What follows belongs to an exercise in optimizing a design on an open flow for small area; a production flow would make more cautious choices. At most, simulation tests tie the RTL to the original design; equivalence was not proved. Not every run is shown, and edits may drop behaviour that the tests do not exercise. For runs 2 to 6, only the layout was checked, not whether the RTL still works.

## design/flow/run.sh

```bash
#!/bin/bash
# synth_recipe.tcl (not shown) runs the flow's synth.tcl, then flattens the netlist and writes it again
# the make line also repeats each setting of config.mk as NAME=value (left out here)
make -C /OpenROAD-flow-scripts/flow DESIGN_CONFIG=/design/flow/config.mk WORK_HOME=/design/flow/orfs CLKGATE_MAP_FILE= SYNTH_SCRIPT=/design/flow/synth_recipe.tcl finish
```

## design/flow/config.mk

```make
export PLATFORM = sky130hd
export DESIGN_NAME = relogio
export DESIGN_NICKNAME = relogio
export VERILOG_FILES = /design/flow/design.v
export SDC_FILE = /design/flow/constraint.sdc
export NUM_CORES = 4
export LEC_CHECK = 0
export CAP_MARGIN = 20
export CORE_MARGIN = 2
export CORE_UTILIZATION = 40
export SLEW_MARGIN = 20
```

## design/flow/constraint.sdc

```tcl
create_clock -name core_clock -period 10.0 [get_ports {clock}]
set_input_delay 2.0000 -clock core_clock [delete_from_list [all_inputs] [get_ports {clock}]]
set_output_delay 2.0000 -clock core_clock [all_outputs]
set_load 0.01 [all_outputs]
```

## design/flow/design.v

```verilog
module edge_detector
#(parameter DEBOUNCE = 130)
(
  input clock, reset, din,
  output reg rising
);
  reg [16:0] contador;
  reg [1:0] EA;
  always @(posedge clock or posedge reset)
  begin
    if (reset == 1'b1) begin
	  EA <= 2'd0;
      rising <= 1'b0;
	  contador <= 17'd0;
    end
    else begin
      case (EA)
        2'd0 : begin
          if (din == 1'b1) begin
            contador <= 17'd0;
			EA <= 2'd1;
			rising <= 1'b1;
          end
        end
        2'd1 : begin
	      EA <= 2'd2;
	      rising <= 1'b0;
        end	
        default : begin
          if (din == 1'b0 && contador > DEBOUNCE) begin  
            EA <= 2'd0;
		  end
		  else begin
		    contador <= contador + 1;
          end
        end
      endcase
    end
  end
endmodule
module timer
  #(parameter HALF_MS_CONT = 5000)
(
  input [2:0] cont,
  input [6:0] min,
  input [6:0] sec,
  input [6:0] hora,
  input reset,
  input clock,
  output [7:0] an,   
  output [7:0] dec_cat,  
  output reg [6:0] hora_left, min_left, sec_left
);
    reg clk_1;
    reg [31:0] cont_50K;
    always @(posedge clock or posedge reset)
    begin
      if (reset == 1'b1) begin  
        clk_1   <= 1'b0;
        cont_50K <= 32'd0;  
      end
      else begin
        if (cont_50K == HALF_MS_CONT-1) begin
          clk_1  <= ~clk_1;  
          cont_50K <= 32'd0;  
       end
      else begin
        cont_50K <= cont_50K + 1'b1;  
      end
    end
end
wire tick_1 = (cont_50K == HALF_MS_CONT-1) && (clk_1 == 1'b0);
always @(posedge clock or posedge reset)
begin
  if(reset)begin
    hora_left <= 7'd0;
    min_left <= 7'd0;
    sec_left <= 7'd0;
  end
  else if (tick_1) begin
    if(cont != 2'd0)begin
      hora_left <= hora;
      min_left <= min;
      sec_left <= sec;
    end
    else begin
      if(hora_left == 7'd23 && min_left == 7'd59 && sec_left == 7'd59)
      begin
          hora_left <= 7'd0;
          min_left <= 7'd0;
          sec_left <= 7'd0;
      end
      else if (min_left == 7'd59 && sec_left == 7'd59)
      begin
          hora_left <= hora_left + 1'b1;
          min_left <= 7'd0;
          sec_left <= 7'd0;
      end
      else if (sec_left == 7'd59)
      begin
          min_left <= min_left + 1'b1;
          sec_left <= 7'd0;
      end
      else begin
          sec_left <= sec_left + 1'b1;
      end
    end
  end
end
endmodule                                                  
module dspl_drv_NexysA7 
#(parameter HALF_MS_COUNT = 5)
(
  input clock, reset,
  input [5:0] d1, d2, d3, d4, d5, d6, d7, d8,
  output reg [7:0] an, dec_cat
);
  reg ck_1KHz;
  reg [2:0] dig_selection;
  reg [4:0] selected_dig;
  reg [31:0] count_50K;
  always @(posedge clock or posedge reset)
  begin
    if (reset == 1'b1) begin
      ck_1KHz   <= 1'b0;
      count_50K <= 32'd0;
    end
    else begin
      if (count_50K == HALF_MS_COUNT-1) begin
        ck_1KHz   <= ~ck_1KHz;
        count_50K <= 32'd0;
      end
      else begin
        count_50K <= count_50K + 1;
      end
    end
  end
  wire tick_1KHz = (count_50K == HALF_MS_COUNT-1) && (ck_1KHz == 1'b0);
  always @(posedge clock or posedge reset)
  begin
    if (reset == 1'b1) begin
      dig_selection <= 3'd0;
      selected_dig  <= 5'd0;
      an            <= 8'b11111111;  
    end
    else if (tick_1KHz) begin
      if (dig_selection == 3'b111) begin
        dig_selection <= 3'd0;
      end
      else begin
        dig_selection <= dig_selection + 1;
      end
      case (dig_selection)
        3'd0 : begin
          selected_dig <= d1[4:0];
          an <= {7'b1111111, ~d1[5]};
        end
        3'd1 : begin
          selected_dig <= d2[4:0];
          an <= {6'b111111, ~d2[5], 1'b1};
        end
        3'd2 : begin
          selected_dig <= d3[4:0];
          an <= {5'b11111, ~d3[5], 2'b11};
        end
        3'd3 : begin
          selected_dig <= d4[4:0];
          an <= {4'b1111, ~d4[5], 3'b111};
        end
        3'd4 : begin
          selected_dig <= d5[4:0];
          an <= {3'b111, ~d5[5], 4'b1111};
        end
        3'd5 : begin
          selected_dig <= d6[4:0];
          an <= {2'b11, ~d6[5], 5'b11111};
        end
        3'd6 : begin
          selected_dig <= d7[4:0];
          an <= {1'b1, ~d7[5], 6'b111111};
        end
        default : begin
          selected_dig <= d8[4:0];
          an <= {~d8[5], 7'b1111111};
        end
      endcase
    end
  end
  always @*
  begin
    case (selected_dig[4:1])
      4'h0 : dec_cat[7:1] = 7'b0000001;
      4'h1 : dec_cat[7:1] = 7'b1001111;
      4'h2 : dec_cat[7:1] = 7'b0010010;
      4'h3 : dec_cat[7:1] = 7'b0000110;
      4'h4 : dec_cat[7:1] = 7'b1001100;
      4'h5 : dec_cat[7:1] = 7'b0100100;
      4'h6 : dec_cat[7:1] = 7'b0100000;
      4'h7 : dec_cat[7:1] = 7'b0001111;
      4'h8 : dec_cat[7:1] = 7'b0000000;
      4'h9 : dec_cat[7:1] = 7'b0000100;
      4'hA : dec_cat[7:1] = 7'b0001000;
      4'hB : dec_cat[7:1] = 7'b1100000;
      4'hC : dec_cat[7:1] = 7'b0110001;
      4'hD : dec_cat[7:1] = 7'b1000010;
      4'hE : dec_cat[7:1] = 7'b0110000;
      default : dec_cat[7:1] = 7'b0111000;
    endcase
    dec_cat[0] = ~selected_dig[0];
  end
endmodule
module relogio
#(parameter HALF_MS_COUNT = 5000)
(
        input clock,
        input reset,
        input soma,
        input subtracao,
        input cont,
        input start,
        output [7:0]an,
        output [7:0]dec_cat
    );
    reg [1:0]EA;  
    reg [2:0]cont_a;  
    reg [6:0] r_hora,r_min,r_sec;  
    wire soma_ed, subtracao_ed,cont_ed,luz_h,luz_m,luz_s;
    wire [7:0] an_s, dec_cat_timer;
    reg clock500ms;
    reg [31:0] count;
    wire [3:0] uni_hora, dez_hora, uni_min, dez_min, uni_seg, dez_seg;
    wire [6:0] hora, min, sec;
     always @(posedge clock or posedge reset)
  begin
    if (reset == 1'b1) 
    begin
      clock500ms <= 1'b0;
      count <= 32'd0;
    end
    else 
    begin
            if (count == (HALF_MS_COUNT/2)-1 || cont_ed == 1'b1) 
      begin
        clock500ms <= ~clock500ms;
        count <= 32'd0;
      end
      else 
      begin
        count <= count + 32'd1;
      end
    end
  end
    assign luz_h = (clock500ms == 1'b0 && EA == 2'd1) ? 1'b0 :
                    1'b1;
    assign luz_m = (clock500ms == 1'b0 && EA == 2'd2) ? 1'b0 :
                    1'b1;
    assign luz_s = (clock500ms == 1'b0 && EA == 2'd3) ? 1'b0 :
                    1'b1;
    timer timepp (.clock(clock), .reset(reset), .hora(r_hora), .min(r_min), .sec(r_sec), .an(an_s), .dec_cat(dec_cat_timer), .cont(cont_a), .hora_left(hora), .min_left(min), .sec_left(sec)); 
    edge_detector menosf (.clock(clock), .reset(reset), .din(subtracao), .rising(subtracao_ed));
    edge_detector maisf (.clock(clock), .reset(reset), .din(soma), .rising(soma_ed));
    edge_detector contf (.clock(clock), .reset(reset), .din(cont), .rising(cont_ed));
    always@(posedge reset or posedge clock)begin   
    if(reset == 1 )begin
        EA <= 2'd0;
    end 
    else begin
    case(EA)
      2'd0: 
        begin
          if(cont_a == 1)begin 
            EA <= 2'd1;
          end
        end
      2'd1: 
        begin
          if(cont_a == 2)begin 
            EA <= 2'd2; 
          end
        end
      2'd2: 
        begin
          if(cont_a == 3)begin 
            EA <= 2'd3; 
          end
        end
      2'd3:  
      begin
          if(cont_a == 4)begin 
            EA <= 2'd0;
          end 
       end
       default: begin
            EA <= 2'd0; 
       end 
    endcase
    end
    end
always @(posedge clock or posedge reset)
begin
    if(reset == 1'b1)
    begin
        r_hora <= 7'd0;
        r_min <= 7'd0;
        r_sec <= 7'd0;
    end
    else
    begin
         if(EA == 2'd0)
         begin
             r_hora <= hora;
             r_min <= min;
             r_sec <= sec;
         end
        else
        if(EA == 2'd1)
        begin
           if(soma_ed == 1'b1)
           begin
                if(r_hora < 7'd23)
                begin
                     r_hora <= r_hora + 7'd1;
                end
                else
                begin
                     r_hora <= 7'd23;
                end
              end
              else if(subtracao_ed == 1'b1)
              begin
                if(r_hora > 7'd0)
                begin
                     r_hora <= r_hora - 7'd1;
                end
                else
                begin
                     r_hora <= 7'd0;
                end
              end
        end
        else if(EA == 2'd2)
        begin
            if(soma_ed == 1'b1)
           begin
                if(r_min < 7'd59)
                begin
                     r_min <= r_min + 7'd1;
                end
                else
                begin
                     r_min <= 7'd59;
                end
              end
              else if(subtracao_ed == 1'b1)
              begin
                if(r_min > 7'd0)
                begin
                     r_min <= r_min - 7'd1;
                end
                else
                begin
                     r_min <= 7'd0;
                end
              end
        end
        else if(EA == 2'd3)
        begin
            if(soma_ed == 1'b1)
           begin
                if(r_sec < 7'd59)
                begin
                     r_sec <= r_sec + 7'd1;
                end
                else
                begin
                     r_sec <= 7'd59;
                end
              end
              else if(subtracao_ed == 1'b1)
              begin
                if(r_sec > 7'd0)
                begin
                     r_sec <= r_sec - 7'd1;
                end
                else
                begin
                     r_sec <= 7'd0;
                end
              end
        end
    end
end
always @(posedge clock or posedge reset)
begin
    if(reset == 1'b1)
    begin
        cont_a <= 3'd0;
    end
    else
    begin
        if(cont_ed == 1'b1)
        begin
            cont_a <= cont_a + 1;
    end
        if(EA == 2'd0 && cont_a == 3'd4)
        begin
            cont_a <= 3'd0;
        end
    end
end
assign dez_hora = (r_hora/10);
assign uni_hora = (r_hora%10);
assign uni_min = (r_min%10);
assign dez_min = (r_min/10);
assign uni_seg = (r_sec%10);
assign dez_seg = (r_sec/10);
dspl_drv_NexysA7 driver (.reset(reset), .clock(clock), .d1({luz_s,uni_seg[3:0],1'b0}), .d2({luz_s,dez_seg[3:0],1'b0}), .d3({luz_m,uni_min[3:0],1'b0}), .d4({luz_m,dez_min[3:0],1'b0}), .d5({luz_h,uni_hora[3:0],1'b0}), .d6({luz_h,dez_hora[3:0],1'b0}), .d8({1'b1,2'b0, EA[1:0],1'b0}), .d7(6'd0), .an(an), .dec_cat(dec_cat));
endmodule
```

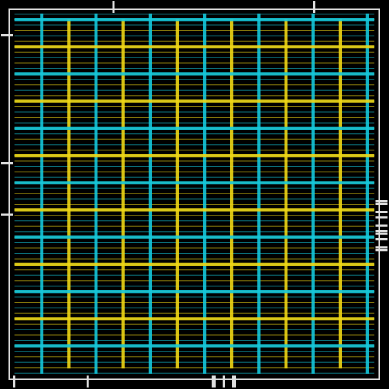
*Power grid, run 1*
Drawn at 2 px/um. Pins as bars on the die edge.
yellow -> VDD
cyan -> VSS
met4 straps = 13
met1 rails = 67
signal pins = 22
Die Width: 184 um
DIE HEIGHT: 184 um
core region area: 32,300 um2

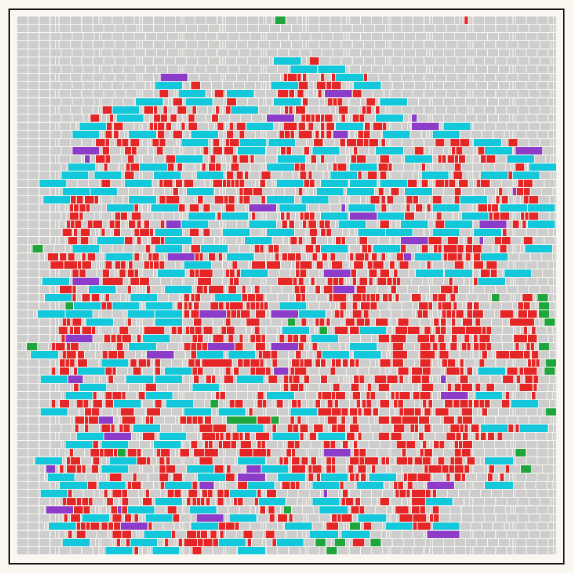
*Placed cells, one colour a class, run 1*
Drawn at 3 px/um. Fill, decap, tap and diode cells in grey.
green -> other buffers and delay cells  # cells 27, share of their area 1.9%
cyan -> flip-flops  # cells 220, share of their area 40%
red -> all other logic  # cells 1,160, share of their area 52%
purple -> clock drivers and dummy loads  # cells 46, share of their area 6.3%
Cell Rows: 66
fin area: 14,500 um2
sequential share of cell area: 0.381
final core occ: 0.448

==> impl_metrics.tcl, run 1 <==
set metrics [dict create \
    drc 0 \
    finalCritPeriodShare 0.455 \
    htree_levels 1 \
    regArea_um2 5510 \
    path_clk_slew_ns 0.06 \
    avgRoutedWirePerCell_um 14.7 \
    r2r_start "driver.dig_selection[2]" \
    ys_seq_elements 220 \
    r2r_cells 13 \
    filler_cell_count 3139 \
    die-area_um2 34000 \
    grt_pass1_vias 9917 \
    relSlewSlack 0.317 \
    yosys.area.top_type "dfrtp_1" \
    fin_tns_setup_ns 0 \
    synth-edff-count 0 \
    cap_violations 0 \
    setup_viol 0 \
    cp_data_arrival_time_ns 2.55 \
    critPathLaunch "driver.selected_dig[2]" \
    grt_pass1_wl_um 48700 \
    grt_usage 0.169 \
    grt_setup_unrepaired "no" \
    cts_inserted_buffers 27 \
    layout.nets 1485 \
    antenna_cells 0 \
    syn-mean-instance-area_um2 8.99 \
    ys.flop_type "dfrtp_1" \
    r2r_setup_slack_ns 5.52 \
    pin_count 22 \
    status "finished clean" \
    timing.hold.ws_ns 0.456 \
    dp.cells 1848 \
    start_util 0.403 \
    synth_seq_area_share 0.424 \
    async_reset_ff_frac 1.00 \
    multi_input_area_um2 7060 \
    cts_tree "done" \
    crit_fanout 6 \
    synth.distinct_cells 78 \
]
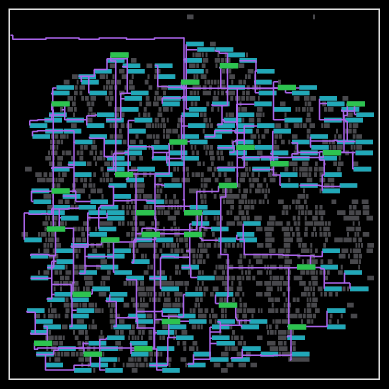
*Clock distribution, run 1*
Drawn at 2 px/um.
cyan -> flip-flops  # count 220
purple -> clock wires  # length 3,150 um
green -> cells driving clock nets  # count 27
routed clock nets = 28
flops lie = spread over the die

[run 1: cell type report]
cell class                 count  share of cell area
clock inverter                 7             0.00562
timing repair buffer          27              0.0185
clock buffer                  39              0.0547
sequential                   220               0.381
inverter                      50              0.0135
tap                          442              0.0382
multi-input combinational   1110               0.488
[run 1: logic make-up after synthesis]
logic type / count (synthesis) / share of synthesized area
xor+xnor: 148 / 0.0997
buf+inv: 117 / 0.0362
compound gates: 264 / 0.128
other cells: 1 / 0.000288
flops: 220 / 0.424
fa+ha+maj: 43 / 0.0414
simple gates: 610 / 0.235
mux: 43 / 0.0356
[run 1: per-layer routing]
metal | vias to the layer above | wire length, um | track usage
li1 | 5065 | - | -
met1 | 4941 | 13600 | 0.239
met2 | 148 | 12900 | 0.276
met3 | 36 | 864 | 0.0207
met4 | 0 | 523 | 0.0442
met5 | - | 0 | 0
[run 1: cells in the final DEF, fill, tap and decap left out, types with 11 or more instances in the layout]
cell             synthesis  final
a21oi_1                 62     62
and2_1                  11     11
and3_1                  44     44
clkbuf_16                0     27
clkdlybuf4s50_1          0     18
dfrtp_1                213    213
ha_1                    43     43
inv_1                   48     47
mux2i_1                 30     29
nand2_1                110    110
nand2b_1                13     13
nand3_1                 90     90
nand4_1                 21     21
nor2_1                 176    176
nor2b_1                 18     18
nor3_1                  40     39
nor4_1                  26     26
o21ai_0                 87     87
o21ai_1                 13     13
xnor2_1                 76     76
xor2_1                  72     72
[run 1: flip-flops by register name (all words and copies together), names as in the netlist, 3 cells and up]
| name | flops |
|---|---|
| count | 32 |
| driver.count_50K | 32 |
| timepp.cont_50K | 32 |
| contf.contador | 17 |
| maisf.contador | 17 |
| menosf.contador | 17 |
| driver.an | 7 |
| r_hora | 7 |
| r_min | 7 |
| r_sec | 7 |
| timepp.hora_left | 7 |
| timepp.min_left | 7 |
| timepp.sec_left | 7 |
| driver.selected_dig | 4 |
| cont_a | 3 |
| driver.dig_selection | 3 |
[run 1: worst max-delay path, cell delays in order (launching register included)]
cell             delay, ns
dfrtp_1               0.45
inv_1                 0.15
ha_1                  0.24
nor2b_1               0.08
or3b_2                0.45
o21ai_0               0.09
clkdlybuf4s50_1       0.56
### Routed metal, one colour a layer, run 1

Drawn at 3 px/um.
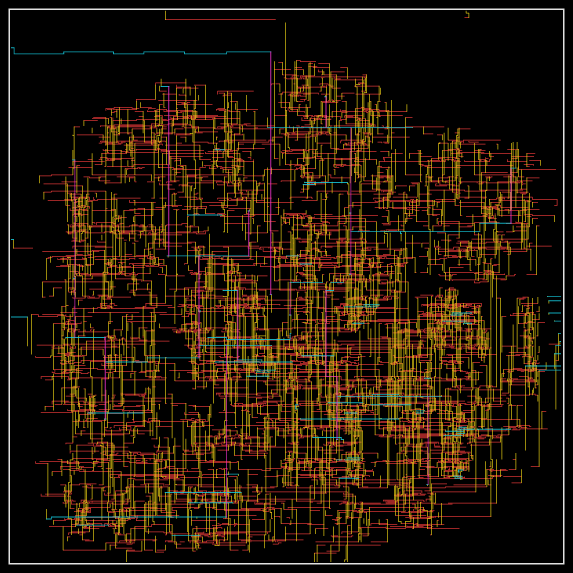

==> run 2: a larger rewrite; changed files in full <==
==> design/flow/design.v <==
module edge_detector
#(parameter DEBOUNCE = 130)
(
  input clock, reset, din,
  output reg rising
);
  reg        waiting;
  reg [16:0] contador;
  wire done = ~din & (contador > DEBOUNCE);
  always @(posedge clock or posedge reset)
  begin
    if (reset == 1'b1) begin
      rising  <= 1'b0;
      waiting <= 1'b0;
    end
    else begin
      rising  <= ~rising & ~waiting & din;
      waiting <= rising | (waiting & ~done);
    end
  end
  always @(posedge clock)
  begin
    if (rising)
      contador <= 17'd0;
    else
      contador <= contador + 17'd1;
  end
endmodule
module relogio
(
        input clock,
        input reset,
        input soma,
        input subtracao,
        input cont,
        input start,
        output [7:0] an,
        output [7:0] dec_cat
);
  wire soma_ed, subtracao_ed, cont_ed;
  edge_detector menosf (.clock(clock), .reset(reset), .din(subtracao), .rising(subtracao_ed));
  edge_detector maisf  (.clock(clock), .reset(reset), .din(soma),      .rising(soma_ed));
  edge_detector contf  (.clock(clock), .reset(reset), .din(cont),      .rising(cont_ed));
  reg [3:0] ph;
  reg [2:0] dig;
  reg [6:0] q;
  wire ph_end = ph[3] & ph[0];                     
  wire q_end  = &q[6:2];                           
  wire step   = ph_end;
  wire tick   = (ph == 4'd4) & (dig == 3'd4) & (q == 7'd62);
  always @(posedge clock or posedge reset)
  begin
    if (reset) begin
      ph  <= 4'd5;
      dig <= 3'd0;
      q   <= 7'd0;
    end
    else begin
      ph <= ph_end ? 4'd0 : ph + 4'd1;
      if (step) begin
        dig <= dig + 3'd1;
        if (dig == 3'd7)
          q <= q_end ? 7'd0 : q + 7'd1;
      end
    end
  end
  reg [1:0] EA;
  reg r1, ca;
  always @(posedge clock or posedge reset)
  begin
    if (reset) begin
      EA <= 2'd0;
      r1 <= 1'b0;
      ca <= 1'b0;
    end
    else begin
      r1 <= cont_ed;
      ca <= cont_ed | r1 | (EA != 2'd0);
      if (r1)
        EA <= EA + 2'd1;
    end
  end
  reg [11:0] bcnt;
  reg blink;
  wire bend = bcnt[11] & bcnt[8] & bcnt[7] & bcnt[6] & bcnt[1] & bcnt[0];  
  always @(posedge clock or posedge reset)
  begin
    if (reset) begin
      bcnt  <= 12'd0;
      blink <= 1'b0;
    end
    else if (bend | cont_ed) begin
      bcnt  <= 12'd0;
      blink <= ~blink;
    end
    else
      bcnt <= bcnt + 12'd1;
  end
  reg [1:0] ah1; reg [3:0] ah0;
  reg [2:0] am1; reg [3:0] am0;
  reg [2:0] as1; reg [3:0] as0;
  reg [1:0] bh1; reg [3:0] bh0;
  reg [2:0] bm1; reg [3:0] bm0;
  reg [2:0] bs1; reg [3:0] bs0;
  wire s0_9  = as0[3] & as0[0];
  wire s1_5  = as1[2] & as1[0];
  wire m0_9  = am0[3] & am0[0];
  wire m1_5  = am1[2] & am1[0];
  wire h_23  = ah1[1] & (ah0 == 4'd3);
  wire h0_9  = ah0[3] & ah0[0];
  wire s_59  = s1_5 & s0_9;
  wire m_59  = m1_5 & m0_9;
  wire [3:0] is0 = s0_9 ? 4'd0 : as0 + 4'd1;
  wire [2:0] is1 = s0_9 ? (s1_5 ? 3'd0 : as1 + 3'd1) : as1;
  wire [3:0] im0 = s_59 ? (m0_9 ? 4'd0 : am0 + 4'd1) : am0;
  wire [2:0] im1 = (s_59 & m0_9) ? (m1_5 ? 3'd0 : am1 + 3'd1) : am1;
  wire hinc = s_59 & m_59;
  wire [3:0] ih0 = hinc ? ((h0_9 | h_23) ? 4'd0 : ah0 + 4'd1) : ah0;
  wire [1:0] ih1 = hinc ? (h_23 ? 2'd0 : (h0_9 ? ah1 + 2'd1 : ah1)) : ah1;
  always @(posedge clock or posedge reset)
  begin
    if (reset) begin
      {bh1, bh0, bm1, bm0, bs1, bs0} <= 20'd0;
    end
    else if (tick) begin
      if (ca)
        {bh1, bh0, bm1, bm0, bs1, bs0} <= {ah1, ah0, am1, am0, as1, as0};
      else
        {bh1, bh0, bm1, bm0, bs1, bs0} <= {ih1, ih0, im1, im0, is1, is0};
    end
  end
  wire up = soma_ed;
  wire dn = subtracao_ed & ~soma_ed;
  reg [1:0] nh1; reg [3:0] nh0;
  reg [2:0] nm1; reg [3:0] nm0;
  reg [2:0] ns1; reg [3:0] ns0;
  always @*
  begin
    {nh1, nh0, nm1, nm0, ns1, ns0} = {ah1, ah0, am1, am0, as1, as0};
    case (EA)
      2'd1: begin
        if (up & ~h_23) begin
          nh0 = h0_9 ? 4'd0 : ah0 + 4'd1;
          nh1 = h0_9 ? ah1 + 2'd1 : ah1;
        end
        else if (dn & ((ah1 != 2'd0) | (ah0 != 4'd0))) begin
          nh0 = (ah0 == 4'd0) ? 4'd9 : ah0 - 4'd1;
          nh1 = (ah0 == 4'd0) ? ah1 - 2'd1 : ah1;
        end
      end
      2'd2: begin
        if (up & ~m_59) begin
          nm0 = m0_9 ? 4'd0 : am0 + 4'd1;
          nm1 = m0_9 ? am1 + 3'd1 : am1;
        end
        else if (dn & ((am1 != 3'd0) | (am0 != 4'd0))) begin
          nm0 = (am0 == 4'd0) ? 4'd9 : am0 - 4'd1;
          nm1 = (am0 == 4'd0) ? am1 - 3'd1 : am1;
        end
      end
      2'd3: begin
        if (up & ~s_59) begin
          ns0 = s0_9 ? 4'd0 : as0 + 4'd1;
          ns1 = s0_9 ? as1 + 3'd1 : as1;
        end
        else if (dn & ((as1 != 3'd0) | (as0 != 4'd0))) begin
          ns0 = (as0 == 4'd0) ? 4'd9 : as0 - 4'd1;
          ns1 = (as0 == 4'd0) ? as1 - 3'd1 : as1;
        end
      end
      default: begin
        {nh1, nh0, nm1, nm0, ns1, ns0} = {bh1, bh0, bm1, bm0, bs1, bs0};
      end
    endcase
  end
  always @(posedge clock)
  begin
    {ah1, ah0, am1, am0, as1, as0} <= {nh1, nh0, nm1, nm0, ns1, ns0};
  end
  reg [3:0] sel;
  reg lit;
  wire luz_h = blink | (EA != 2'd1);
  wire luz_m = blink | (EA != 2'd2);
  wire luz_s = blink | (EA != 2'd3);
  reg [3:0] dval;
  reg dlit;
  always @*
  begin
    case (dig)
      3'd0: begin dval = as0;          dlit = luz_s; end
      3'd1: begin dval = {1'b0, as1};  dlit = luz_s; end
      3'd2: begin dval = am0;          dlit = luz_m; end
      3'd3: begin dval = {1'b0, am1};  dlit = luz_m; end
      3'd4: begin dval = ah0;          dlit = luz_h; end
      3'd5: begin dval = {2'b0, ah1};  dlit = luz_h; end
      3'd6: begin dval = 4'd0;         dlit = 1'b0;  end
      default: begin dval = {2'b0, EA}; dlit = 1'b1; end
    endcase
  end
  always @(posedge clock or posedge reset)
  begin
    if (reset) begin
      sel <= 4'd0;
      lit <= 1'b0;
    end
    else if (step) begin
      sel <= dval;
      lit <= dlit;
    end
  end
  wire [2:0] shown = dig - 3'd1;
  genvar gi;
  generate
    for (gi = 0; gi < 8; gi = gi + 1) begin : g_an
      assign an[gi] = ~(lit & (shown == gi));
    end
  endgenerate
  wire d3 = sel[3], d2 = sel[2], d1 = sel[1], d0 = sel[0];
  wire [6:0] seg;
  assign seg[6] = ~(d3 | d1 | (d2 & d0) | (~d2 & ~d0));
  assign seg[5] = ~(~d2 | ~(d1 ^ d0));
  assign seg[4] = ~(d2 | ~d1 | d0);
  assign seg[3] = ~(d3 | (~d2 & ~d0) | (d1 & ~d0) | (~d2 & d1) | (d2 & ~d1 & d0));
  assign seg[2] = ~((~d2 & ~d0) | (d1 & ~d0));
  assign seg[1] = ~(d3 | (~d1 & ~d0) | (d2 & ~d1) | (d2 & ~d0));
  assign seg[0] = ~(d3 | (d1 & ~d2) | (d2 & ~d1) | (d1 & ~d0));
  assign dec_cat = {seg, 1'b1};
endmodule
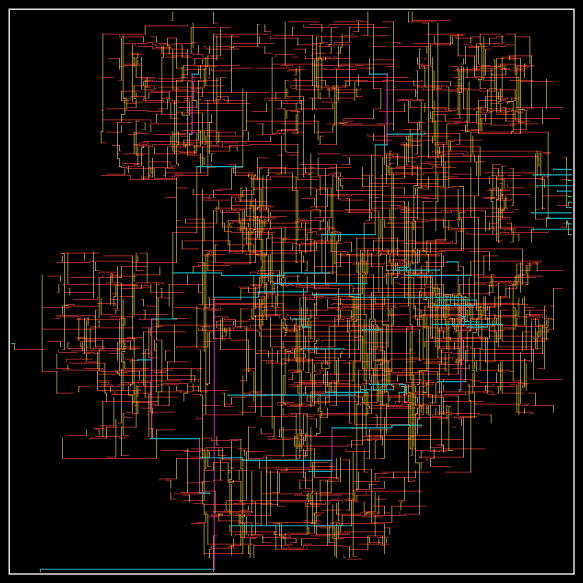
*Routed metal, one colour a layer, run 2*
Drawn at 4 px/um.
cyan -> met3  # wire length 563 um
yellow -> met2  # wire length 6,790 um
magenta -> met4  # wire length 176 um
red -> met1  # wire length 7,670 um

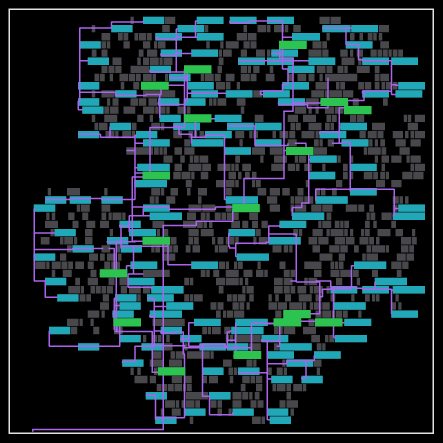
*Clock distribution, run 2*
Drawn at 3 px/um.
green -> cells driving clock nets  # count 17
cyan -> flip-flops  # count 133
purple -> clock wires  # length 1,880 um
routed clock nets = 18
Worst Clk Skew: 0.00991 ns
clk latency of the worst-skew pair: 0.42 ns

==> run 2 against run 1 <==
  * Via count shrank 44%
  * Die area shrank 42%
  * Critical path type unchanged
  * Largest cell class unchanged
==> impl_metrics.tcl, run 2 <==
set metrics [dict create \
    final.min_clock_period_ns 4.21 \
    layout_common_cells "92 x nor2_1, 69 x nand2_1, 60 x dfrtp_1" \
    layout.nets 861 \
    yosysWarnings 2 \
    grt_usage 0.161 \
    required_ns 8.00 \
    cp_data_arrival_time_ns 2.21 \
    grt_max_degree 63 \
    grt_pass1_vias 5355 \
    drive_gt1_frac 0.0759 \
    reg_top3 "contf.contador x17, maisf.contador x17, menosf.contador x17" \
    crit_fanout 7 \
    wl_um 15200 \
    synth.top_cell.area_share 0.200 \
    htree_levels 4 \
    fmax_mhz 237 \
    syn_to_final_growth_pct 13.1 \
    cts_setup_buffers 0 \
    slowest_delay_ns 0.54 \
    fin_tns_setup_ns 0 \
    rows 50 \
    setup_ws_ns 5.79 \
    yosys.area.top_type "dfrtp_1" \
    grt_pass1_wl_um 26100 \
    drv_slew 0 \
    clock-root-buffer "clkbuf_16" \
    synthTopCellsByArea "dfrtp_1 20%, dfxtp_1 14%, edfxtp_1 8.0%, ha_1 6.3%, nor2_1 4.6%" \
    relSlewSlack 0.430 \
    r2r_start "am0[0]" \
    tightest_slew_ns 0.849 \
    synth-edff-count 20 \
    cts_inserted_buffers 17 \
    synth_commonest_cells "92 x nor2_1, 69 x nand2_1, 60 x dfrtp_1" \
    final_common_cell "nor2_1" \
    ys.flop_type "dfrtp_1" \
    ys_seq_elements 133 \
    slowest_stage "clkdlybuf4s50_1" \
    crit_family "buffers and inverters" \
    syn-mean-instance-area_um2 9.13 \
    antenna_cells 0 \
    hold_buffers 0 \
    setup_viol 0 \
    status "finished clean" \
    cts_tree "done" \
    crit_chain "inv_1, ha_1, xor2_1, and2_1, nand2_1, clkdlybuf4s50_1" \
    async_reset_ff_frac 0.466 \
    first_iter_violations 327 \
    hold_path_class "flop to flop" \
    synth_seq_area_share 0.424 \
    synth.distinct_cells 73 \
    min-delay-start "contf.waiting" \
    start_util 0.404 \
    viasPerCell 5.35 \
    place_hpwl_um 10100 \
    startpoint_type "flop" \
    path_buf_inv 2 \
    die-area_um2 19800 \
    grt_setup_unrepaired "no" \
    port_buffers 19 \
    clockBufferDepth 2 \
    path_clk_slew_ns 0.06 \
    critPathLaunch "dig[1]" \
    cap_violations 0 \
    avgRoutedWirePerCell_um 14.3 \
    finalHoldViolations 0 \
    critical_path_class "flop to output port" \
    filler_cell_count 1765 \
    first_pass_iters 7 \
    yosysMostFrequentCell "nor2_1" \
    drc 0 \
    cts_sinks 133 \
    pin_count 22 \
    syn_inst 820 \
    finalCritPeriodShare 0.421 \
    crit_path_end_kind "output port" \
    grt_overflow_total 0 \
    gp_congestion 0.791 \
    place_ws_ns 6.22 \
]
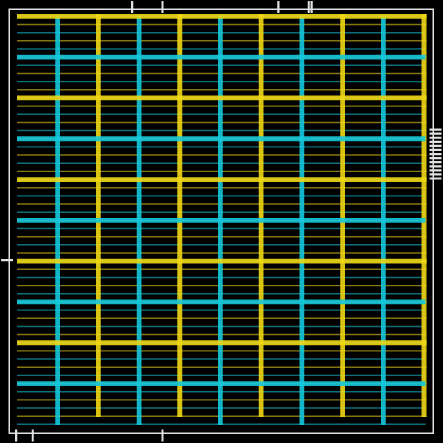
*Power grid, run 2*
Drawn at 3 px/um. Pins as bars on the die edge.
yellow -> VDD
cyan -> VSS
met5 straps = 10
met4 straps = 10
signal pins = 22
met1 rails = 51
DIE HEIGHT: 141 um
Die Width: 141 um

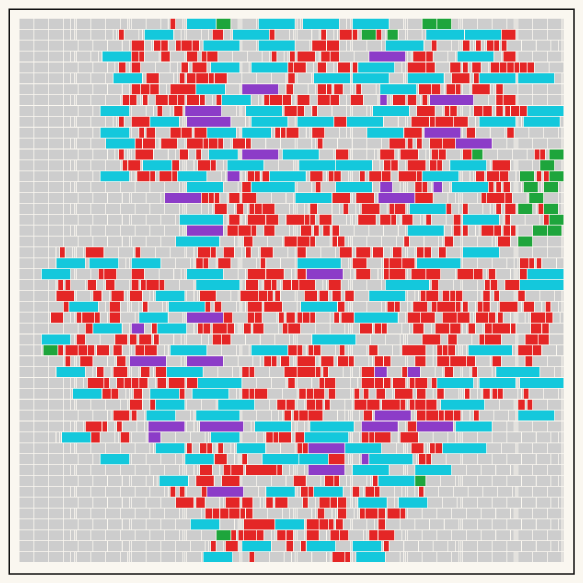
*Placed cells, one colour a class, run 2*
Drawn at 4 px/um. Fill, decap, tap and diode cells in grey.
red -> all other logic  # cells 643, share of their area 51%
cyan -> flip-flops  # cells 133, share of their area 39%
purple -> clock drivers and dummy loads  # cells 32, share of their area 8.1%
green -> other buffers and delay cells  # cells 22, share of their area 2.6%
sequential share of cell area: 0.375
core region area: 18,500 um2

==> run 2: cell type report <==
cell class / instances / area (um2) / share of cell area
multi-input cells: 605 / 3990 / 0.471
clock buffers: 20 / 500 / 0.0591
flip-flops and latches: 133 / 3180 / 0.375
clock inverters: 12 / 159 / 0.0188
inverters: 38 / 143 / 0.0168
repair buffers: 22 / 213 / 0.0251
well taps: 234 / 293 / 0.0346
==> run 2: path summary, 6_finish.rpt <==
path                                end  slack, ns  cells after the start
max                               an[7]       5.79                      6
min                        contf.rising       0.44                      1
max reg2reg                      am1[0]       7.09                      6
min reg2reg                contf.rising       0.44                      1
max in group asynchronous        bm1[2]       7.33                      3
min in group asynchronous       bcnt[0]       2.13                      3
==> run 2: metal layers <==
layer	part of all wire	GRT usage	routed length, um	up-vias
met4	0.012	0.0668	176	0
met2	0.45	0.249	6790	87
met3	0.037	0.0367	563	18
met5	0	0	0	-
li1	-	-	-	2902
met1	0.50	0.219	7670	2685
==> run 2: kinds of logic (layout without fill, tap and decap cells) <==
logic type | count (synthesis) | after routing | share of synthesized area
adder cells (fa/ha/maj) | 38 | 38 | 0.0635
multiplexers | 18 | 18 | 0.0261
XOR/XNOR | 59 | 59 | 0.0690
AND/OR/NAND/NOR | 329 | 329 | 0.233
flip-flops | 133 | 133 | 0.424
AO/OA/AOI/OAI | 160 | 160 | 0.141
buffers and inverters | 82 | 92 | 0.0434
other | 1 | 1 | 0.000501
==> run 2: stage by stage <==
stage	instances	area, um2	hold WS, ns	util
finish	1064	8470	0.438	0.458
global route	1064	8470	0.456	0.458
CTS	1064	8470	0.438	0.458
detailed placement	1032	7810	0.431	0.422
global placement	1032	7810	0.424	0.422
floorplan	820	7490	0.405	-
### The clock network, run 2

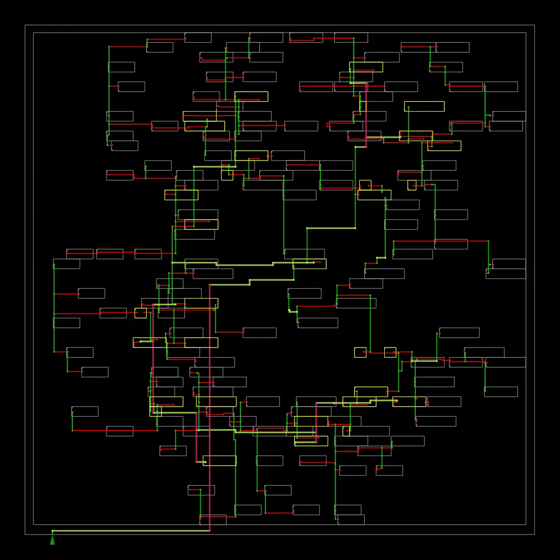

==> run 3, diff against run 2 <==
--- a/design/flow/config.mk
+++ b/design/flow/config.mk
@@ -7,5 +7,5 @@
 export LEC_CHECK = 0
 export CAP_MARGIN = 20
 export CORE_MARGIN = 2
-export CORE_UTILIZATION = 40
+export CORE_UTILIZATION = 70
 export SLEW_MARGIN = 20
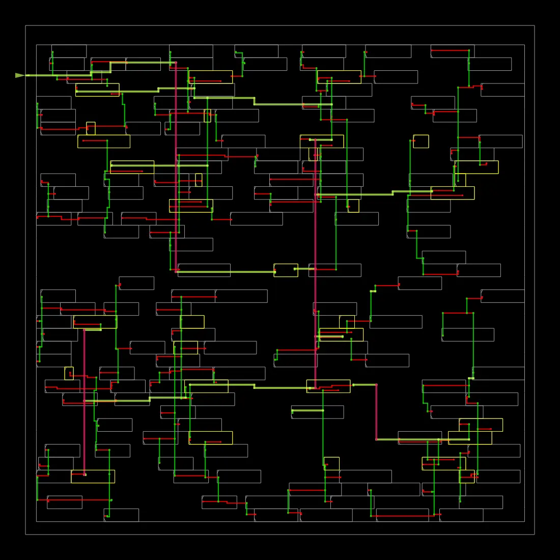
*The clock network, run 3*
Inserted Clock Buffers: 17
clk latency of the worst-skew pair: 0.54 ns
# clk buffers: 22

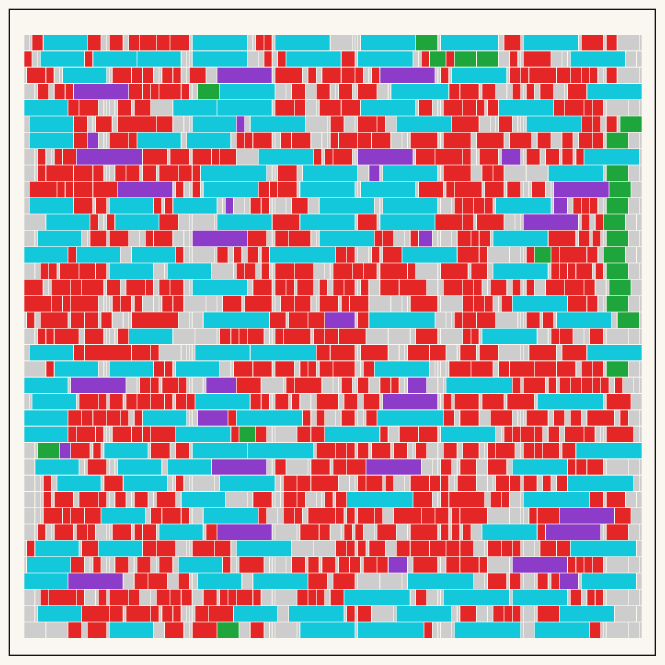
*Placed cells, one colour a class, run 3*
Drawn at 6 px/um. Fill, decap, tap and diode cells in grey.
cyan -> flip-flops  # cells 133, share of their area 39%
purple -> clock drivers and dummy loads  # cells 32, share of their area 7.0%
green -> other buffers and delay cells  # cells 22, share of their area 2.6%
red -> all other logic  # cells 643, share of their area 51%
sequential share of cell area: 0.385
fin area: 8260 um2
Cell Rows: 37
final core occ: 0.796

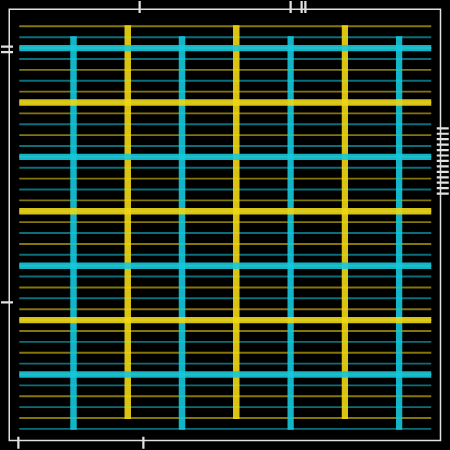
*Power grid, run 3*
Drawn at 4 px/um. Pins as bars on the die edge.
cyan -> VSS
yellow -> VDD
rows = 37
met4 straps = 7
met5 straps = 7

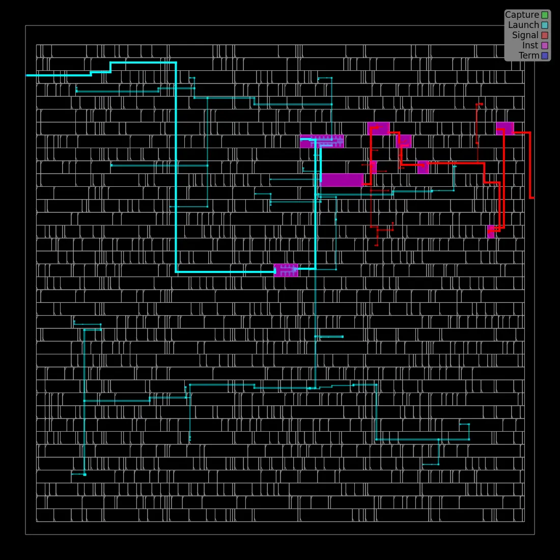
*The worst timing path, run 3*
setup TNS: 0 ns
Final Critical Period: 4.37 ns
final instance count without filler cells: 966
final worst setup slack: 5.63 ns

==> run 3 against run 2 <==
  * Register-to-register slack better by 0.04 ns
  * Synthesized cell count unchanged
  * Largest cell class unchanged
  * Still clean on timing, DRC and antenna
  * Non-clock buffer count is the same
  * Global-route usage increased by 12 points
  * Critical endpoint is now an[3]
==> impl_metrics.tcl, run 3 <==
set metrics [dict create \
    tightest_slew_ns 0.871 \
    status "finished clean" \
    relSlewSlack 0.415 \
    antenna_cells 0 \
    slowest_delay_ns 0.51 \
    yosys.area_share.adder 0.0635 \
    cts_tree "done" \
    finClkSkew_ns 0.00462 \
    drive_gt1_frac 0.0735 \
    layout_common_cells "92 x nor2_1, 69 x nand2_1, 60 x dfrtp_1" \
    finalHoldViolations 0 \
    start_util 0.722 \
    clockBufferDepth 2 \
    synth-simple-area-share 0.233 \
    synth-edff-count 20 \
    synthTopCellsByArea "dfrtp_1 20%, dfxtp_1 14%, edfxtp_1 8.0%, ha_1 6.3%, nor2_1 4.6%" \
    async_reset_ff_frac 0.466 \
    finalCritPeriodShare 0.437 \
    grt_pass1_vias 5726 \
    synth_top_family_by_area "simple AND/OR/NAND/NOR gates" \
    synth_xor_area_frac 0.0690 \
    die_w_um 107 \
    cts_setup_buffers 0 \
    num_vias 5987 \
    antenna_found_initial 0 \
    use_met3 0.0666 \
    setup_viol 0 \
    synthesis.area_um2 7490 \
    clock-root-buffer "clkbuf_8" \
    cts_sinks 133 \
    pin_count 22 \
    first_iter_violations 504 \
    timing.hold.ws_ns 0.455 \
    final_common_cell "nor2_1" \
    yosysMostFrequentCell "nor2_1" \
    fmax_mhz 229 \
    synth.distinct_cells 73 \
    htree_levels 4 \
    synth_compound_area_frac 0.141 \
    met2_usage 0.476 \
    drv_slew 0 \
    grt_usage 0.284 \
    synth_commonest_cells "92 x nor2_1, 69 x nand2_1, 60 x dfrtp_1" \
    hold_buffers 0 \
    grt_setup_unrepaired "no" \
    avgRoutedWirePerCell_um 16.0 \
    layout.nets 861 \
    grt.met1_usage 0.354 \
    critical_path_class "flop to output port" \
    syn_to_final_growth_pct 10.2 \
    path_clk_slew_ns 0.06 \
    syn-mean-instance-area_um2 9.13 \
    ys.flop_type "dfrtp_1" \
    port_buffers 19 \
    synthMuxAreaShare 0.0261 \
    grt_overflow_total 0 \
    startpoint_type "flop" \
    place_hpwl_um 10200 \
    dieHeight_um 107 \
    synth.top_cell.area_share 0.200 \
    cp_data_arrival_time_ns 2.37 \
    wl_um 15500 \
    grt_pass1_wl_um 26300 \
    crit_path_end_kind "output port" \
    synth_seq_area_share 0.424 \
    die-area_um2 11500 \
    cap_violations 0 \
    reg_top3 "contf.contador x17, maisf.contador x17, menosf.contador x17" \
    drc 0 \
    crit_fanout 7 \
    required_ns 8.00 \
    crit_chain "inv_1, ha_1, xnor2_1, and2_1, nand2_1, clkdlybuf4s50_1" \
    grt_max_degree 63 \
    yosys.area.top_type "dfrtp_1" \
    core_area_um2 10400 \
    yosysWarnings 2 \
    slowest_stage "clkdlybuf4s50_1" \
    top_usage_layer "met2" \
    ys_seq_elements 133 \
    hold_path_class "flop to flop" \
    syn_inst 820 \
    cts-resized-gates 0 \
    ant_nets 0 \
    first_pass_iters 6 \
    viasPerCell 6.20 \
    gp_congestion 0.910 \
]
run 3: cell types whose count changed in the layout (fill, tap and decap cells not counted), moves of 2 or more:
cell       change
clkbuf_1       +2
bufinv_16      -2
clkbuf_16      -3
inv_6          -2
clkbuf_8       +3
run 3: through the flow:
stage	cells	util	setup slack, ns	cell area, um2
floorplan	820	-	6.46	7490
global placement	934	0.742	6.29	7690
detailed placement	934	0.742	6.23	7690
CTS	966	0.796	5.61	8260
global route	966	0.796	5.50	8260
finish	966	0.796	5.63	8260
run 3: layout make-up:
| type | instances | area (um2) |
|---|---|---|
| timing repair buffer | 22 | 213 |
| clock inverter | 10 | 92.6 |
| inverter | 38 | 143 |
| multi-input combinational | 605 | 3990 |
| fill | 706 | 2110 |
| sequential | 133 | 3180 |
| clock buffer | 22 | 474 |
| tap | 136 | 170 |
run 3: critical path: cells and delay by family, from the launching register on:
| kind | cells | cell delay [ns] |
|---|---|---|
| XOR/XNOR | 1 | 0.19 |
| AND/OR/NAND/NOR | 2 | 0.33 |
| adder cells (fa/ha/maj) | 1 | 0.23 |
| flip-flops | 1 | 0.46 |
| buffers and inverters | 2 | 0.62 |
run 3: per-layer routing:
| layer | wire, um | vias to the layer above |
|---|---|---|
| met1 | 6800 | 2896 |
| met3 | 776 | 24 |
| met4 | 233 | 0 |
| li1 | - | 2897 |
| met5 | 0 | - |
| met2 | 7650 | 170 |
run 3: worst paths after layout:
kind	startpoint	slack (ns)	cells past startpoint	end
max	dig[1]	5.63	6	an[3]
min	menosf.waiting	0.46	1	menosf.rising
max reg2reg	am0[0]	7.13	6	am1[1]
min reg2reg	menosf.waiting	0.46	1	menosf.rising
max in group asynchronous	reset	7.44	3	bh0[1]
min in group asynchronous	reset	2.01	3	ph[1]
run 3: cells by family (layout without fill, tap and decap cells):
logic type      count (synthesis)  in the layout
compound gates                160            160
xor+xnor                       59             59
fa+ha+maj                      38             38
buf+inv                        82             92
flops                         133            133
mux                            18             18
other cells                     1              1
simple gates                  329            329
### Routed metal, one colour a layer, run 3

Drawn at 6 px/um.
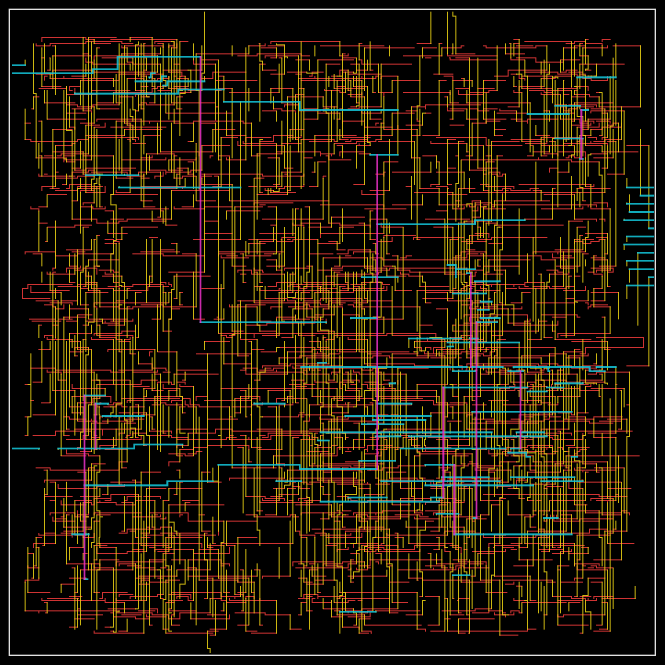

==> run 4, diff against run 3 <==
--- a/design/flow/config.mk
+++ b/design/flow/config.mk
@@ -5,6 +5,7 @@
 export SDC_FILE = /design/flow/constraint.sdc
 export NUM_CORES = 4
 export LEC_CHECK = 0
+export ABC_AREA = 1
 export CAP_MARGIN = 20
 export CORE_MARGIN = 2
 export CORE_UTILIZATION = 70
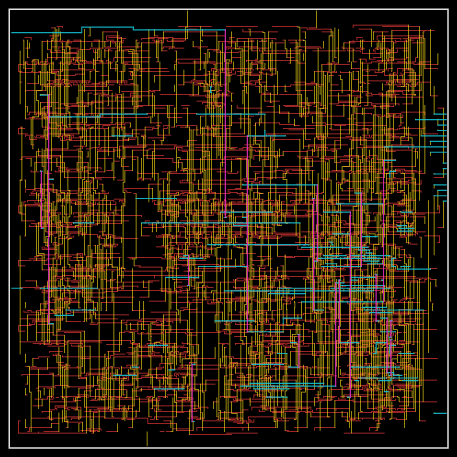
*Routed metal, one colour a layer, run 4*
Drawn at 4 px/um.
cyan -> met3  # wire length 809 um
magenta -> met4  # wire length 424 um
yellow -> met2  # wire length 8,320 um
red -> met1  # wire length 7,490 um
Global Route Usage Sum: 0.304
final WL: 17,000 um

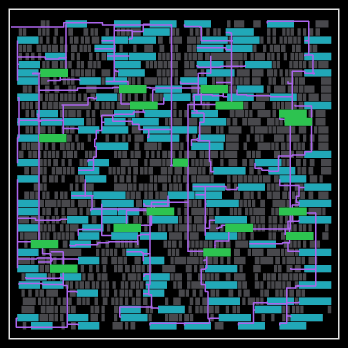
*Clock distribution, run 4*
Drawn at 3 px/um.
cyan -> flip-flops  # count 133
purple -> clock wires  # length 1,690 um
green -> cells driving clock nets  # count 17
flops lie = spread over the die
routed clock nets = 18
Worst Clk Skew: 0.00643 ns

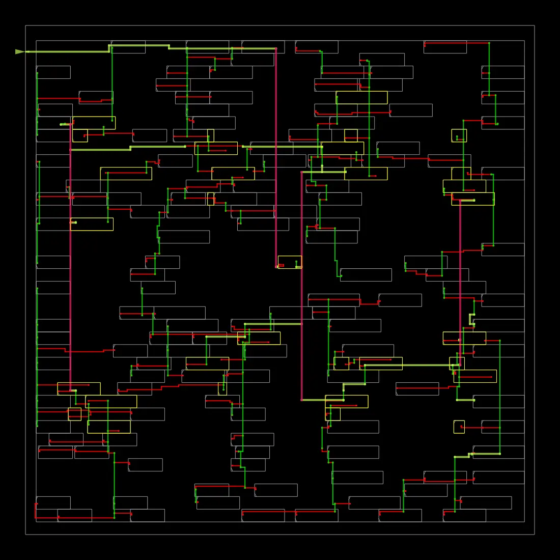
*The clock network, run 4*
# clk buffers: 18
FFs & Latches: 133
clk sinks: 133

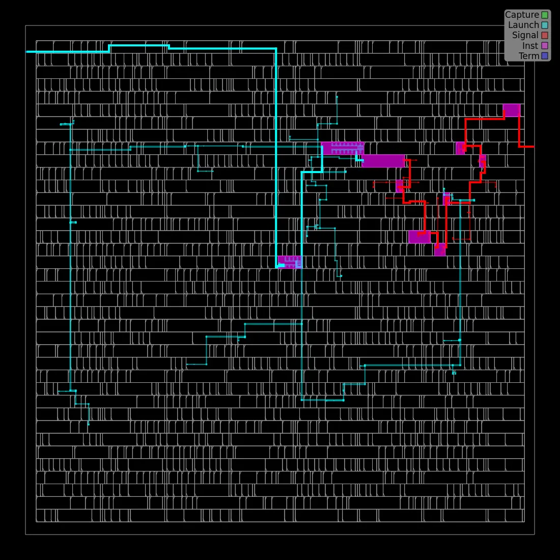
*The worst timing path, run 4*
final instance count without filler cells: 1,238
Final Critical Period: 4.44 ns

==> run 4 against run 3 <==
  * Non-clock buffer count is 2 lower
  * Count of clock-buffer cells in the layout is 4 lower
  * First-iteration DRC count is 32% higher
  * Critical endpoint is now an[6]
  * Highest routed layer unchanged
==> impl_metrics.tcl, run 4 <==
set metrics [dict create \
    status "finished clean" \
    synth_commonest_cells "297 x nand2_1, 134 x nor2_1, 125 x inv_1" \
    place_hpwl_um 11600 \
    viasPerCell 5.50 \
    placed_area_um2 8020 \
    relSlewSlack 0.409 \
    ys_seq_elements 133 \
    final_common_cell "nand2_1" \
    avgRoutedWirePerCell_um 13.8 \
    first_iter_violations 663 \
    critPathLaunch "dig[1]" \
    rows 38 \
    drc 0 \
    finalInstanceArea_um2 8610 \
    synth.top_cell.area_share 0.193 \
    yosysWarnings 2 \
    synth_seq_area_share 0.409 \
    gp_congestion 0.913 \
    clock-root-buffer "clkbuf_8" \
    ys.flop_type "dfrtp_1" \
    cts_setup_buffers 0 \
    yosysMostFrequentCell "nand2_1" \
    finalCritPeriodShare 0.444 \
    synth-edff-count 20 \
    setup_ws_ns 5.56 \
    slowest_stage "clkdlybuf4s50_1" \
    synthTopCellsByArea "dfrtp_1 19%, nand2_1 14%, dfxtp_1 13%, edfxtp_1 7.7%, nor2_1 6.5%" \
    timing.rr.end "am0[3]" \
    cts_tree "done" \
    crit_chain "inv_1, ha_1, or2_2, nand2_1, inv_1, nand3_1, clkdlybuf4s50_1" \
    async_reset_ff_frac 0.466 \
    layout.nets 1129 \
    antenna_found_initial 0 \
    filler_cell_count 808 \
    syn-mean-instance-area_um2 7.27 \
    grt_pass1_wl_um 28800 \
    cts-resized-gates 0 \
    grt_pass1_vias 6476 \
    min-delay-start "contf.waiting" \
    die_w_um 109 \
    crit_path_end_kind "output port" \
    hold_buffers 0 \
    core_area_um2 10800 \
    grt_max_degree 63 \
    crit_fanout 5 \
    tightest_slew_ns 0.886 \
    fin_tns_setup_ns 0 \
    r2r_setup_slack_ns 7.86 \
    setup_viol 0 \
    yosys.area.top_type "dfrtp_1" \
    ant_nets 0 \
    drive_gt1_frac 0.0765 \
    critical_path_class "flop to output port" \
    antenna_cells 0 \
    r2r_start "maisf.rising" \
    required_ns 8.00 \
    synth.distinct_cells 45 \
    pin_count 22 \
    startpoint_type "flop" \
    drv_slew 0 \
    use_met3 0.0545 \
    htree_levels 4 \
    top_usage_layer "met2" \
    start_util 0.717 \
    synthesis.area_um2 7770 \
    cap_violations 0 \
    port_buffers 19 \
    slowest_delay_ns 0.54 \
    dieHeight_um 109 \
    grt_setup_unrepaired "no" \
    multi_input_area_um2 3940 \
    path_clk_slew_ns 0.06 \
    first_pass_iters 7 \
    met2_usage 0.515 \
    clockBufferDepth 2 \
    min_path_cells 1 \
    fmax_mhz 225 \
    insertion_delay_ns 0.54 \
    grt_overflow_total 0 \
    finalHoldViolations 0 \
    num_vias 6812 \
    r2r_cells 5 \
    syn_inst 1069 \
    path_buf_inv 3 \
    cts_inserted_buffers 17 \
    hold_path_class "flop to flop" \
    grt.met1_usage 0.382 \
    regArea_um2 3180 \
    reg_top3 "contf.contador x17, maisf.contador x17, menosf.contador x17" \
    die-area_um2 12000 \
]
## run 4: worst max-delay path by stage
stage | to | slack (ns) | cells after the start
2_1_floorplan | EA[0] | 6.46 | 1
3_3_place_gp | an[4] | 6.22 | 7
3_5_place_dp | an[6] | 6.15 | 7
4_1_cts | an[6] | 5.56 | 7
5_1_grt | an[6] | 5.39 | 7
6_report | an[6] | 5.56 | 7
## run 4: metal layers
metal,part of all wire,wire (um)
met1,0.44,7490
met2,0.49,8310
met3,0.047,808
met4,0.025,423
met5,0,0
## run 4: area by class of cell
class,instances,share of cell area
Inverter,139,0.0609
Timing Repair Buffer,20,0.0230
Tap cell,140,0.0203
Clock buffer,18,0.0485
Sequential cell,133,0.369
Multi-Input combinational cell,774,0.458
Clock inverter,14,0.0203
## run 4: per-stage QoR
step	util	hold slack, ns	cells
2_1_floorplan	-	0.352	1069
3_3_place_gp	0.739	0.418	1206
3_5_place_dp	0.739	0.419	1206
4_1_cts	0.794	0.428	1238
5_1_grt	0.794	0.437	1238
6_report	0.794	0.427	1238
## run 4: worst register-to-register path, cell delays in order, from the launching register on
cell,delay (ns)
dfrtp_1,0.92
inv_1,0.39
nor2_2,0.32
a21oi_1,0.10
o21ai_1,0.09
nand2_1,0.06
## run 4: cells by family after synthesis
group,count (synthesis),synth area share
other cells,1,0.000483
compound gates,133,0.0954
xor+xnor,24,0.0271
simple gates,578,0.323
fa+ha+maj,38,0.0612
flops,133,0.409
buf+inv,162,0.0836
### Placed cells, one colour a class, run 4

Drawn at 4 px/um. Fill, decap, tap and diode cells in grey.
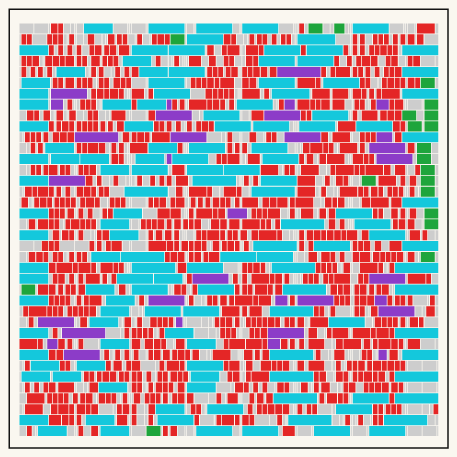

==> run 5, diff against run 4 <==
--- a/design/flow/config.mk
+++ b/design/flow/config.mk
@@ -5,8 +5,8 @@
 export SDC_FILE = /design/flow/constraint.sdc
 export NUM_CORES = 4
 export LEC_CHECK = 0
-export ABC_AREA = 1
 export CAP_MARGIN = 20
 export CORE_MARGIN = 2
 export CORE_UTILIZATION = 70
+export CTS_BUF_LIST = sky130_fd_sc_hd__clkbuf_4
 export SLEW_MARGIN = 20
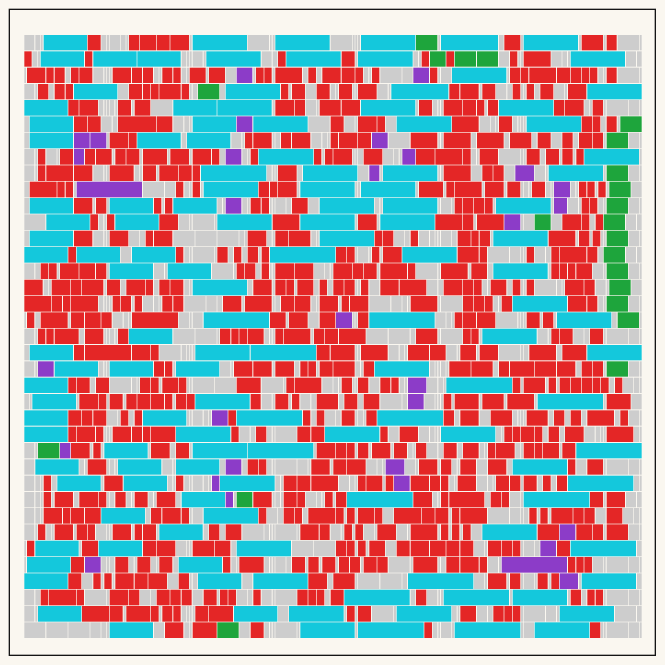
*Placed cells, one colour a class, run 5*
Drawn at 6 px/um. Fill, decap, tap and diode cells in grey.
cyan -> flip-flops  # cells 133, share of their area 41%
red -> all other logic  # cells 643, share of their area 53%
green -> other buffers and delay cells  # cells 22, share of their area 2.7%
purple -> clock drivers and dummy loads  # cells 32, share of their area 3.5%
final core occ: 0.768
sequential share of cell area: 0.399
core region area: 10,400 um2

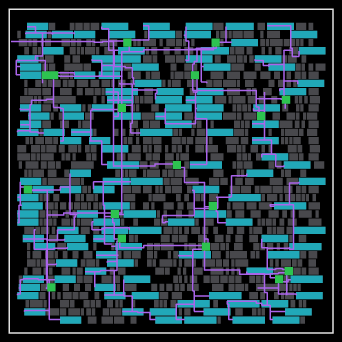
*Clock distribution, run 5*
Drawn at 3 px/um.
purple -> clock wires  # length 1,550 um
cyan -> flip-flops  # count 133
green -> cells driving clock nets  # count 17
routed clock nets = 18
Worst Clk Skew: 0.0152 ns
clk latency of the worst-skew pair: 0.56 ns

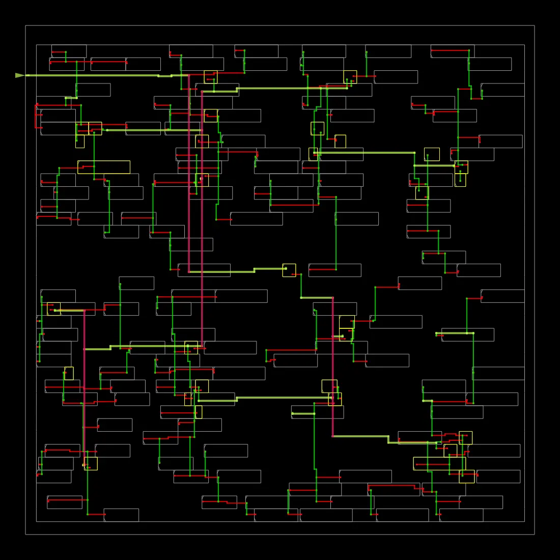
*The clock network, run 5*
# clk buffers: 19

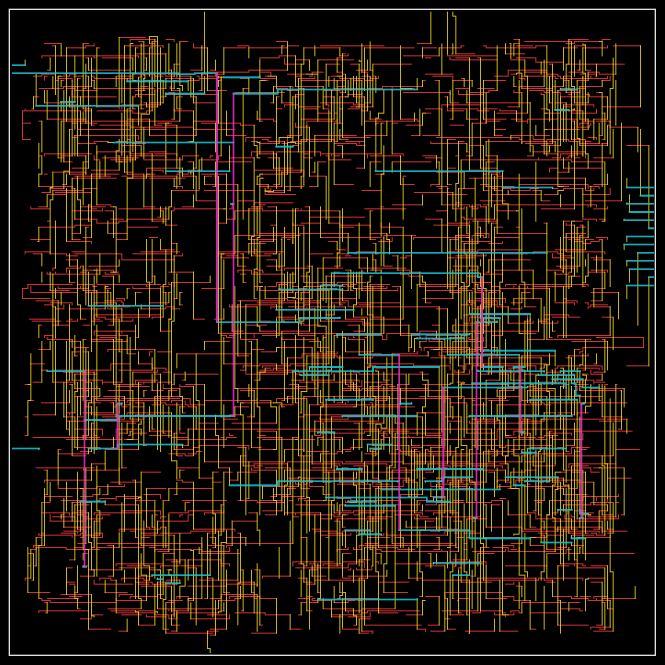
*Routed metal, one colour a layer, run 5*
Drawn at 6 px/um.
yellow -> met2  # wire length 7,280 um
cyan -> met3  # wire length 846 um
magenta -> met4  # wire length 260 um
red -> met1  # wire length 6,620 um
WL/cell: 15.5 um
Global Route Usage Sum: 0.274
vias: 5,998

==> run 5 against run 4 <==
  * Via count fell by 12%
  * Area after synthesis shrank 3.6%
  * Sequential share of layout area increased by 3.0 points
  * Cell area shrank 7.5%
  * Register-to-register slack worse by 0.75 ns
  * Highest routed layer unchanged
==> impl_metrics.tcl, run 5 <==
set metrics [dict create \
    timing.hold.ws_ns 0.440 \
    clock-root-buffer "clkbuf_4" \
    synthesis.area_um2 7490 \
    ant_nets 0 \
    final.min_clock_period_ns 4.34 \
    die_w_um 107 \
    cts-resized-gates 0 \
    cts_tree "done" \
    grt_setup_unrepaired "no" \
    status "finished clean" \
    synth_commonest_cells "92 x nor2_1, 69 x nand2_1, 60 x dfrtp_1" \
    critPathLaunch "dig[1]" \
    pin_count 22 \
    cts_setup_buffers 0 \
    r2r_setup_slack_ns 7.11 \
    finalCritPeriodShare 0.434 \
    dieHeight_um 107 \
    required_ns 8.00 \
    yosysMostFrequentCell "nor2_1" \
    ys_seq_elements 133 \
    clockBufferDepth 2 \
    grt_pass1_wl_um 25400 \
    antenna_found_initial 0 \
    path_clk_slew_ns 0.11 \
    yosysWarnings 2 \
    reg_top3 "contf.contador x17, maisf.contador x17, menosf.contador x17" \
    filler_cell_count 769 \
    ys.flop_type "dfrtp_1" \
    setup_ws_ns 5.66 \
    cap_violations 0 \
    startpoint_type "flop" \
    relSlewSlack 0.415 \
    hold_path_class "flop to flop" \
    htree_levels 4 \
    fin_tns_setup_ns 0 \
    slowest_delay_ns 0.54 \
    gp_congestion 0.910 \
    crit_fanout 7 \
    antenna_cells 0 \
]
[run 5: worst max-delay path, delay by kind of cell (launching register included)]
family | cells | cell delay (ns)
flip-flops | 1 | 0.47
XOR/XNOR | 1 | 0.16
adder cells (fa/ha/maj) | 1 | 0.23
buffers and inverters | 2 | 0.65
AND/OR/NAND/NOR | 2 | 0.28
[run 5: worst min-delay path by stage]
| stage | from | end | slack (ns) | depth (start not counted) |
|---|---|---|---|---|
| 2_1_floorplan | contf.rising | r1 | 0.41 | 0 |
| 3_3_place_gp | contf.waiting | contf.rising | 0.42 | 1 |
| 3_5_place_dp | menosf.waiting | menosf.rising | 0.43 | 1 |
| 4_1_cts | menosf.waiting | menosf.rising | 0.45 | 1 |
| 5_1_grt | menosf.waiting | menosf.rising | 0.46 | 1 |
| 6_report | menosf.waiting | menosf.rising | 0.44 | 1 |
[run 5: final cells by class]
cell class	count	area [um2]	area share
Tap cell	136	170	0.0214
Sequential cell	133	3180	0.399
Inverter	38	143	0.0179
Timing Repair Buffer	22	213	0.0267
Clock inverter	13	130	0.0163
Clock buffer	19	143	0.0179
Multi-Input combinational cell	605	3990	0.501
[run 5: per-layer routing]
| layer | track usage | wire length [um] | up-vias |
|---|---|---|---|
| met2 | 0.459 | 7280 | 190 |
| met5 | 0 | 0 | - |
| li1 | - | - | 2912 |
| met1 | 0.339 | 6620 | 2871 |
| met3 | 0.0678 | 845 | 25 |
| met4 | 0.111 | 260 | 0 |
[run 5: logic make-up after synthesis]
logic type | count (synthesis) | share of synthesized area
and+or+nand+nor | 329 | 0.233
AOI/OAI and AO/OA | 160 | 0.141
DFF | 133 | 0.424
buffers and inverters | 82 | 0.0434
xor gates and xnor gates | 59 | 0.0690
adders and majority gates | 38 | 0.0635
muxes | 18 | 0.0261
other | 1 | 0.000501
[run 5: metrics by stage]
stage                     std cells  area [um2]
final                           966        7960
after global routing            966        7960
after CTS                       966        7960
after detailed placement        934        7690
after global placement          934        7690
after floorplan                 820        7490
### The worst timing path, run 5

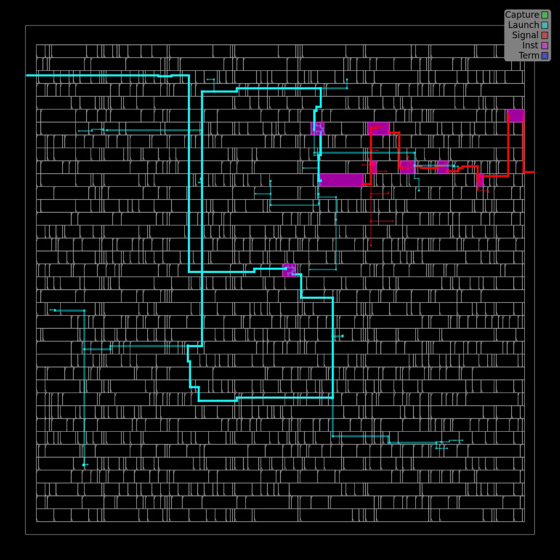

==> run 6, diff against run 5 <==
--- a/design/flow/config.mk
+++ b/design/flow/config.mk
@@ -8,5 +8,5 @@
 export CAP_MARGIN = 20
 export CORE_MARGIN = 2
 export CORE_UTILIZATION = 70
-export CTS_BUF_LIST = sky130_fd_sc_hd__clkbuf_4
+export CTS_BUF_LIST = sky130_fd_sc_hd__clkbuf_8
 export SLEW_MARGIN = 20
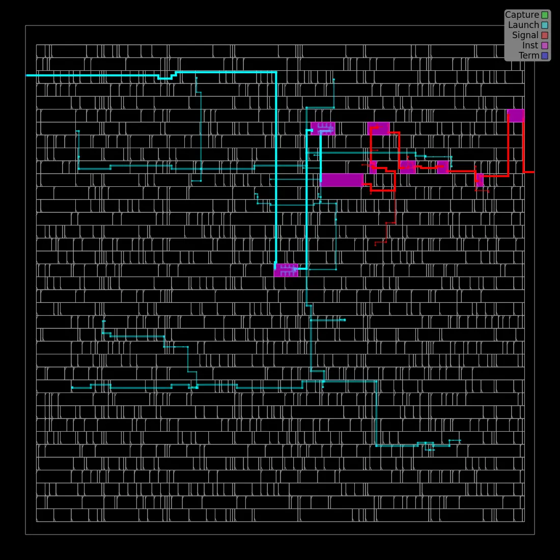
*The worst timing path, run 6*
final core occ: 0.779
final instance count without filler cells: 966

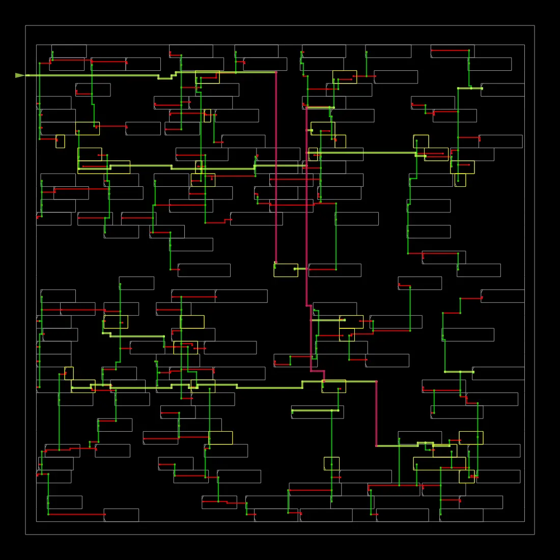
*The clock network, run 6*
Worst Clk Skew: 0.00919 ns
clk latency of the worst-skew pair: 0.45 ns

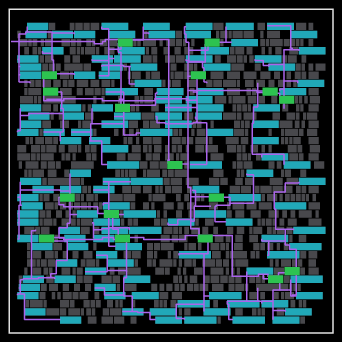
*Clock distribution, run 6*
Drawn at 3 px/um.
purple -> clock wires  # length 1,510 um
green -> cells driving clock nets  # count 17
cyan -> flip-flops  # count 133
routed clock nets = 18

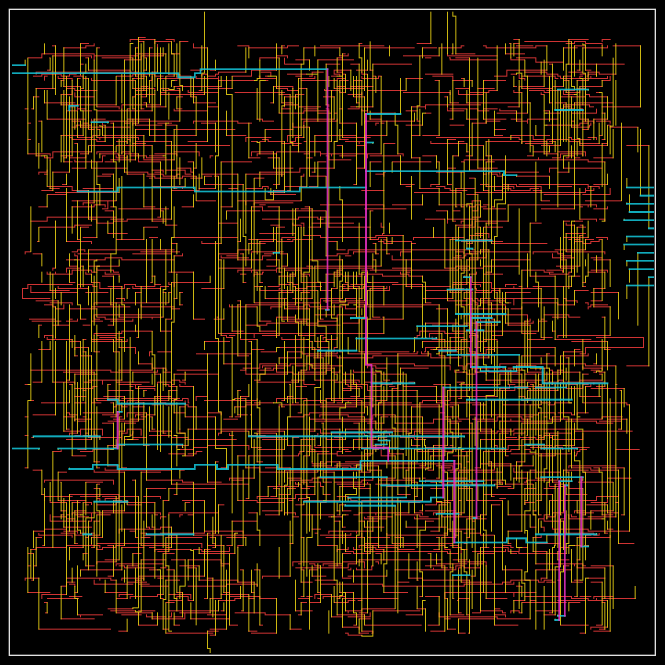
*Routed metal, one colour a layer, run 6*
Drawn at 6 px/um.
cyan -> met3  # wire length 698 um
red -> met1  # wire length 6,830 um
yellow -> met2  # wire length 7,420 um
magenta -> met4  # wire length 244 um
Global Route Usage Sum: 0.275
WL/cell: 15.7 um
final WL: 15,200 um

==> run 6 against run 5 <==
  * Still clean on timing, DRC and antenna
  * Global-route usage up 0.13 points
  * Worst hold slack worse by 0.0052 ns
  * Maximum frequency up 2.4%
  * Die area unchanged
  * Register-to-register slack better by 0.02 ns
  * Non-clock buffer count unchanged
  * Synthesized cell count unchanged
  * Cell area up 1.5%
  * Worst setup slack better by 0.10 ns
  * Largest cell class unchanged
  * Highest routed layer unchanged
==> impl_metrics.tcl, run 6 <==
set metrics [dict create \
    yosysWarnings 2 \
    dieHeight_um 107 \
    cp_data_arrival_time_ns 2.24 \
    num_vias 5971 \
    syn_inst 820 \
    cts_sinks 133 \
    finalHoldViolations 0 \
    rows 37 \
    syn-mean-instance-area_um2 9.13 \
    pin_count 22 \
    tightest_slew_ns 0.860 \
    status "finished clean" \
    hold_buffers 0 \
    final.min_clock_period_ns 4.24 \
    synthTopCellsByArea "dfrtp_1 20%, dfxtp_1 14%, edfxtp_1 8.0%, ha_1 6.3%, nor2_1 4.6%" \
    yosysMostFrequentCell "nor2_1" \
    final_common_cell "nor2_1" \
    cts_setup_buffers 0 \
    async_reset_ff_frac 0.466 \
    filler_cell_count 750 \
    synthesis.area_um2 7490 \
    cap_violations 0 \
    grt_pass1_wl_um 25600 \
    cts_tree "done" \
    cts_inserted_buffers 17 \
    layout.nets 861 \
    antenna_found_initial 0 \
    grt_max_degree 63 \
    place_ws_ns 6.23 \
    port_buffers 19 \
    core_area_um2 10400 \
    ant_nets 0 \
    synth_seq_area_share 0.424 \
    htree_levels 4 \
    drc 0 \
    grt_setup_unrepaired "no" \
    crit_path_end_kind "output port" \
    layout_common_cells "92 x nor2_1, 69 x nand2_1, 60 x dfrtp_1" \
    setup_ws_ns 5.76 \
    startpoint_type "flop" \
    grt_pass1_vias 5653 \
    crit_fanout 7 \
    start_util 0.722 \
    reg_top3 "contf.contador x17, maisf.contador x17, menosf.contador x17" \
    gp_congestion 0.910 \
    fmax_mhz 236 \
    multi_input_area_um2 3990 \
    fin_tns_setup_ns 0 \
    synth_commonest_cells "92 x nor2_1, 69 x nand2_1, 60 x dfrtp_1" \
    required_ns 8.00 \
    dp.cells 934 \
    place_hpwl_um 10200 \
    critical_path_class "flop to output port" \
    regArea_um2 3180 \
    timing.hold.ws_ns 0.435 \
    clockBufferDepth 2 \
    first_pass_iters 9 \
    synth.distinct_cells 73 \
    setup_viol 0 \
    drv_slew 0 \
    die_w_um 107 \
    synth.top_cell.area_share 0.200 \
    finalInstanceArea_um2 8080 \
    yosys.area.top_type "dfrtp_1" \
    clock-root-buffer "clkbuf_8" \
    viasPerCell 6.18 \
    antenna_cells 0 \
    first_iter_violations 485 \
    ys.flop_type "dfrtp_1" \
    cts-resized-gates 0 \
    finalCritPeriodShare 0.424 \
    path_clk_slew_ns 0.07 \
    die-area_um2 11500 \
    drive_gt1_frac 0.0735 \
    hold_path_class "flop to flop" \
    syn_to_final_growth_pct 7.90 \
    ys_seq_elements 133 \
    grt_overflow_total 0 \
    relSlewSlack 0.423 \
    placed_area_um2 7690 \
    synth-edff-count 20 \
]
-- run 6: cell counts after synthesis --
Identical to the previous run, type by type.
-- run 6: cells by family after synthesis --
logic type	count (synthesis)	share of synthesized area
flops	133	0.424
mux	18	0.0261
buf+inv	82	0.0434
simple gates	329	0.233
xor+xnor	59	0.0690
compound gates	160	0.141
fa+ha+maj	38	0.0635
other cells	1	0.000501
-- run 6: area by class of cell --
class / count / share of cell area
sequential: 133 / 0.393
clock inverter: 13 / 0.0161
multi-input combinational: 605 / 0.494
timing repair buffer: 22 / 0.0263
inverter: 38 / 0.0176
clock buffer: 19 / 0.0324
tap: 136 / 0.0211
-- run 6: worst paths after layout --
path | startpoint | slack (ns) | cells after the start | end
max | dig[1] | 5.76 | 6 | an[5]
min in group asynchronous | reset | 2.10 | 3 | contf.waiting
min | contf.waiting | 0.44 | 1 | contf.rising
max reg2reg | am0[0] | 7.13 | 6 | am1[1]
max in group asynchronous | reset | 7.35 | 3 | bm1[1]
min reg2reg | contf.waiting | 0.44 | 1 | contf.rising
-- run 6: critical path, stage by stage, from the launching register on --
cell and delay [ns]:
dfrtp_1 0.47, inv_1 0.12, ha_1 0.23, xor2_1 0.16
and2_1 0.21, nand2_1 0.08, clkdlybuf4s50_1 0.54
-- run 6: layer usage --
layer | track usage | part of all wire
met5 | 0 | 0
met1 | 0.344 | 0.45
met3 | 0.0690 | 0.046
met2 | 0.461 | 0.49
met4 | 0.102 | 0.016
### Placed cells, one colour a class, run 6

Drawn at 6 px/um. Fill, decap, tap and diode cells in grey.
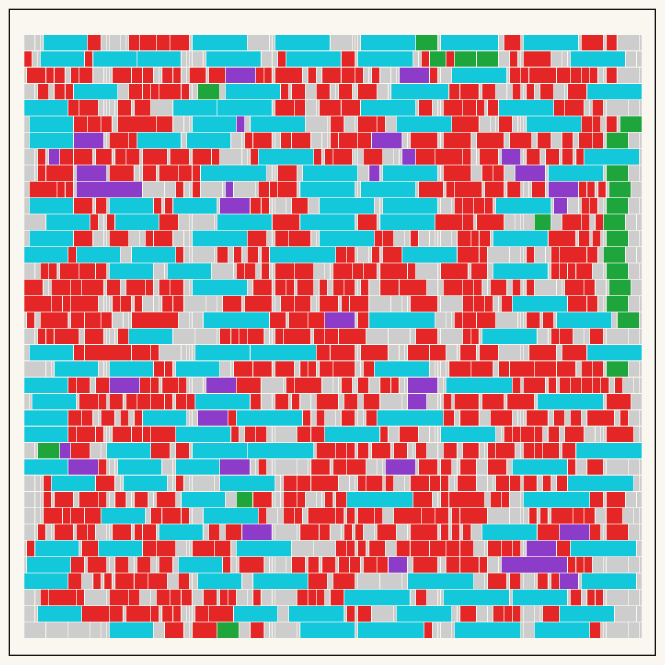

## Run 7: files that changed since run 6, shown whole
removed: design/flow/run.sh
==> design/flow/design.v <==
module edge_detector
#(parameter DEBOUNCE = 130)
(
  input clock, reset, din,
  output reg rising
);
  reg        waiting;
  reg [16:0] contador;
  wire done = ~din & (contador > DEBOUNCE);
  always @(posedge clock or posedge reset)
  begin
    if (reset == 1'b1) begin
      rising  <= 1'b0;
      waiting <= 1'b0;
    end
    else begin
      rising  <= ~rising & ~waiting & din;
      waiting <= rising | (waiting & ~done);
    end
  end
  always @(posedge clock)
  begin
    if (rising)
      contador <= 17'd0;
    else
      contador <= contador + 17'd1;
  end
endmodule
module relogio
(
        input clock,
        input reset,
        input soma,
        input subtracao,
        input cont,
        input start,
        output [7:0] an,
        output [7:0] dec_cat
);
  wire soma_ed, subtracao_ed, cont_ed;
  edge_detector menosf (.clock(clock), .reset(reset), .din(subtracao), .rising(subtracao_ed));
  edge_detector maisf  (.clock(clock), .reset(reset), .din(soma),      .rising(soma_ed));
  edge_detector contf  (.clock(clock), .reset(reset), .din(cont),      .rising(cont_ed));
  reg [3:0] ph;
  reg [2:0] dig;
  reg [6:0] q;
  wire ph_end = ph[3] & ph[0];                     
  wire q_end  = &q[6:2];                           
  wire step   = ph_end;
  wire tick   = (ph == 4'd4) & (dig == 3'd4) & (q == 7'd62);
  always @(posedge clock or posedge reset)
  begin
    if (reset) begin
      ph  <= 4'd5;
      dig <= 3'd0;
      q   <= 7'd0;
    end
    else begin
      ph <= ph_end ? 4'd0 : ph + 4'd1;
      if (step) begin
        dig <= dig + 3'd1;
        if (dig == 3'd7)
          q <= q_end ? 7'd0 : q + 7'd1;
      end
    end
  end
  reg [1:0] EA;
  reg r1, ca;
  always @(posedge clock or posedge reset)
  begin
    if (reset) begin
      EA <= 2'd0;
      r1 <= 1'b0;
      ca <= 1'b0;
    end
    else begin
      r1 <= cont_ed;
      ca <= cont_ed | r1 | (EA != 2'd0);
      if (r1)
        EA <= EA + 2'd1;
    end
  end
  reg [11:0] bcnt;
  reg blink;
  wire bend = bcnt[11] & bcnt[8] & bcnt[7] & bcnt[6] & bcnt[1] & bcnt[0];  
  always @(posedge clock or posedge reset)
  begin
    if (reset) begin
      bcnt  <= 12'd0;
      blink <= 1'b0;
    end
    else if (bend | cont_ed) begin
      bcnt  <= 12'd0;
      blink <= ~blink;
    end
    else
      bcnt <= bcnt + 12'd1;
  end
  reg [4:0] ah, bh;
  reg [5:0] am, as, bm, bs;
  wire s_59 = (as == 6'd59);
  wire m_59 = (am == 6'd59);
  wire h_23 = (ah == 5'd23);
  wire sel_h = (EA == 2'd1) | ((EA == 2'd0) & s_59 & m_59);
  wire sel_m = (EA == 2'd2) | ((EA == 2'd0) & s_59 & ~m_59);
  wire [5:0] f = sel_h ? {1'b0, ah} : sel_m ? am : as;
  wire f_max = sel_h ? h_23 : sel_m ? m_59 : s_59;
  wire [5:0] f_inc = f + 6'd1;
  wire [5:0] f_dec = f - 6'd1;
  wire [5:0] is = sel_h | sel_m ? 6'd0 : f_inc;
  wire [5:0] im = sel_h ? 6'd0 : sel_m ? f_inc : am;
  wire [4:0] ih = sel_h ? (h_23 ? 5'd0 : f_inc[4:0]) : ah;
  always @(posedge clock or posedge reset)
  begin
    if (reset) begin
      {bh, bm, bs} <= 17'd0;
    end
    else if (tick) begin
      if (ca)
        {bh, bm, bs} <= {ah, am, as};
      else
        {bh, bm, bs} <= {ih, im, is};
    end
  end
  wire up = soma_ed;
  wire dn = subtracao_ed & ~soma_ed;
  wire [5:0] fn = (up & ~f_max) ? f_inc : (dn & (f != 6'd0)) ? f_dec : f;
  wire [4:0] nh = (EA == 2'd0) ? bh : (EA == 2'd1) ? fn[4:0] : ah;
  wire [5:0] nm = (EA == 2'd0) ? bm : (EA == 2'd2) ? fn : am;
  wire [5:0] ns = (EA == 2'd0) ? bs : (EA == 2'd3) ? fn : as;
  always @(posedge clock)
    {ah, am, as} <= {nh, nm, ns};
  reg [5:0] fsel;
  always @*
    case (dig[2:1])
      2'd0: fsel = as;
      2'd1: fsel = am;
      default: fsel = {1'b0, ah};
    endcase
  wire [2:0] ftens = (fsel >= 6'd50) ? 3'd5 : (fsel >= 6'd40) ? 3'd4 : (fsel >= 6'd30) ? 3'd3 :
                     (fsel >= 6'd20) ? 3'd2 : (fsel >= 6'd10) ? 3'd1 : 3'd0;
  wire [5:0] funits6 = fsel - ftens * 4'd10;
  wire [3:0] funits = funits6[3:0];
  reg [3:0] sel;
  reg lit;
  wire luz_h = blink | (EA != 2'd1);
  wire luz_m = blink | (EA != 2'd2);
  wire luz_s = blink | (EA != 2'd3);
  reg [3:0] dval;
  reg dlit;
  always @*
  begin
    case (dig)
      3'd0, 3'd2, 3'd4: dval = funits;
      3'd1, 3'd3, 3'd5: dval = {1'b0, ftens};
      3'd6: dval = 4'd0;
      default: dval = {2'b0, EA};
    endcase
    case (dig)
      3'd0, 3'd1: dlit = luz_s;
      3'd2, 3'd3: dlit = luz_m;
      3'd4, 3'd5: dlit = luz_h;
      3'd6: dlit = 1'b0;
      default: dlit = 1'b1;
    endcase
  end
  always @(posedge clock or posedge reset)
  begin
    if (reset) begin
      sel <= 4'd0;
      lit <= 1'b0;
    end
    else if (step) begin
      sel <= dval;
      lit <= dlit;
    end
  end
  wire [2:0] shown = dig - 3'd1;
  genvar gi;
  generate
    for (gi = 0; gi < 8; gi = gi + 1) begin : g_an
      assign an[gi] = ~(lit & (shown == gi));
    end
  endgenerate
  wire d3 = sel[3], d2 = sel[2], d1 = sel[1], d0 = sel[0];
  wire [6:0] seg;
  assign seg[6] = ~(d3 | d1 | (d2 & d0) | (~d2 & ~d0));
  assign seg[5] = ~(~d2 | ~(d1 ^ d0));
  assign seg[4] = ~(d2 | ~d1 | d0);
  assign seg[3] = ~(d3 | (~d2 & ~d0) | (d1 & ~d0) | (~d2 & d1) | (d2 & ~d1 & d0));
  assign seg[2] = ~((~d2 & ~d0) | (d1 & ~d0));
  assign seg[1] = ~(d3 | (~d1 & ~d0) | (d2 & ~d1) | (d2 & ~d0));
  assign seg[0] = ~(d3 | (d1 & ~d2) | (d2 & ~d1) | (d1 & ~d0));
  assign dec_cat = {seg, 1'b1};
endmodule
==> design/flow/flow/run.sh <==
#!/bin/bash
# Own layout flow: the standard flow (standard.sh) with
#  - the standard synthesis script plus an area-oriented ABC script and
#    no full/half-adder extraction (flow/abc_proc.tcl, flow/area.abc);
#  - ports buffered with the smallest buffer.
# Each tool's full output stays in orfs/logs/ (one log per step); make's own
# output goes to flow_make.log.
set -euo pipefail
W=$(pwd)
export OWN_ABC_SCRIPT=$W/flow/area.abc
{ head -n 1 "$W/synth_recipe.tcl"; cat "$W/flow/abc_proc.tcl"; tail -n +2 "$W/synth_recipe.tcl"; } > "$W/own_synth.tcl"
bash "$W/standard.sh" SYNTH_SCRIPT="$W/own_synth.tcl" ADDER_MAP_FILE= \
  BUFFER_PORTS_ARGS="-buffer_cell sky130_fd_sc_hd__buf_1" finish > "$W/flow_make.log" 2>&1
==> design/flow/flow/abc_proc.tcl <==
# Map the logic for area: run ABC with flow/area.abc in place of the
# script the standard synthesis passes (registers are mapped before ABC
# runs, so they stay as the standard synthesis makes them).
proc abc {args} {
  set i [lsearch $args -script]
  if {$i >= 0} { lset args [expr {$i + 1}] $::env(OWN_ABC_SCRIPT) }
  yosys abc {*}$args
}
==> design/flow/flow/area.abc <==
strash
ifraig
dc2
strash
dch -f
amap
==> design/flow/standard.sh <==
#!/bin/bash
# synth_recipe.tcl (not shown) runs the flow's synth.tcl, then flattens the netlist and writes it again
# the make line also repeats each setting of config.mk as NAME=value (left out here)
make -C /OpenROAD-flow-scripts/flow DESIGN_CONFIG=/design/flow/config.mk WORK_HOME=/design/flow/orfs CLKGATE_MAP_FILE= SYNTH_SCRIPT=/design/flow/synth_recipe.tcl "${@:-finish}"
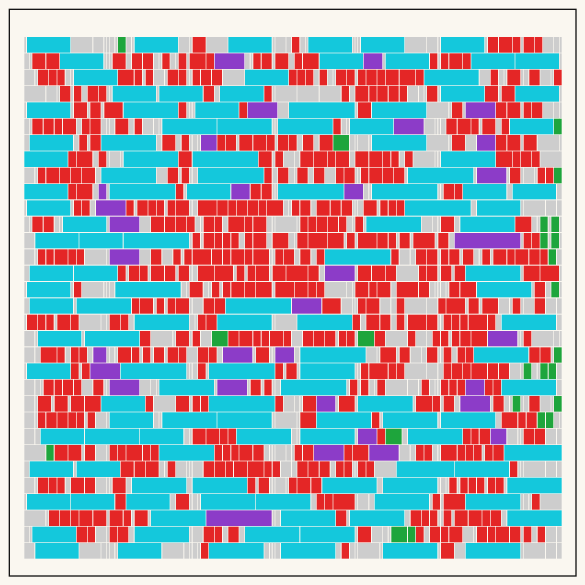
*Placed cells, one colour a class, run 7*
Drawn at 6 px/um. Fill, decap, tap and diode cells in grey.
green -> other buffers and delay cells  # cells 24, share of their area 1.8%
red -> all other logic  # cells 545, share of their area 43%
cyan -> flip-flops  # cells 127, share of their area 49%
purple -> clock drivers and dummy loads  # cells 32, share of their area 6.5%

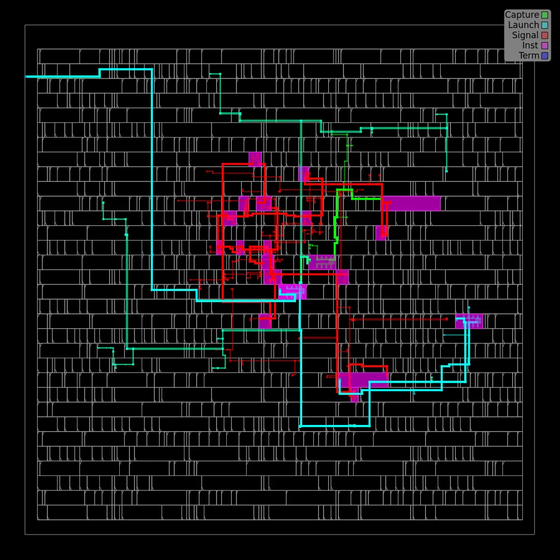
*The worst timing path, run 7*
final instance count without filler cells: 830
Final Critical Period: 4.97 ns
final core occ: 0.811
final worst setup slack: 5.03 ns

==> run 7 against run 6 <==
  * Cell area shrank 22%
  * Synthesized cell count shrank 18%
  * Clock skew grew 0.0029 ns
  * Critical path type is now flop to flop
  * Critical endpoint is now ah[4]
  * Largest cell class is now flip-flops and latches
  * Highest routed layer unchanged
==> impl_metrics.tcl, run 7 <==
set metrics [dict create \
    reg_top3 "contf.contador x17, maisf.contador x17, menosf.contador x17" \
    place_hpwl_um 8530 \
    fmax_mhz 201 \
    layout.nets 721 \
    relSlewSlack 0.307 \
    synthTopCellsByArea "dfrtp_1 25%, dfxtp_1 18%, edfxtp_1 9.0%, nor2_1 8.3%, o21ai_0 5.4%" \
    status "finished clean" \
    synthMuxAreaShare 0 \
    die_w_um 94.2 \
    yosys.area.top_type "dfrtp_1" \
    clock-root-buffer "clkbuf_8" \
    startpoint_type "flop" \
    min-delay-start "menosf.contador[0]" \
    clockBufferDepth 2 \
    crit_path_end_kind "flop" \
    port_buffers 19 \
    path_clk_slew_ns 0.08 \
    async_reset_ff_frac 0.465 \
    synth_compound_area_frac 0.177 \
    ys.flop_type "dfrtp_1" \
    wl_um 12600 \
    antenna_found_initial 0 \
    crit_fanout 12 \
    synth.top_cell.area_share 0.250 \
    yosysWarnings 2 \
    first_pass_iters 5 \
    cts_setup_buffers 0 \
    viasPerCell 6.15 \
    finClkSkew_ns 0.0121 \
    syn_inst 673 \
    syn_to_final_growth_pct 11.2 \
    cts_tree "done" \
    fin_tns_setup_ns 0 \
    antenna_cells 0 \
    synth_xor_area_frac 0 \
    grt_overflow_total 0 \
    pin_count 22 \
    syn-mean-instance-area_um2 8.46 \
    drc 0 \
    htree_levels 4 \
    required_ns 10.16 \
    grt_max_degree 60 \
    synthesis.area_um2 5700 \
    tightest_slew_ns 1.03 \
    synth_commonest_cells "126 x nor2_1, 74 x clkinv_1, 62 x o21ai_0" \
    r2r_setup_slack_ns 5.03 \
    finalHoldViolations 0 \
    die-area_um2 8880 \
    gp_congestion 0.913 \
    final_common_cell "nor2_1" \
    drv_slew 0 \
    cts-resized-gates 0 \
    insertion_delay_ns 0.43 \
    timing.rr.end "ah[4]" \
    rows 32 \
    cts_inserted_buffers 17 \
    grt_pass1_wl_um 21400 \
    grt_pass1_vias 4775 \
    drive_gt1_frac 0.0549 \
    grt_setup_unrepaired "no" \
    avgRoutedWirePerCell_um 15.2 \
    cp_data_arrival_time_ns 5.13 \
    synth.distinct_cells 38 \
    yosysMostFrequentCell "nor2_1" \
    cts_sinks 127 \
    synth-edff-count 17 \
    yosys.area_share.adder 0 \
    hold_buffers 0 \
    setup_viol 0 \
    ant_nets 0 \
    ys_seq_elements 127 \
    start_util 0.730 \
    num_vias 5107 \
    synth_top_family_by_area "simple AND/OR/NAND/NOR gates" \
    r2r_cells 15 \
    synth_seq_area_share 0.528 \
    layout_common_cells "126 x nor2_1, 73 x clkinv_1, 62 x o21ai_0" \
    grt_usage 0.309 \
    r2r_start "EA[0]" \
    synth-simple-area-share 0.243 \
    cap_violations 0 \
    critical_path_class "flop to flop" \
    first_iter_violations 571 \
    finalCritPeriodShare 0.497 \
    min_path_cells 1 \
    holdPathEnd "menosf.contador[0]" \
    hold_path_class "flop to flop" \
]
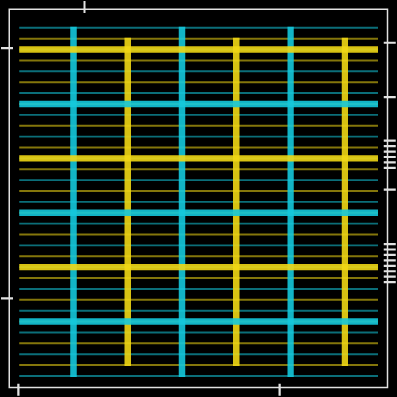
*Power grid, run 7*
Drawn at 4 px/um. Pins as bars on the die edge.
yellow -> VDD
cyan -> VSS
met5 straps = 6
met4 straps = 6
core region area: 7810 um2
DIE HEIGHT: 94.2 um

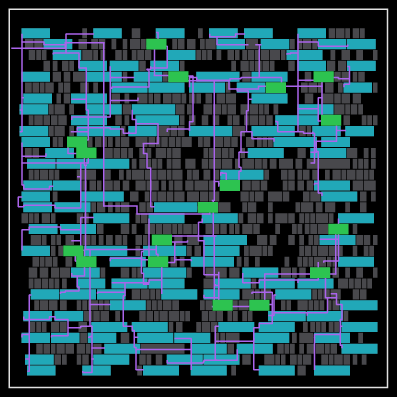
*Clock distribution, run 7*
Drawn at 4 px/um.
green -> cells driving clock nets  # count 17
cyan -> flip-flops  # count 127
purple -> clock wires  # length 1,430 um
routed clock nets = 18

## run 7: cell count changes in the layout (fill, tap and decap cells not counted), sizes merged, moves of 19 or more
cell           delta
nand3            -24
xnor2            -22
nor3             +34
buf              +21
ha               -38
clkinv           +70
nor2             +34
clkdlybuf4s50    -19
nand2            -20
inv              -35
xor2             -37
## run 7: worst max path at each step
stage / from / to / cells after the start
floorplan: as[3] / ah[4] / 16
global placement: EA[0] / ah[4] / 15
detailed placement: EA[0] / ah[4] / 15
CTS: EA[0] / ah[4] / 15
global route: EA[0] / ah[4] / 15
finish: EA[0] / ah[4] / 15
## run 7: final cells by class
class                           instances  area, um2
Clock buffer                           18        248
Clock inverter                         14        155
Fill cell                             507       1470
Inverter                               74        278
Multi-Input combinational cell        471       2410
Sequential cell                       127       3010
Tap cell                              102        128
Timing Repair Buffer                   24        109
## run 7: cells by family (layout without fill, tap and decap cells)
logic type | Yosys count | count (layout)
flops | 127 | 127
buf+inv | 75 | 130
compound gates | 166 | 166
other cells | 1 | 1
simple gates | 304 | 304
## run 7: metal layers
layer,track usage,part of all wire,up-vias
li1,-,-,2473
met1,0.401,0.42,2375
met2,0.494,0.48,217
met3,0.0690,0.071,42
met4,0.143,0.026,0
met5,0,0,-
## run 7: through the flow
step	worst slack, ns	instances	cell area [um2]	hold slack, ns	util
after CTS	5.25	830	6330	0.429	0.811
after detailed placement	5.27	798	5930	0.412	0.760
final	5.03	830	6330	0.424	0.811
after floorplan	5.95	673	5700	0.394	-
after global routing	4.73	830	6330	0.448	0.811
after global placement	5.38	798	5930	0.405	0.760
## run 7: worst max-delay path: stages, from the launching register on
cell and delay (ns):
dfrtp_1 0.47, clkinv_1 0.40, a31oi_1 0.63, clkinv_1 0.50, or2_0 0.33, a32oi_1 0.45, nor2b_1 0.35, nand4_1 0.17
o211ai_1 0.37, clkinv_1 0.15, nand2_1 0.13, o31ai_1 0.11, o21ai_0 0.21, a21oi_1 0.13, o21ai_0 0.16, o21ai_0 0.15
### Routed metal, one colour a layer, run 7

Drawn at 6 px/um.
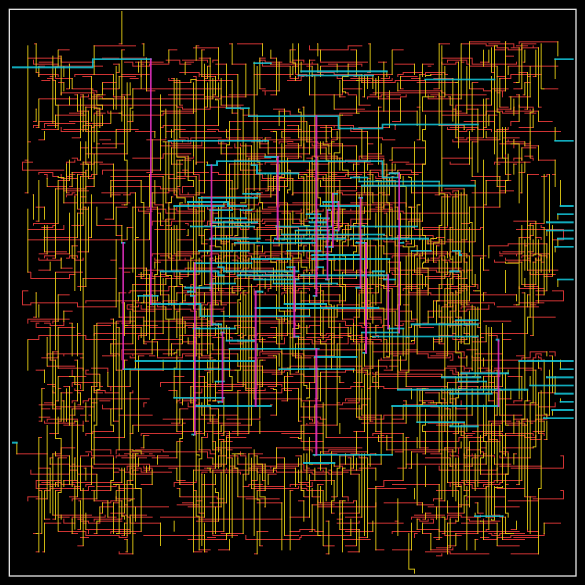

==> run 8, diff against run 7 <==
--- a/design/flow/flow/run.sh
+++ b/design/flow/flow/run.sh
@@ -10,4 +10,5 @@
 export OWN_ABC_SCRIPT=$W/flow/area.abc
 { head -n 1 "$W/synth_recipe.tcl"; cat "$W/flow/abc_proc.tcl"; tail -n +2 "$W/synth_recipe.tcl"; } > "$W/own_synth.tcl"
 bash "$W/standard.sh" SYNTH_SCRIPT="$W/own_synth.tcl" ADDER_MAP_FILE= \
-  BUFFER_PORTS_ARGS="-buffer_cell sky130_fd_sc_hd__buf_1" finish > "$W/flow_make.log" 2>&1
+  BUFFER_PORTS_ARGS="-buffer_cell sky130_fd_sc_hd__buf_1" \
+  CTS_ARGS="-sink_clustering_enable -repair_clock_nets -dont_use_dummy_load -buf_list sky130_fd_sc_hd__clkbuf_4" finish > "$W/flow_make.log" 2>&1
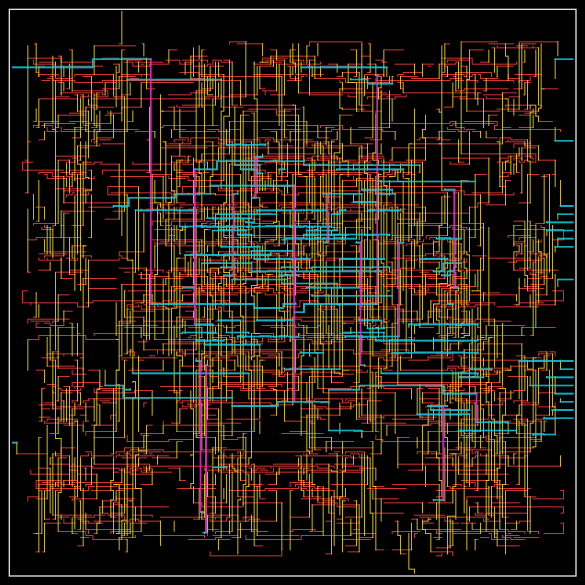
*Routed metal, one colour a layer, run 8*
Drawn at 6 px/um.
cyan -> met3  # wire length 862 um
red -> met1  # wire length 5,410 um
magenta -> met4  # wire length 295 um
yellow -> met2  # wire length 5,760 um
vias: 5,034
WL/cell: 15.1 um
Global Route Usage Sum: 0.304

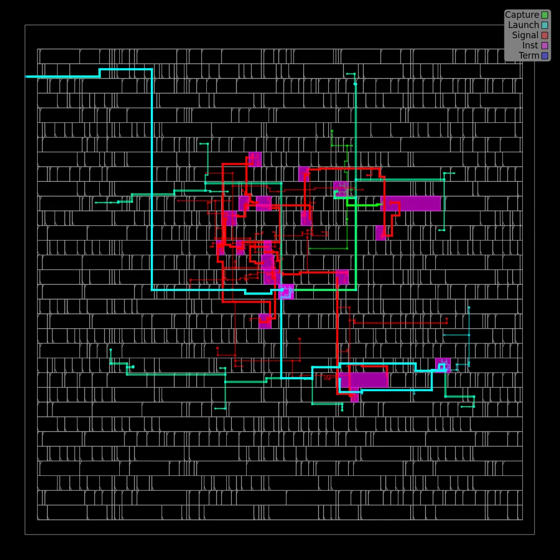
*The worst timing path, run 8*
final worst setup slack: 5.03 ns
final core occ: 0.776
Final Critical Period: 4.97 ns
final instance count without filler cells: 815

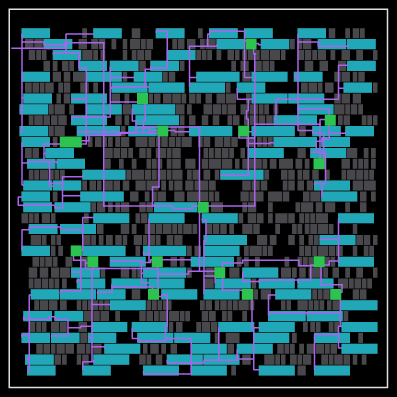
*Clock distribution, run 8*
Drawn at 4 px/um.
purple -> clock wires  # length 1,340 um
cyan -> flip-flops  # count 127
green -> cells driving clock nets  # count 17
flops lie = spread over the die
routed clock nets = 18
clk latency of the worst-skew pair: 0.54 ns
Worst Clk Skew: 0.0537 ns

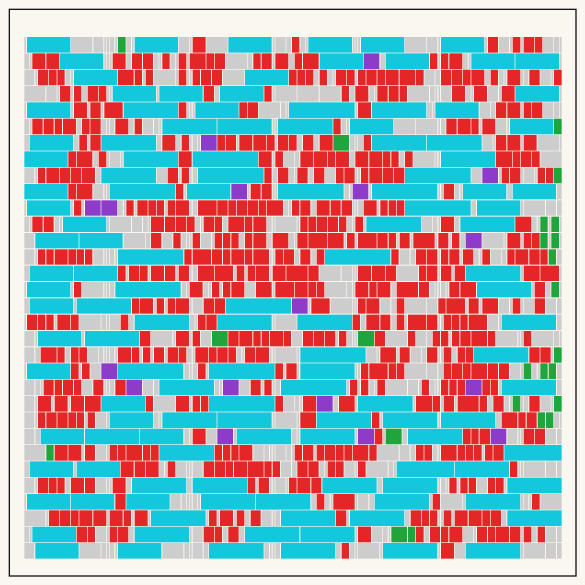
*Placed cells, one colour a class, run 8*
Drawn at 6 px/um. Fill, decap, tap and diode cells in grey.
red -> all other logic  # cells 545, share of their area 45%
cyan -> flip-flops  # cells 127, share of their area 51%
green -> other buffers and delay cells  # cells 24, share of their area 1.8%
purple -> cells driving clock nets  # cells 17, share of their area 2.2%
sequential share of cell area: 0.497
fin area: 6060 um2
Cell Rows: 32

==> run 8 against run 7 <==
  * Still clean
  * Clock skew increased by 0.042 ns
  * Register-to-register slack about the same
  * Cell area decreased by 4.3%
  * Critical path type unchanged
  * Highest routed layer unchanged
==> impl_metrics.tcl, run 8 <==
set metrics [dict create \
    hold_buffers 0 \
    viasPerCell 6.18 \
    syn-mean-instance-area_um2 8.46 \
    htree_levels 4 \
    cp_data_arrival_time_ns 5.20 \
    synth.distinct_cells 38 \
    dp.cells 798 \
    synthesis.area_um2 5700 \
    required_ns 10.23 \
    wl_um 12300 \
    fmax_mhz 201 \
    fin_tns_setup_ns 0 \
    antenna_cells 0 \
    first_iter_violations 483 \
    crit_path_end_kind "flop" \
    grt_setup_unrepaired "no" \
    grt_overflow_total 0 \
    pin_count 22 \
    startpoint_type "flop" \
    crit_family "compound AO/OA/AOI/OAI gates" \
    syn_to_final_growth_pct 6.35 \
    synth-edff-count 17 \
    layout.nets 721 \
    filler_cell_count 575 \
    core_area_um2 7810 \
    clockBufferDepth 2 \
    drc 0 \
    grt_pass1_vias 4649 \
    final_common_cell "nor2_1" \
    hold_path_class "flop to flop" \
    cts-resized-gates 0 \
    ant_nets 0 \
    relSlewSlack 0.308 \
    path_buf_inv 3 \
    die-area_um2 8880 \
    yosys.area.top_type "dfrtp_1" \
    cts_tree "done" \
    port_buffers 19 \
    cts_sinks 127 \
    drive_gt1_frac 0.0365 \
    crit_fanout 12 \
    layout_common_cells "126 x nor2_1, 73 x clkinv_1, 62 x o21ai_0" \
    cap_violations 0 \
    placed_area_um2 5930 \
    cts_setup_buffers 0 \
    grt_max_degree 60 \
    status "finished clean" \
    cts_inserted_buffers 17 \
    yosysMostFrequentCell "nor2_1" \
    place_hpwl_um 8530 \
    antenna_found_initial 0 \
    dieHeight_um 94.2 \
    die_w_um 94.2 \
    yosysWarnings 2 \
    finalCritPeriodShare 0.497 \
    gp_congestion 0.913 \
    finalHoldViolations 0 \
    syn_inst 673 \
    path_clk_slew_ns 0.10 \
    drv_slew 0 \
    tightest_slew_ns 1.03 \
    setup_viol 0 \
    first_pass_iters 6 \
    crit_chain "clkinv_1, a31oi_1, clkinv_1, or2_0, a32oi_1, nor2b_1, nand4_1, o211ai_1, clkinv_1, nand2_1, o31ai_1, o21ai_0, a21oi_1, o21ai_0, o21ai_0" \
    ys_seq_elements 127 \
    start_util 0.730 \
    synthTopCellsByArea "dfrtp_1 25%, dfxtp_1 18%, edfxtp_1 9.0%, nor2_1 8.3%, o21ai_0 5.4%" \
    critical_path_class "flop to flop" \
    grt_pass1_wl_um 21100 \
    clock-root-buffer "clkbuf_4" \
    slowest_delay_ns 0.63 \
    synth_commonest_cells "126 x nor2_1, 74 x clkinv_1, 62 x o21ai_0" \
    slowest_stage "a31oi_1" \
    synth.top_cell.area_share 0.250 \
    synth_seq_area_share 0.528 \
    async_reset_ff_frac 0.465 \
    reg_top3 "contf.contador x17, maisf.contador x17, menosf.contador x17" \
    ys.flop_type "dfrtp_1" \
]
## run 8: cell count changes in the layout (fill, tap and decap cells not counted), sizes merged
| cell | previous run | this run |
|---|---|---|
| inv | 9 | 1 |
| clkinv | 75 | 73 |
| clkbuf | 18 | 17 |
| bufinv | 2 | 0 |
| clkinvlp | 2 | 0 |
## run 8: per-layer routing
| metal | up-vias | GRT usage | wire length (um) |
|---|---|---|---|
| li1 | 2460 | - | - |
| met1 | 2326 | 0.407 | 5410 |
| met2 | 216 | 0.479 | 5760 |
| met3 | 32 | 0.0690 | 861 |
| met4 | 0 | 0.129 | 295 |
| met5 | - | 0 | 0 |
## run 8: area by class of cell
class / instances / area [um2] / area share
well taps: 102 / 128 / 0.0211
inverters: 74 / 278 / 0.0458
clock buffers: 17 / 128 / 0.0211
repair buffers: 24 / 109 / 0.0180
flip-flops and latches: 127 / 3010 / 0.497
multi-input cells: 471 / 2410 / 0.397
## run 8: final timing paths
kind,from,cells after the start,slack (ns),endpoint
worst max-delay path,EA[0],15,5.03,ah[4]
worst min-delay path,menosf.contador[0],1,0.43,menosf.contador[0]
worst max register to register,EA[0],15,5.03,ah[4]
worst min register to register,menosf.contador[0],1,0.43,menosf.contador[0]
max in group asynchronous,reset,3,7.82,ca
min in group asynchronous,reset,3,1.64,bcnt[2]
## run 8: stage by stage
stage                     hold slack [ns]  utilization  worst slack [ns]
after global routing                0.453        0.776              4.74
after global placement              0.405        0.760              5.38
final                               0.431        0.776              5.03
after floorplan                     0.394            -              5.95
after detailed placement            0.412        0.760              5.27
after CTS                           0.434        0.776              5.25
## run 8: logic make-up after synthesis
family / count (synthesis) / share of synthesized area
AOI/OAI and AO/OA: 166 / 0.177
DFF: 127 / 0.528
buffers and inverters: 75 / 0.0501
and+or+nand+nor: 304 / 0.243
other: 1 / 0.000658
==> run 9, diff against run 8 <==
--- a/design/flow/config.mk
+++ b/design/flow/config.mk
@@ -7,6 +7,6 @@
 export LEC_CHECK = 0
 export CAP_MARGIN = 20
 export CORE_MARGIN = 2
-export CORE_UTILIZATION = 70
+export CORE_UTILIZATION = 85
 export CTS_BUF_LIST = sky130_fd_sc_hd__clkbuf_8
 export SLEW_MARGIN = 20
==> run 9 against run 8 <==
  * The flow now stops in 3_1_place_gp_skip_io
  * Area after synthesis unchanged
  * Synthesized cell count unchanged
==> impl_metrics.tcl, run 9 <==
set metrics [dict create \
    dieHeight_um 85.9 \
    synth_commonest_cells "126 x nor2_1, 74 x clkinv_1, 62 x o21ai_0" \
    synthesis.area_um2 5700 \
    flow.stopped_at "3_1_place_gp_skip_io" \
    die_w_um 85.9 \
    yosys.area.top_type "dfrtp_1" \
    async_reset_ff_frac 0.465 \
    error_line "[ERROR GPL-0301] Utilization 101.117 % exceeds 100%." \
    synthTopCellsByArea "dfrtp_1 25%, dfxtp_1 18%, edfxtp_1 9.0%, nor2_1 8.3%, o21ai_0 5.4%" \
    synth_seq_area_share 0.528 \
    ys_seq_elements 127 \
    syn-mean-instance-area_um2 8.46 \
    syn_inst 673 \
    rows 29 \
    yosysWarnings 2 \
    yosysMostFrequentCell "nor2_1" \
    synth-edff-count 17 \
    status "did not finish" \
    synth.top_cell.area_share 0.250 \
    start_util 0.887 \
    synth.distinct_cells 38 \
    ys.flop_type "dfrtp_1" \
]
## run 9: cells by family after synthesis
| kind of cell | share of synthesized area |
|---|---|
| flip-flops | 0.528 |
| AND/OR/NAND/NOR | 0.243 |
| AO/OA/AOI/OAI | 0.177 |
| other | 0.000658 |
| buffers and inverters | 0.0501 |
==> run 10, diff against run 9 <==
--- a/design/flow/flow/run.sh
+++ b/design/flow/flow/run.sh
@@ -11,4 +11,4 @@
 { head -n 1 "$W/synth_recipe.tcl"; cat "$W/flow/abc_proc.tcl"; tail -n +2 "$W/synth_recipe.tcl"; } > "$W/own_synth.tcl"
 bash "$W/standard.sh" SYNTH_SCRIPT="$W/own_synth.tcl" ADDER_MAP_FILE= \
   BUFFER_PORTS_ARGS="-buffer_cell sky130_fd_sc_hd__buf_1" \
-  CTS_ARGS="-sink_clustering_enable -repair_clock_nets -dont_use_dummy_load -buf_list sky130_fd_sc_hd__clkbuf_4" finish > "$W/flow_make.log" 2>&1
+  CTS_ARGS="-sink_clustering_enable -repair_clock_nets -dont_use_dummy_load -buf_list sky130_fd_sc_hd__clkbuf_8" finish > "$W/flow_make.log" 2>&1
--- a/design/flow/config.mk
+++ b/design/flow/config.mk
@@ -7,6 +7,6 @@
 export LEC_CHECK = 0
 export CAP_MARGIN = 20
 export CORE_MARGIN = 2
-export CORE_UTILIZATION = 85
+export CORE_UTILIZATION = 70
 export CTS_BUF_LIST = sky130_fd_sc_hd__clkbuf_8
 export SLEW_MARGIN = 20
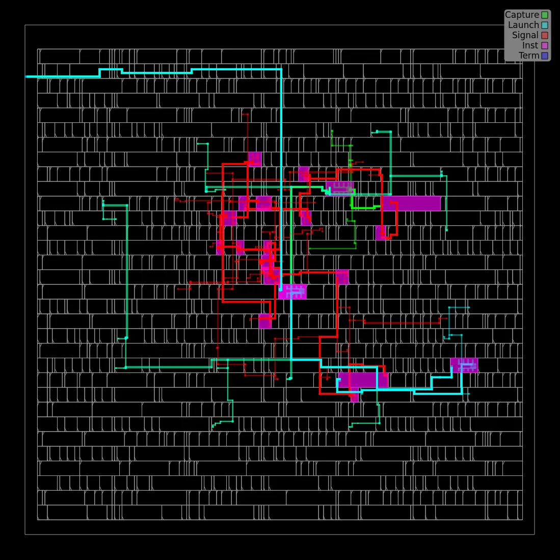
*The worst timing path, run 10*
final worst setup slack: 5.00 ns
Final Critical Period: 5.00 ns
final core occ: 0.790

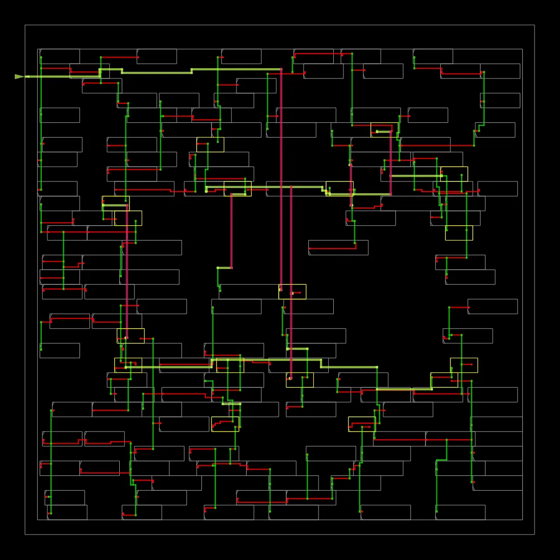
*The clock network, run 10*
FFs & Latches: 127

==> run 10 against run 9 <==
  * The run now finishes clean
  * Area after synthesis stayed put
  * Synthesized cell count stayed put
==> impl_metrics.tcl, run 10 <==
set metrics [dict create \
    status "finished clean" \
    grt_pass1_vias 4710 \
    core_area_um2 7810 \
    setup_viol 0 \
    yosysMostFrequentCell "nor2_1" \
    placed_area_um2 5930 \
    gp_congestion 0.913 \
    cp_data_arrival_time_ns 5.13 \
    layout_common_cells "126 x nor2_1, 73 x clkinv_1, 62 x o21ai_0" \
    finalHoldViolations 0 \
    critical_path_class "flop to flop" \
    syn-mean-instance-area_um2 8.46 \
    synth-edff-count 17 \
    cts_setup_buffers 0 \
    grt.met1_usage 0.405 \
    port_buffers 19 \
    synthesis.area_um2 5700 \
    r2r_cells 15 \
    clockBufferDepth 2 \
    finClkSkew_ns 0.0345 \
    tightest_slew_ns 1.04 \
    yosys.area.top_type "dfrtp_1" \
    htree_levels 4 \
    crit_path_end "ah[4]" \
    hold_buffers 0 \
    grt_pass1_wl_um 21200 \
    rows 32 \
    synthTopCellsByArea "dfrtp_1 25%, dfxtp_1 18%, edfxtp_1 9.0%, nor2_1 8.3%, o21ai_0 5.4%" \
    synth_seq_area_share 0.528 \
    required_ns 10.13 \
    fmax_mhz 200 \
    r2r_setup_slack_ns 5.00 \
    grt_setup_unrepaired "no" \
    drv_slew 0 \
    crit_fanout 12 \
    clock-root-buffer "clkbuf_8" \
    relSlewSlack 0.296 \
    synth_commonest_cells "126 x nor2_1, 74 x clkinv_1, 62 x o21ai_0" \
    met2_usage 0.486 \
    startpoint_type "flop" \
    synth.distinct_cells 38 \
    cts_inserted_buffers 17 \
    async_reset_ff_frac 0.465 \
    pin_count 22 \
    cap_violations 0 \
    synth.top_cell.area_share 0.250 \
    cts-resized-gates 0 \
    ant_nets 0 \
    first_iter_violations 563 \
    antenna_cells 0 \
    cts_sinks 127 \
    die_w_um 94.2 \
    final_common_cell "nor2_1" \
    drive_gt1_frac 0.0365 \
    ys.flop_type "dfrtp_1" \
    fin_tns_setup_ns 0 \
    crit_path_end_kind "flop" \
    die-area_um2 8880 \
    insertion_delay_ns 0.44 \
    grt_max_degree 60 \
    layout.nets 721 \
    timing.rr.end "ah[4]" \
    dieHeight_um 94.2 \
    grt_overflow_total 0 \
    reg_top3 "contf.contador x17, maisf.contador x17, menosf.contador x17" \
    cts_tree "done" \
    place_hpwl_um 8530 \
    syn_to_final_growth_pct 8.21 \
    syn_inst 673 \
    r2r_start "EA[0]" \
    start_util 0.730 \
    viasPerCell 6.22 \
    antenna_found_initial 0 \
    use_met3 0.0634 \
    top_usage_layer "met2" \
    path_clk_slew_ns 0.07 \
    timing.hold.ws_ns 0.426 \
    yosysWarnings 2 \
    ys_seq_elements 127 \
]
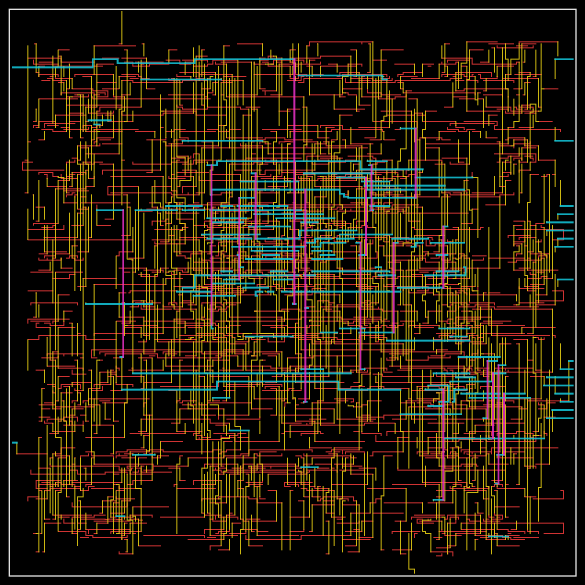
*Routed metal, one colour a layer, run 10*
Drawn at 6 px/um.
cyan -> met3  # wire length 888 um
red -> met1  # wire length 5,370 um
yellow -> met2  # wire length 6,010 um
magenta -> met4  # wire length 299 um
Global Route Usage Sum: 0.305
vias: 5,073
final WL: 12,600 um
WL/cell: 15.4 um

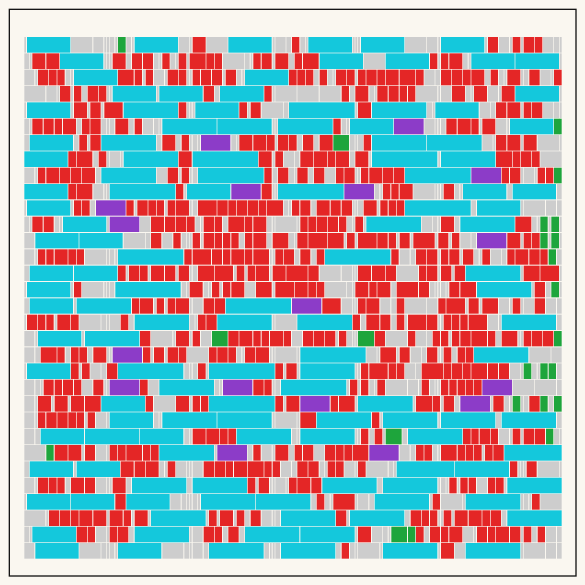
*Placed cells, one colour a class, run 10*
Drawn at 6 px/um. Fill, decap, tap and diode cells in grey.
cyan -> flip-flops  # cells 127, share of their area 50%
red -> all other logic  # cells 545, share of their area 44%
green -> other buffers and delay cells  # cells 24, share of their area 1.8%
purple -> cells driving clock nets  # cells 17, share of their area 3.9%
sequential share of cell area: 0.488
fin area: 6160 um2

-- run 10: cell counts after synthesis --
Identical to the previous run, type by type.
-- run 10: area by class of cell --
cell class | instances | area, um2
flip-flops and latches | 127 | 3010
well taps | 102 | 128
inverters | 74 | 278
multi-input cells | 471 | 2410
clock buffers | 17 | 234
fillers | 546 | 1640
repair buffers | 24 | 109
-- run 10: kinds of logic (layout without fill, tap and decap cells) --
family,after synthesis,after routing,synth area share
simple gates,304,304,0.243
compound gates,166,166,0.177
flops,127,127,0.528
buf+inv,75,115,0.0501
other cells,1,1,0.000658
-- run 10: how the worst min path moves through the flow --
stage	from	to	slack [ns]	depth (start not counted)
after detailed placement	menosf.contador[0]	menosf.contador[0]	0.41	1
final	menosf.contador[0]	menosf.contador[0]	0.43	1
after global routing	menosf.contador[0]	menosf.contador[0]	0.45	1
after global placement	menosf.contador[0]	menosf.contador[0]	0.41	1
after CTS	menosf.contador[0]	menosf.contador[0]	0.43	1
after floorplan	menosf.contador[0]	menosf.contador[0]	0.39	1
-- run 10: critical path: stages (launching register included) --
cell,delay [ns]
dfrtp_1,0.46
clkinv_1,0.42
a31oi_1,0.62
clkinv_1,0.48
or2_0,0.32
a32oi_1,0.46
nor2b_1,0.36
nand4_1,0.18
o211ai_1,0.37
clkinv_1,0.14
nand2_1,0.13
o31ai_1,0.10
o21ai_0,0.21
a21oi_1,0.12
o21ai_0,0.17
o21ai_0,0.16
-- run 10: through the flow --
step	std cells	utilization	setup WS (ns)
after floorplan	673	-	5.95
after global placement	798	0.760	5.38
after detailed placement	798	0.760	5.27
after CTS	815	0.790	5.22
after global routing	815	0.790	4.71
final	815	0.790	5.00
-- run 10: routing by layer --
layer / wire length (um) / share of wire
met2: 6010 / 0.48
met1: 5370 / 0.43
met4: 298 / 0.024
met3: 888 / 0.071
met5: 0 / 0

==> notes/layouts.md <==
Pictures saved along the way, in no particular order.

The clock network.
image #1
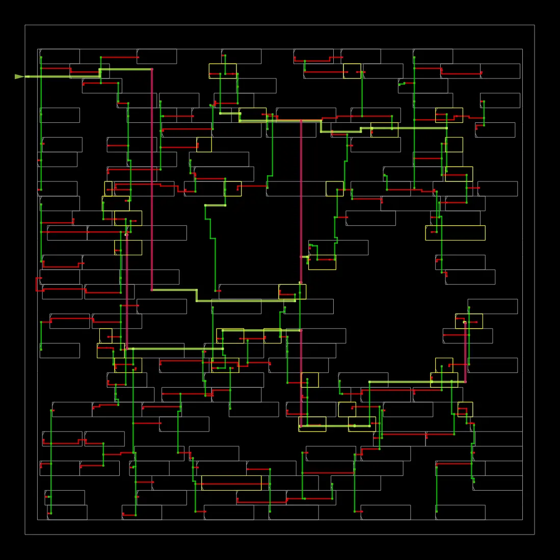
image #2
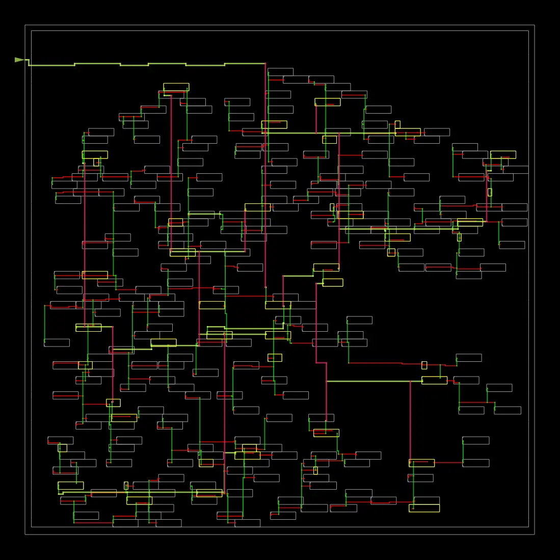
Image #2 comes from run 1.
Image #1 comes from run 7.
Of these, most clock buffers: image #2
Of these, most sequential cells: image #2

-- port drivers added, routing unchanged --
The flow's constraints put no driver on any port. The routed layouts listed below were extracted and timed again, unchanged, in two steps. Step 1 assumes that a clkbuf_16 drives the clock port and a buf_2 every other input. Step 2 times the ports against the registers' clock, not the clock port: input delays grow and output delays shrink by t, the midpoint of the rising clock arrivals with the driver on. a / b / c = no drivers / after step 1 / after step 2; a / b = the first two.
run | t, ns | setup WS [ns] | worst hold slack (ns) | worst register clock-pin slew, ns
run 1 | 0.591 | 5.449 / 5.401 / 5.517 | 0.456 / 0.456 / 0.456 | 0.06 / 0.06
run 2 | 0.462 | 5.789 / 5.746 / 6.208 | 0.438 / 0.438 / 0.438 | 0.06 / 0.06
run 3 | 0.577 | 5.630 / 5.593 / 6.169 | 0.455 / 0.455 / 0.455 | 0.06 / 0.06
run 4 | 0.569 | 5.556 / 5.521 / 6.090 | 0.427 / 0.427 / 0.427 | 0.06 / 0.06
run 5 | 0.587 | 5.656 / 5.621 / 6.209 | 0.440 / 0.440 / 0.440 | 0.12 / 0.12
run 6 | 0.476 | 5.758 / 5.723 / 6.199 | 0.435 / 0.435 / 0.435 | 0.08 / 0.08
run 7 | 0.462 | 5.027 / 5.027 / 5.027 | 0.424 / 0.424 / 0.424 | 0.08 / 0.08
run 8 | 0.544 | 5.026 / 5.026 / 5.026 | 0.431 / 0.431 / 0.431 | 0.12 / 0.12
run 10 | 0.453 | 5.001 / 5.001 / 5.001 | 0.426 / 0.426 / 0.426 | 0.08 / 0.08
After both steps setup and hold are still met in every run listed.
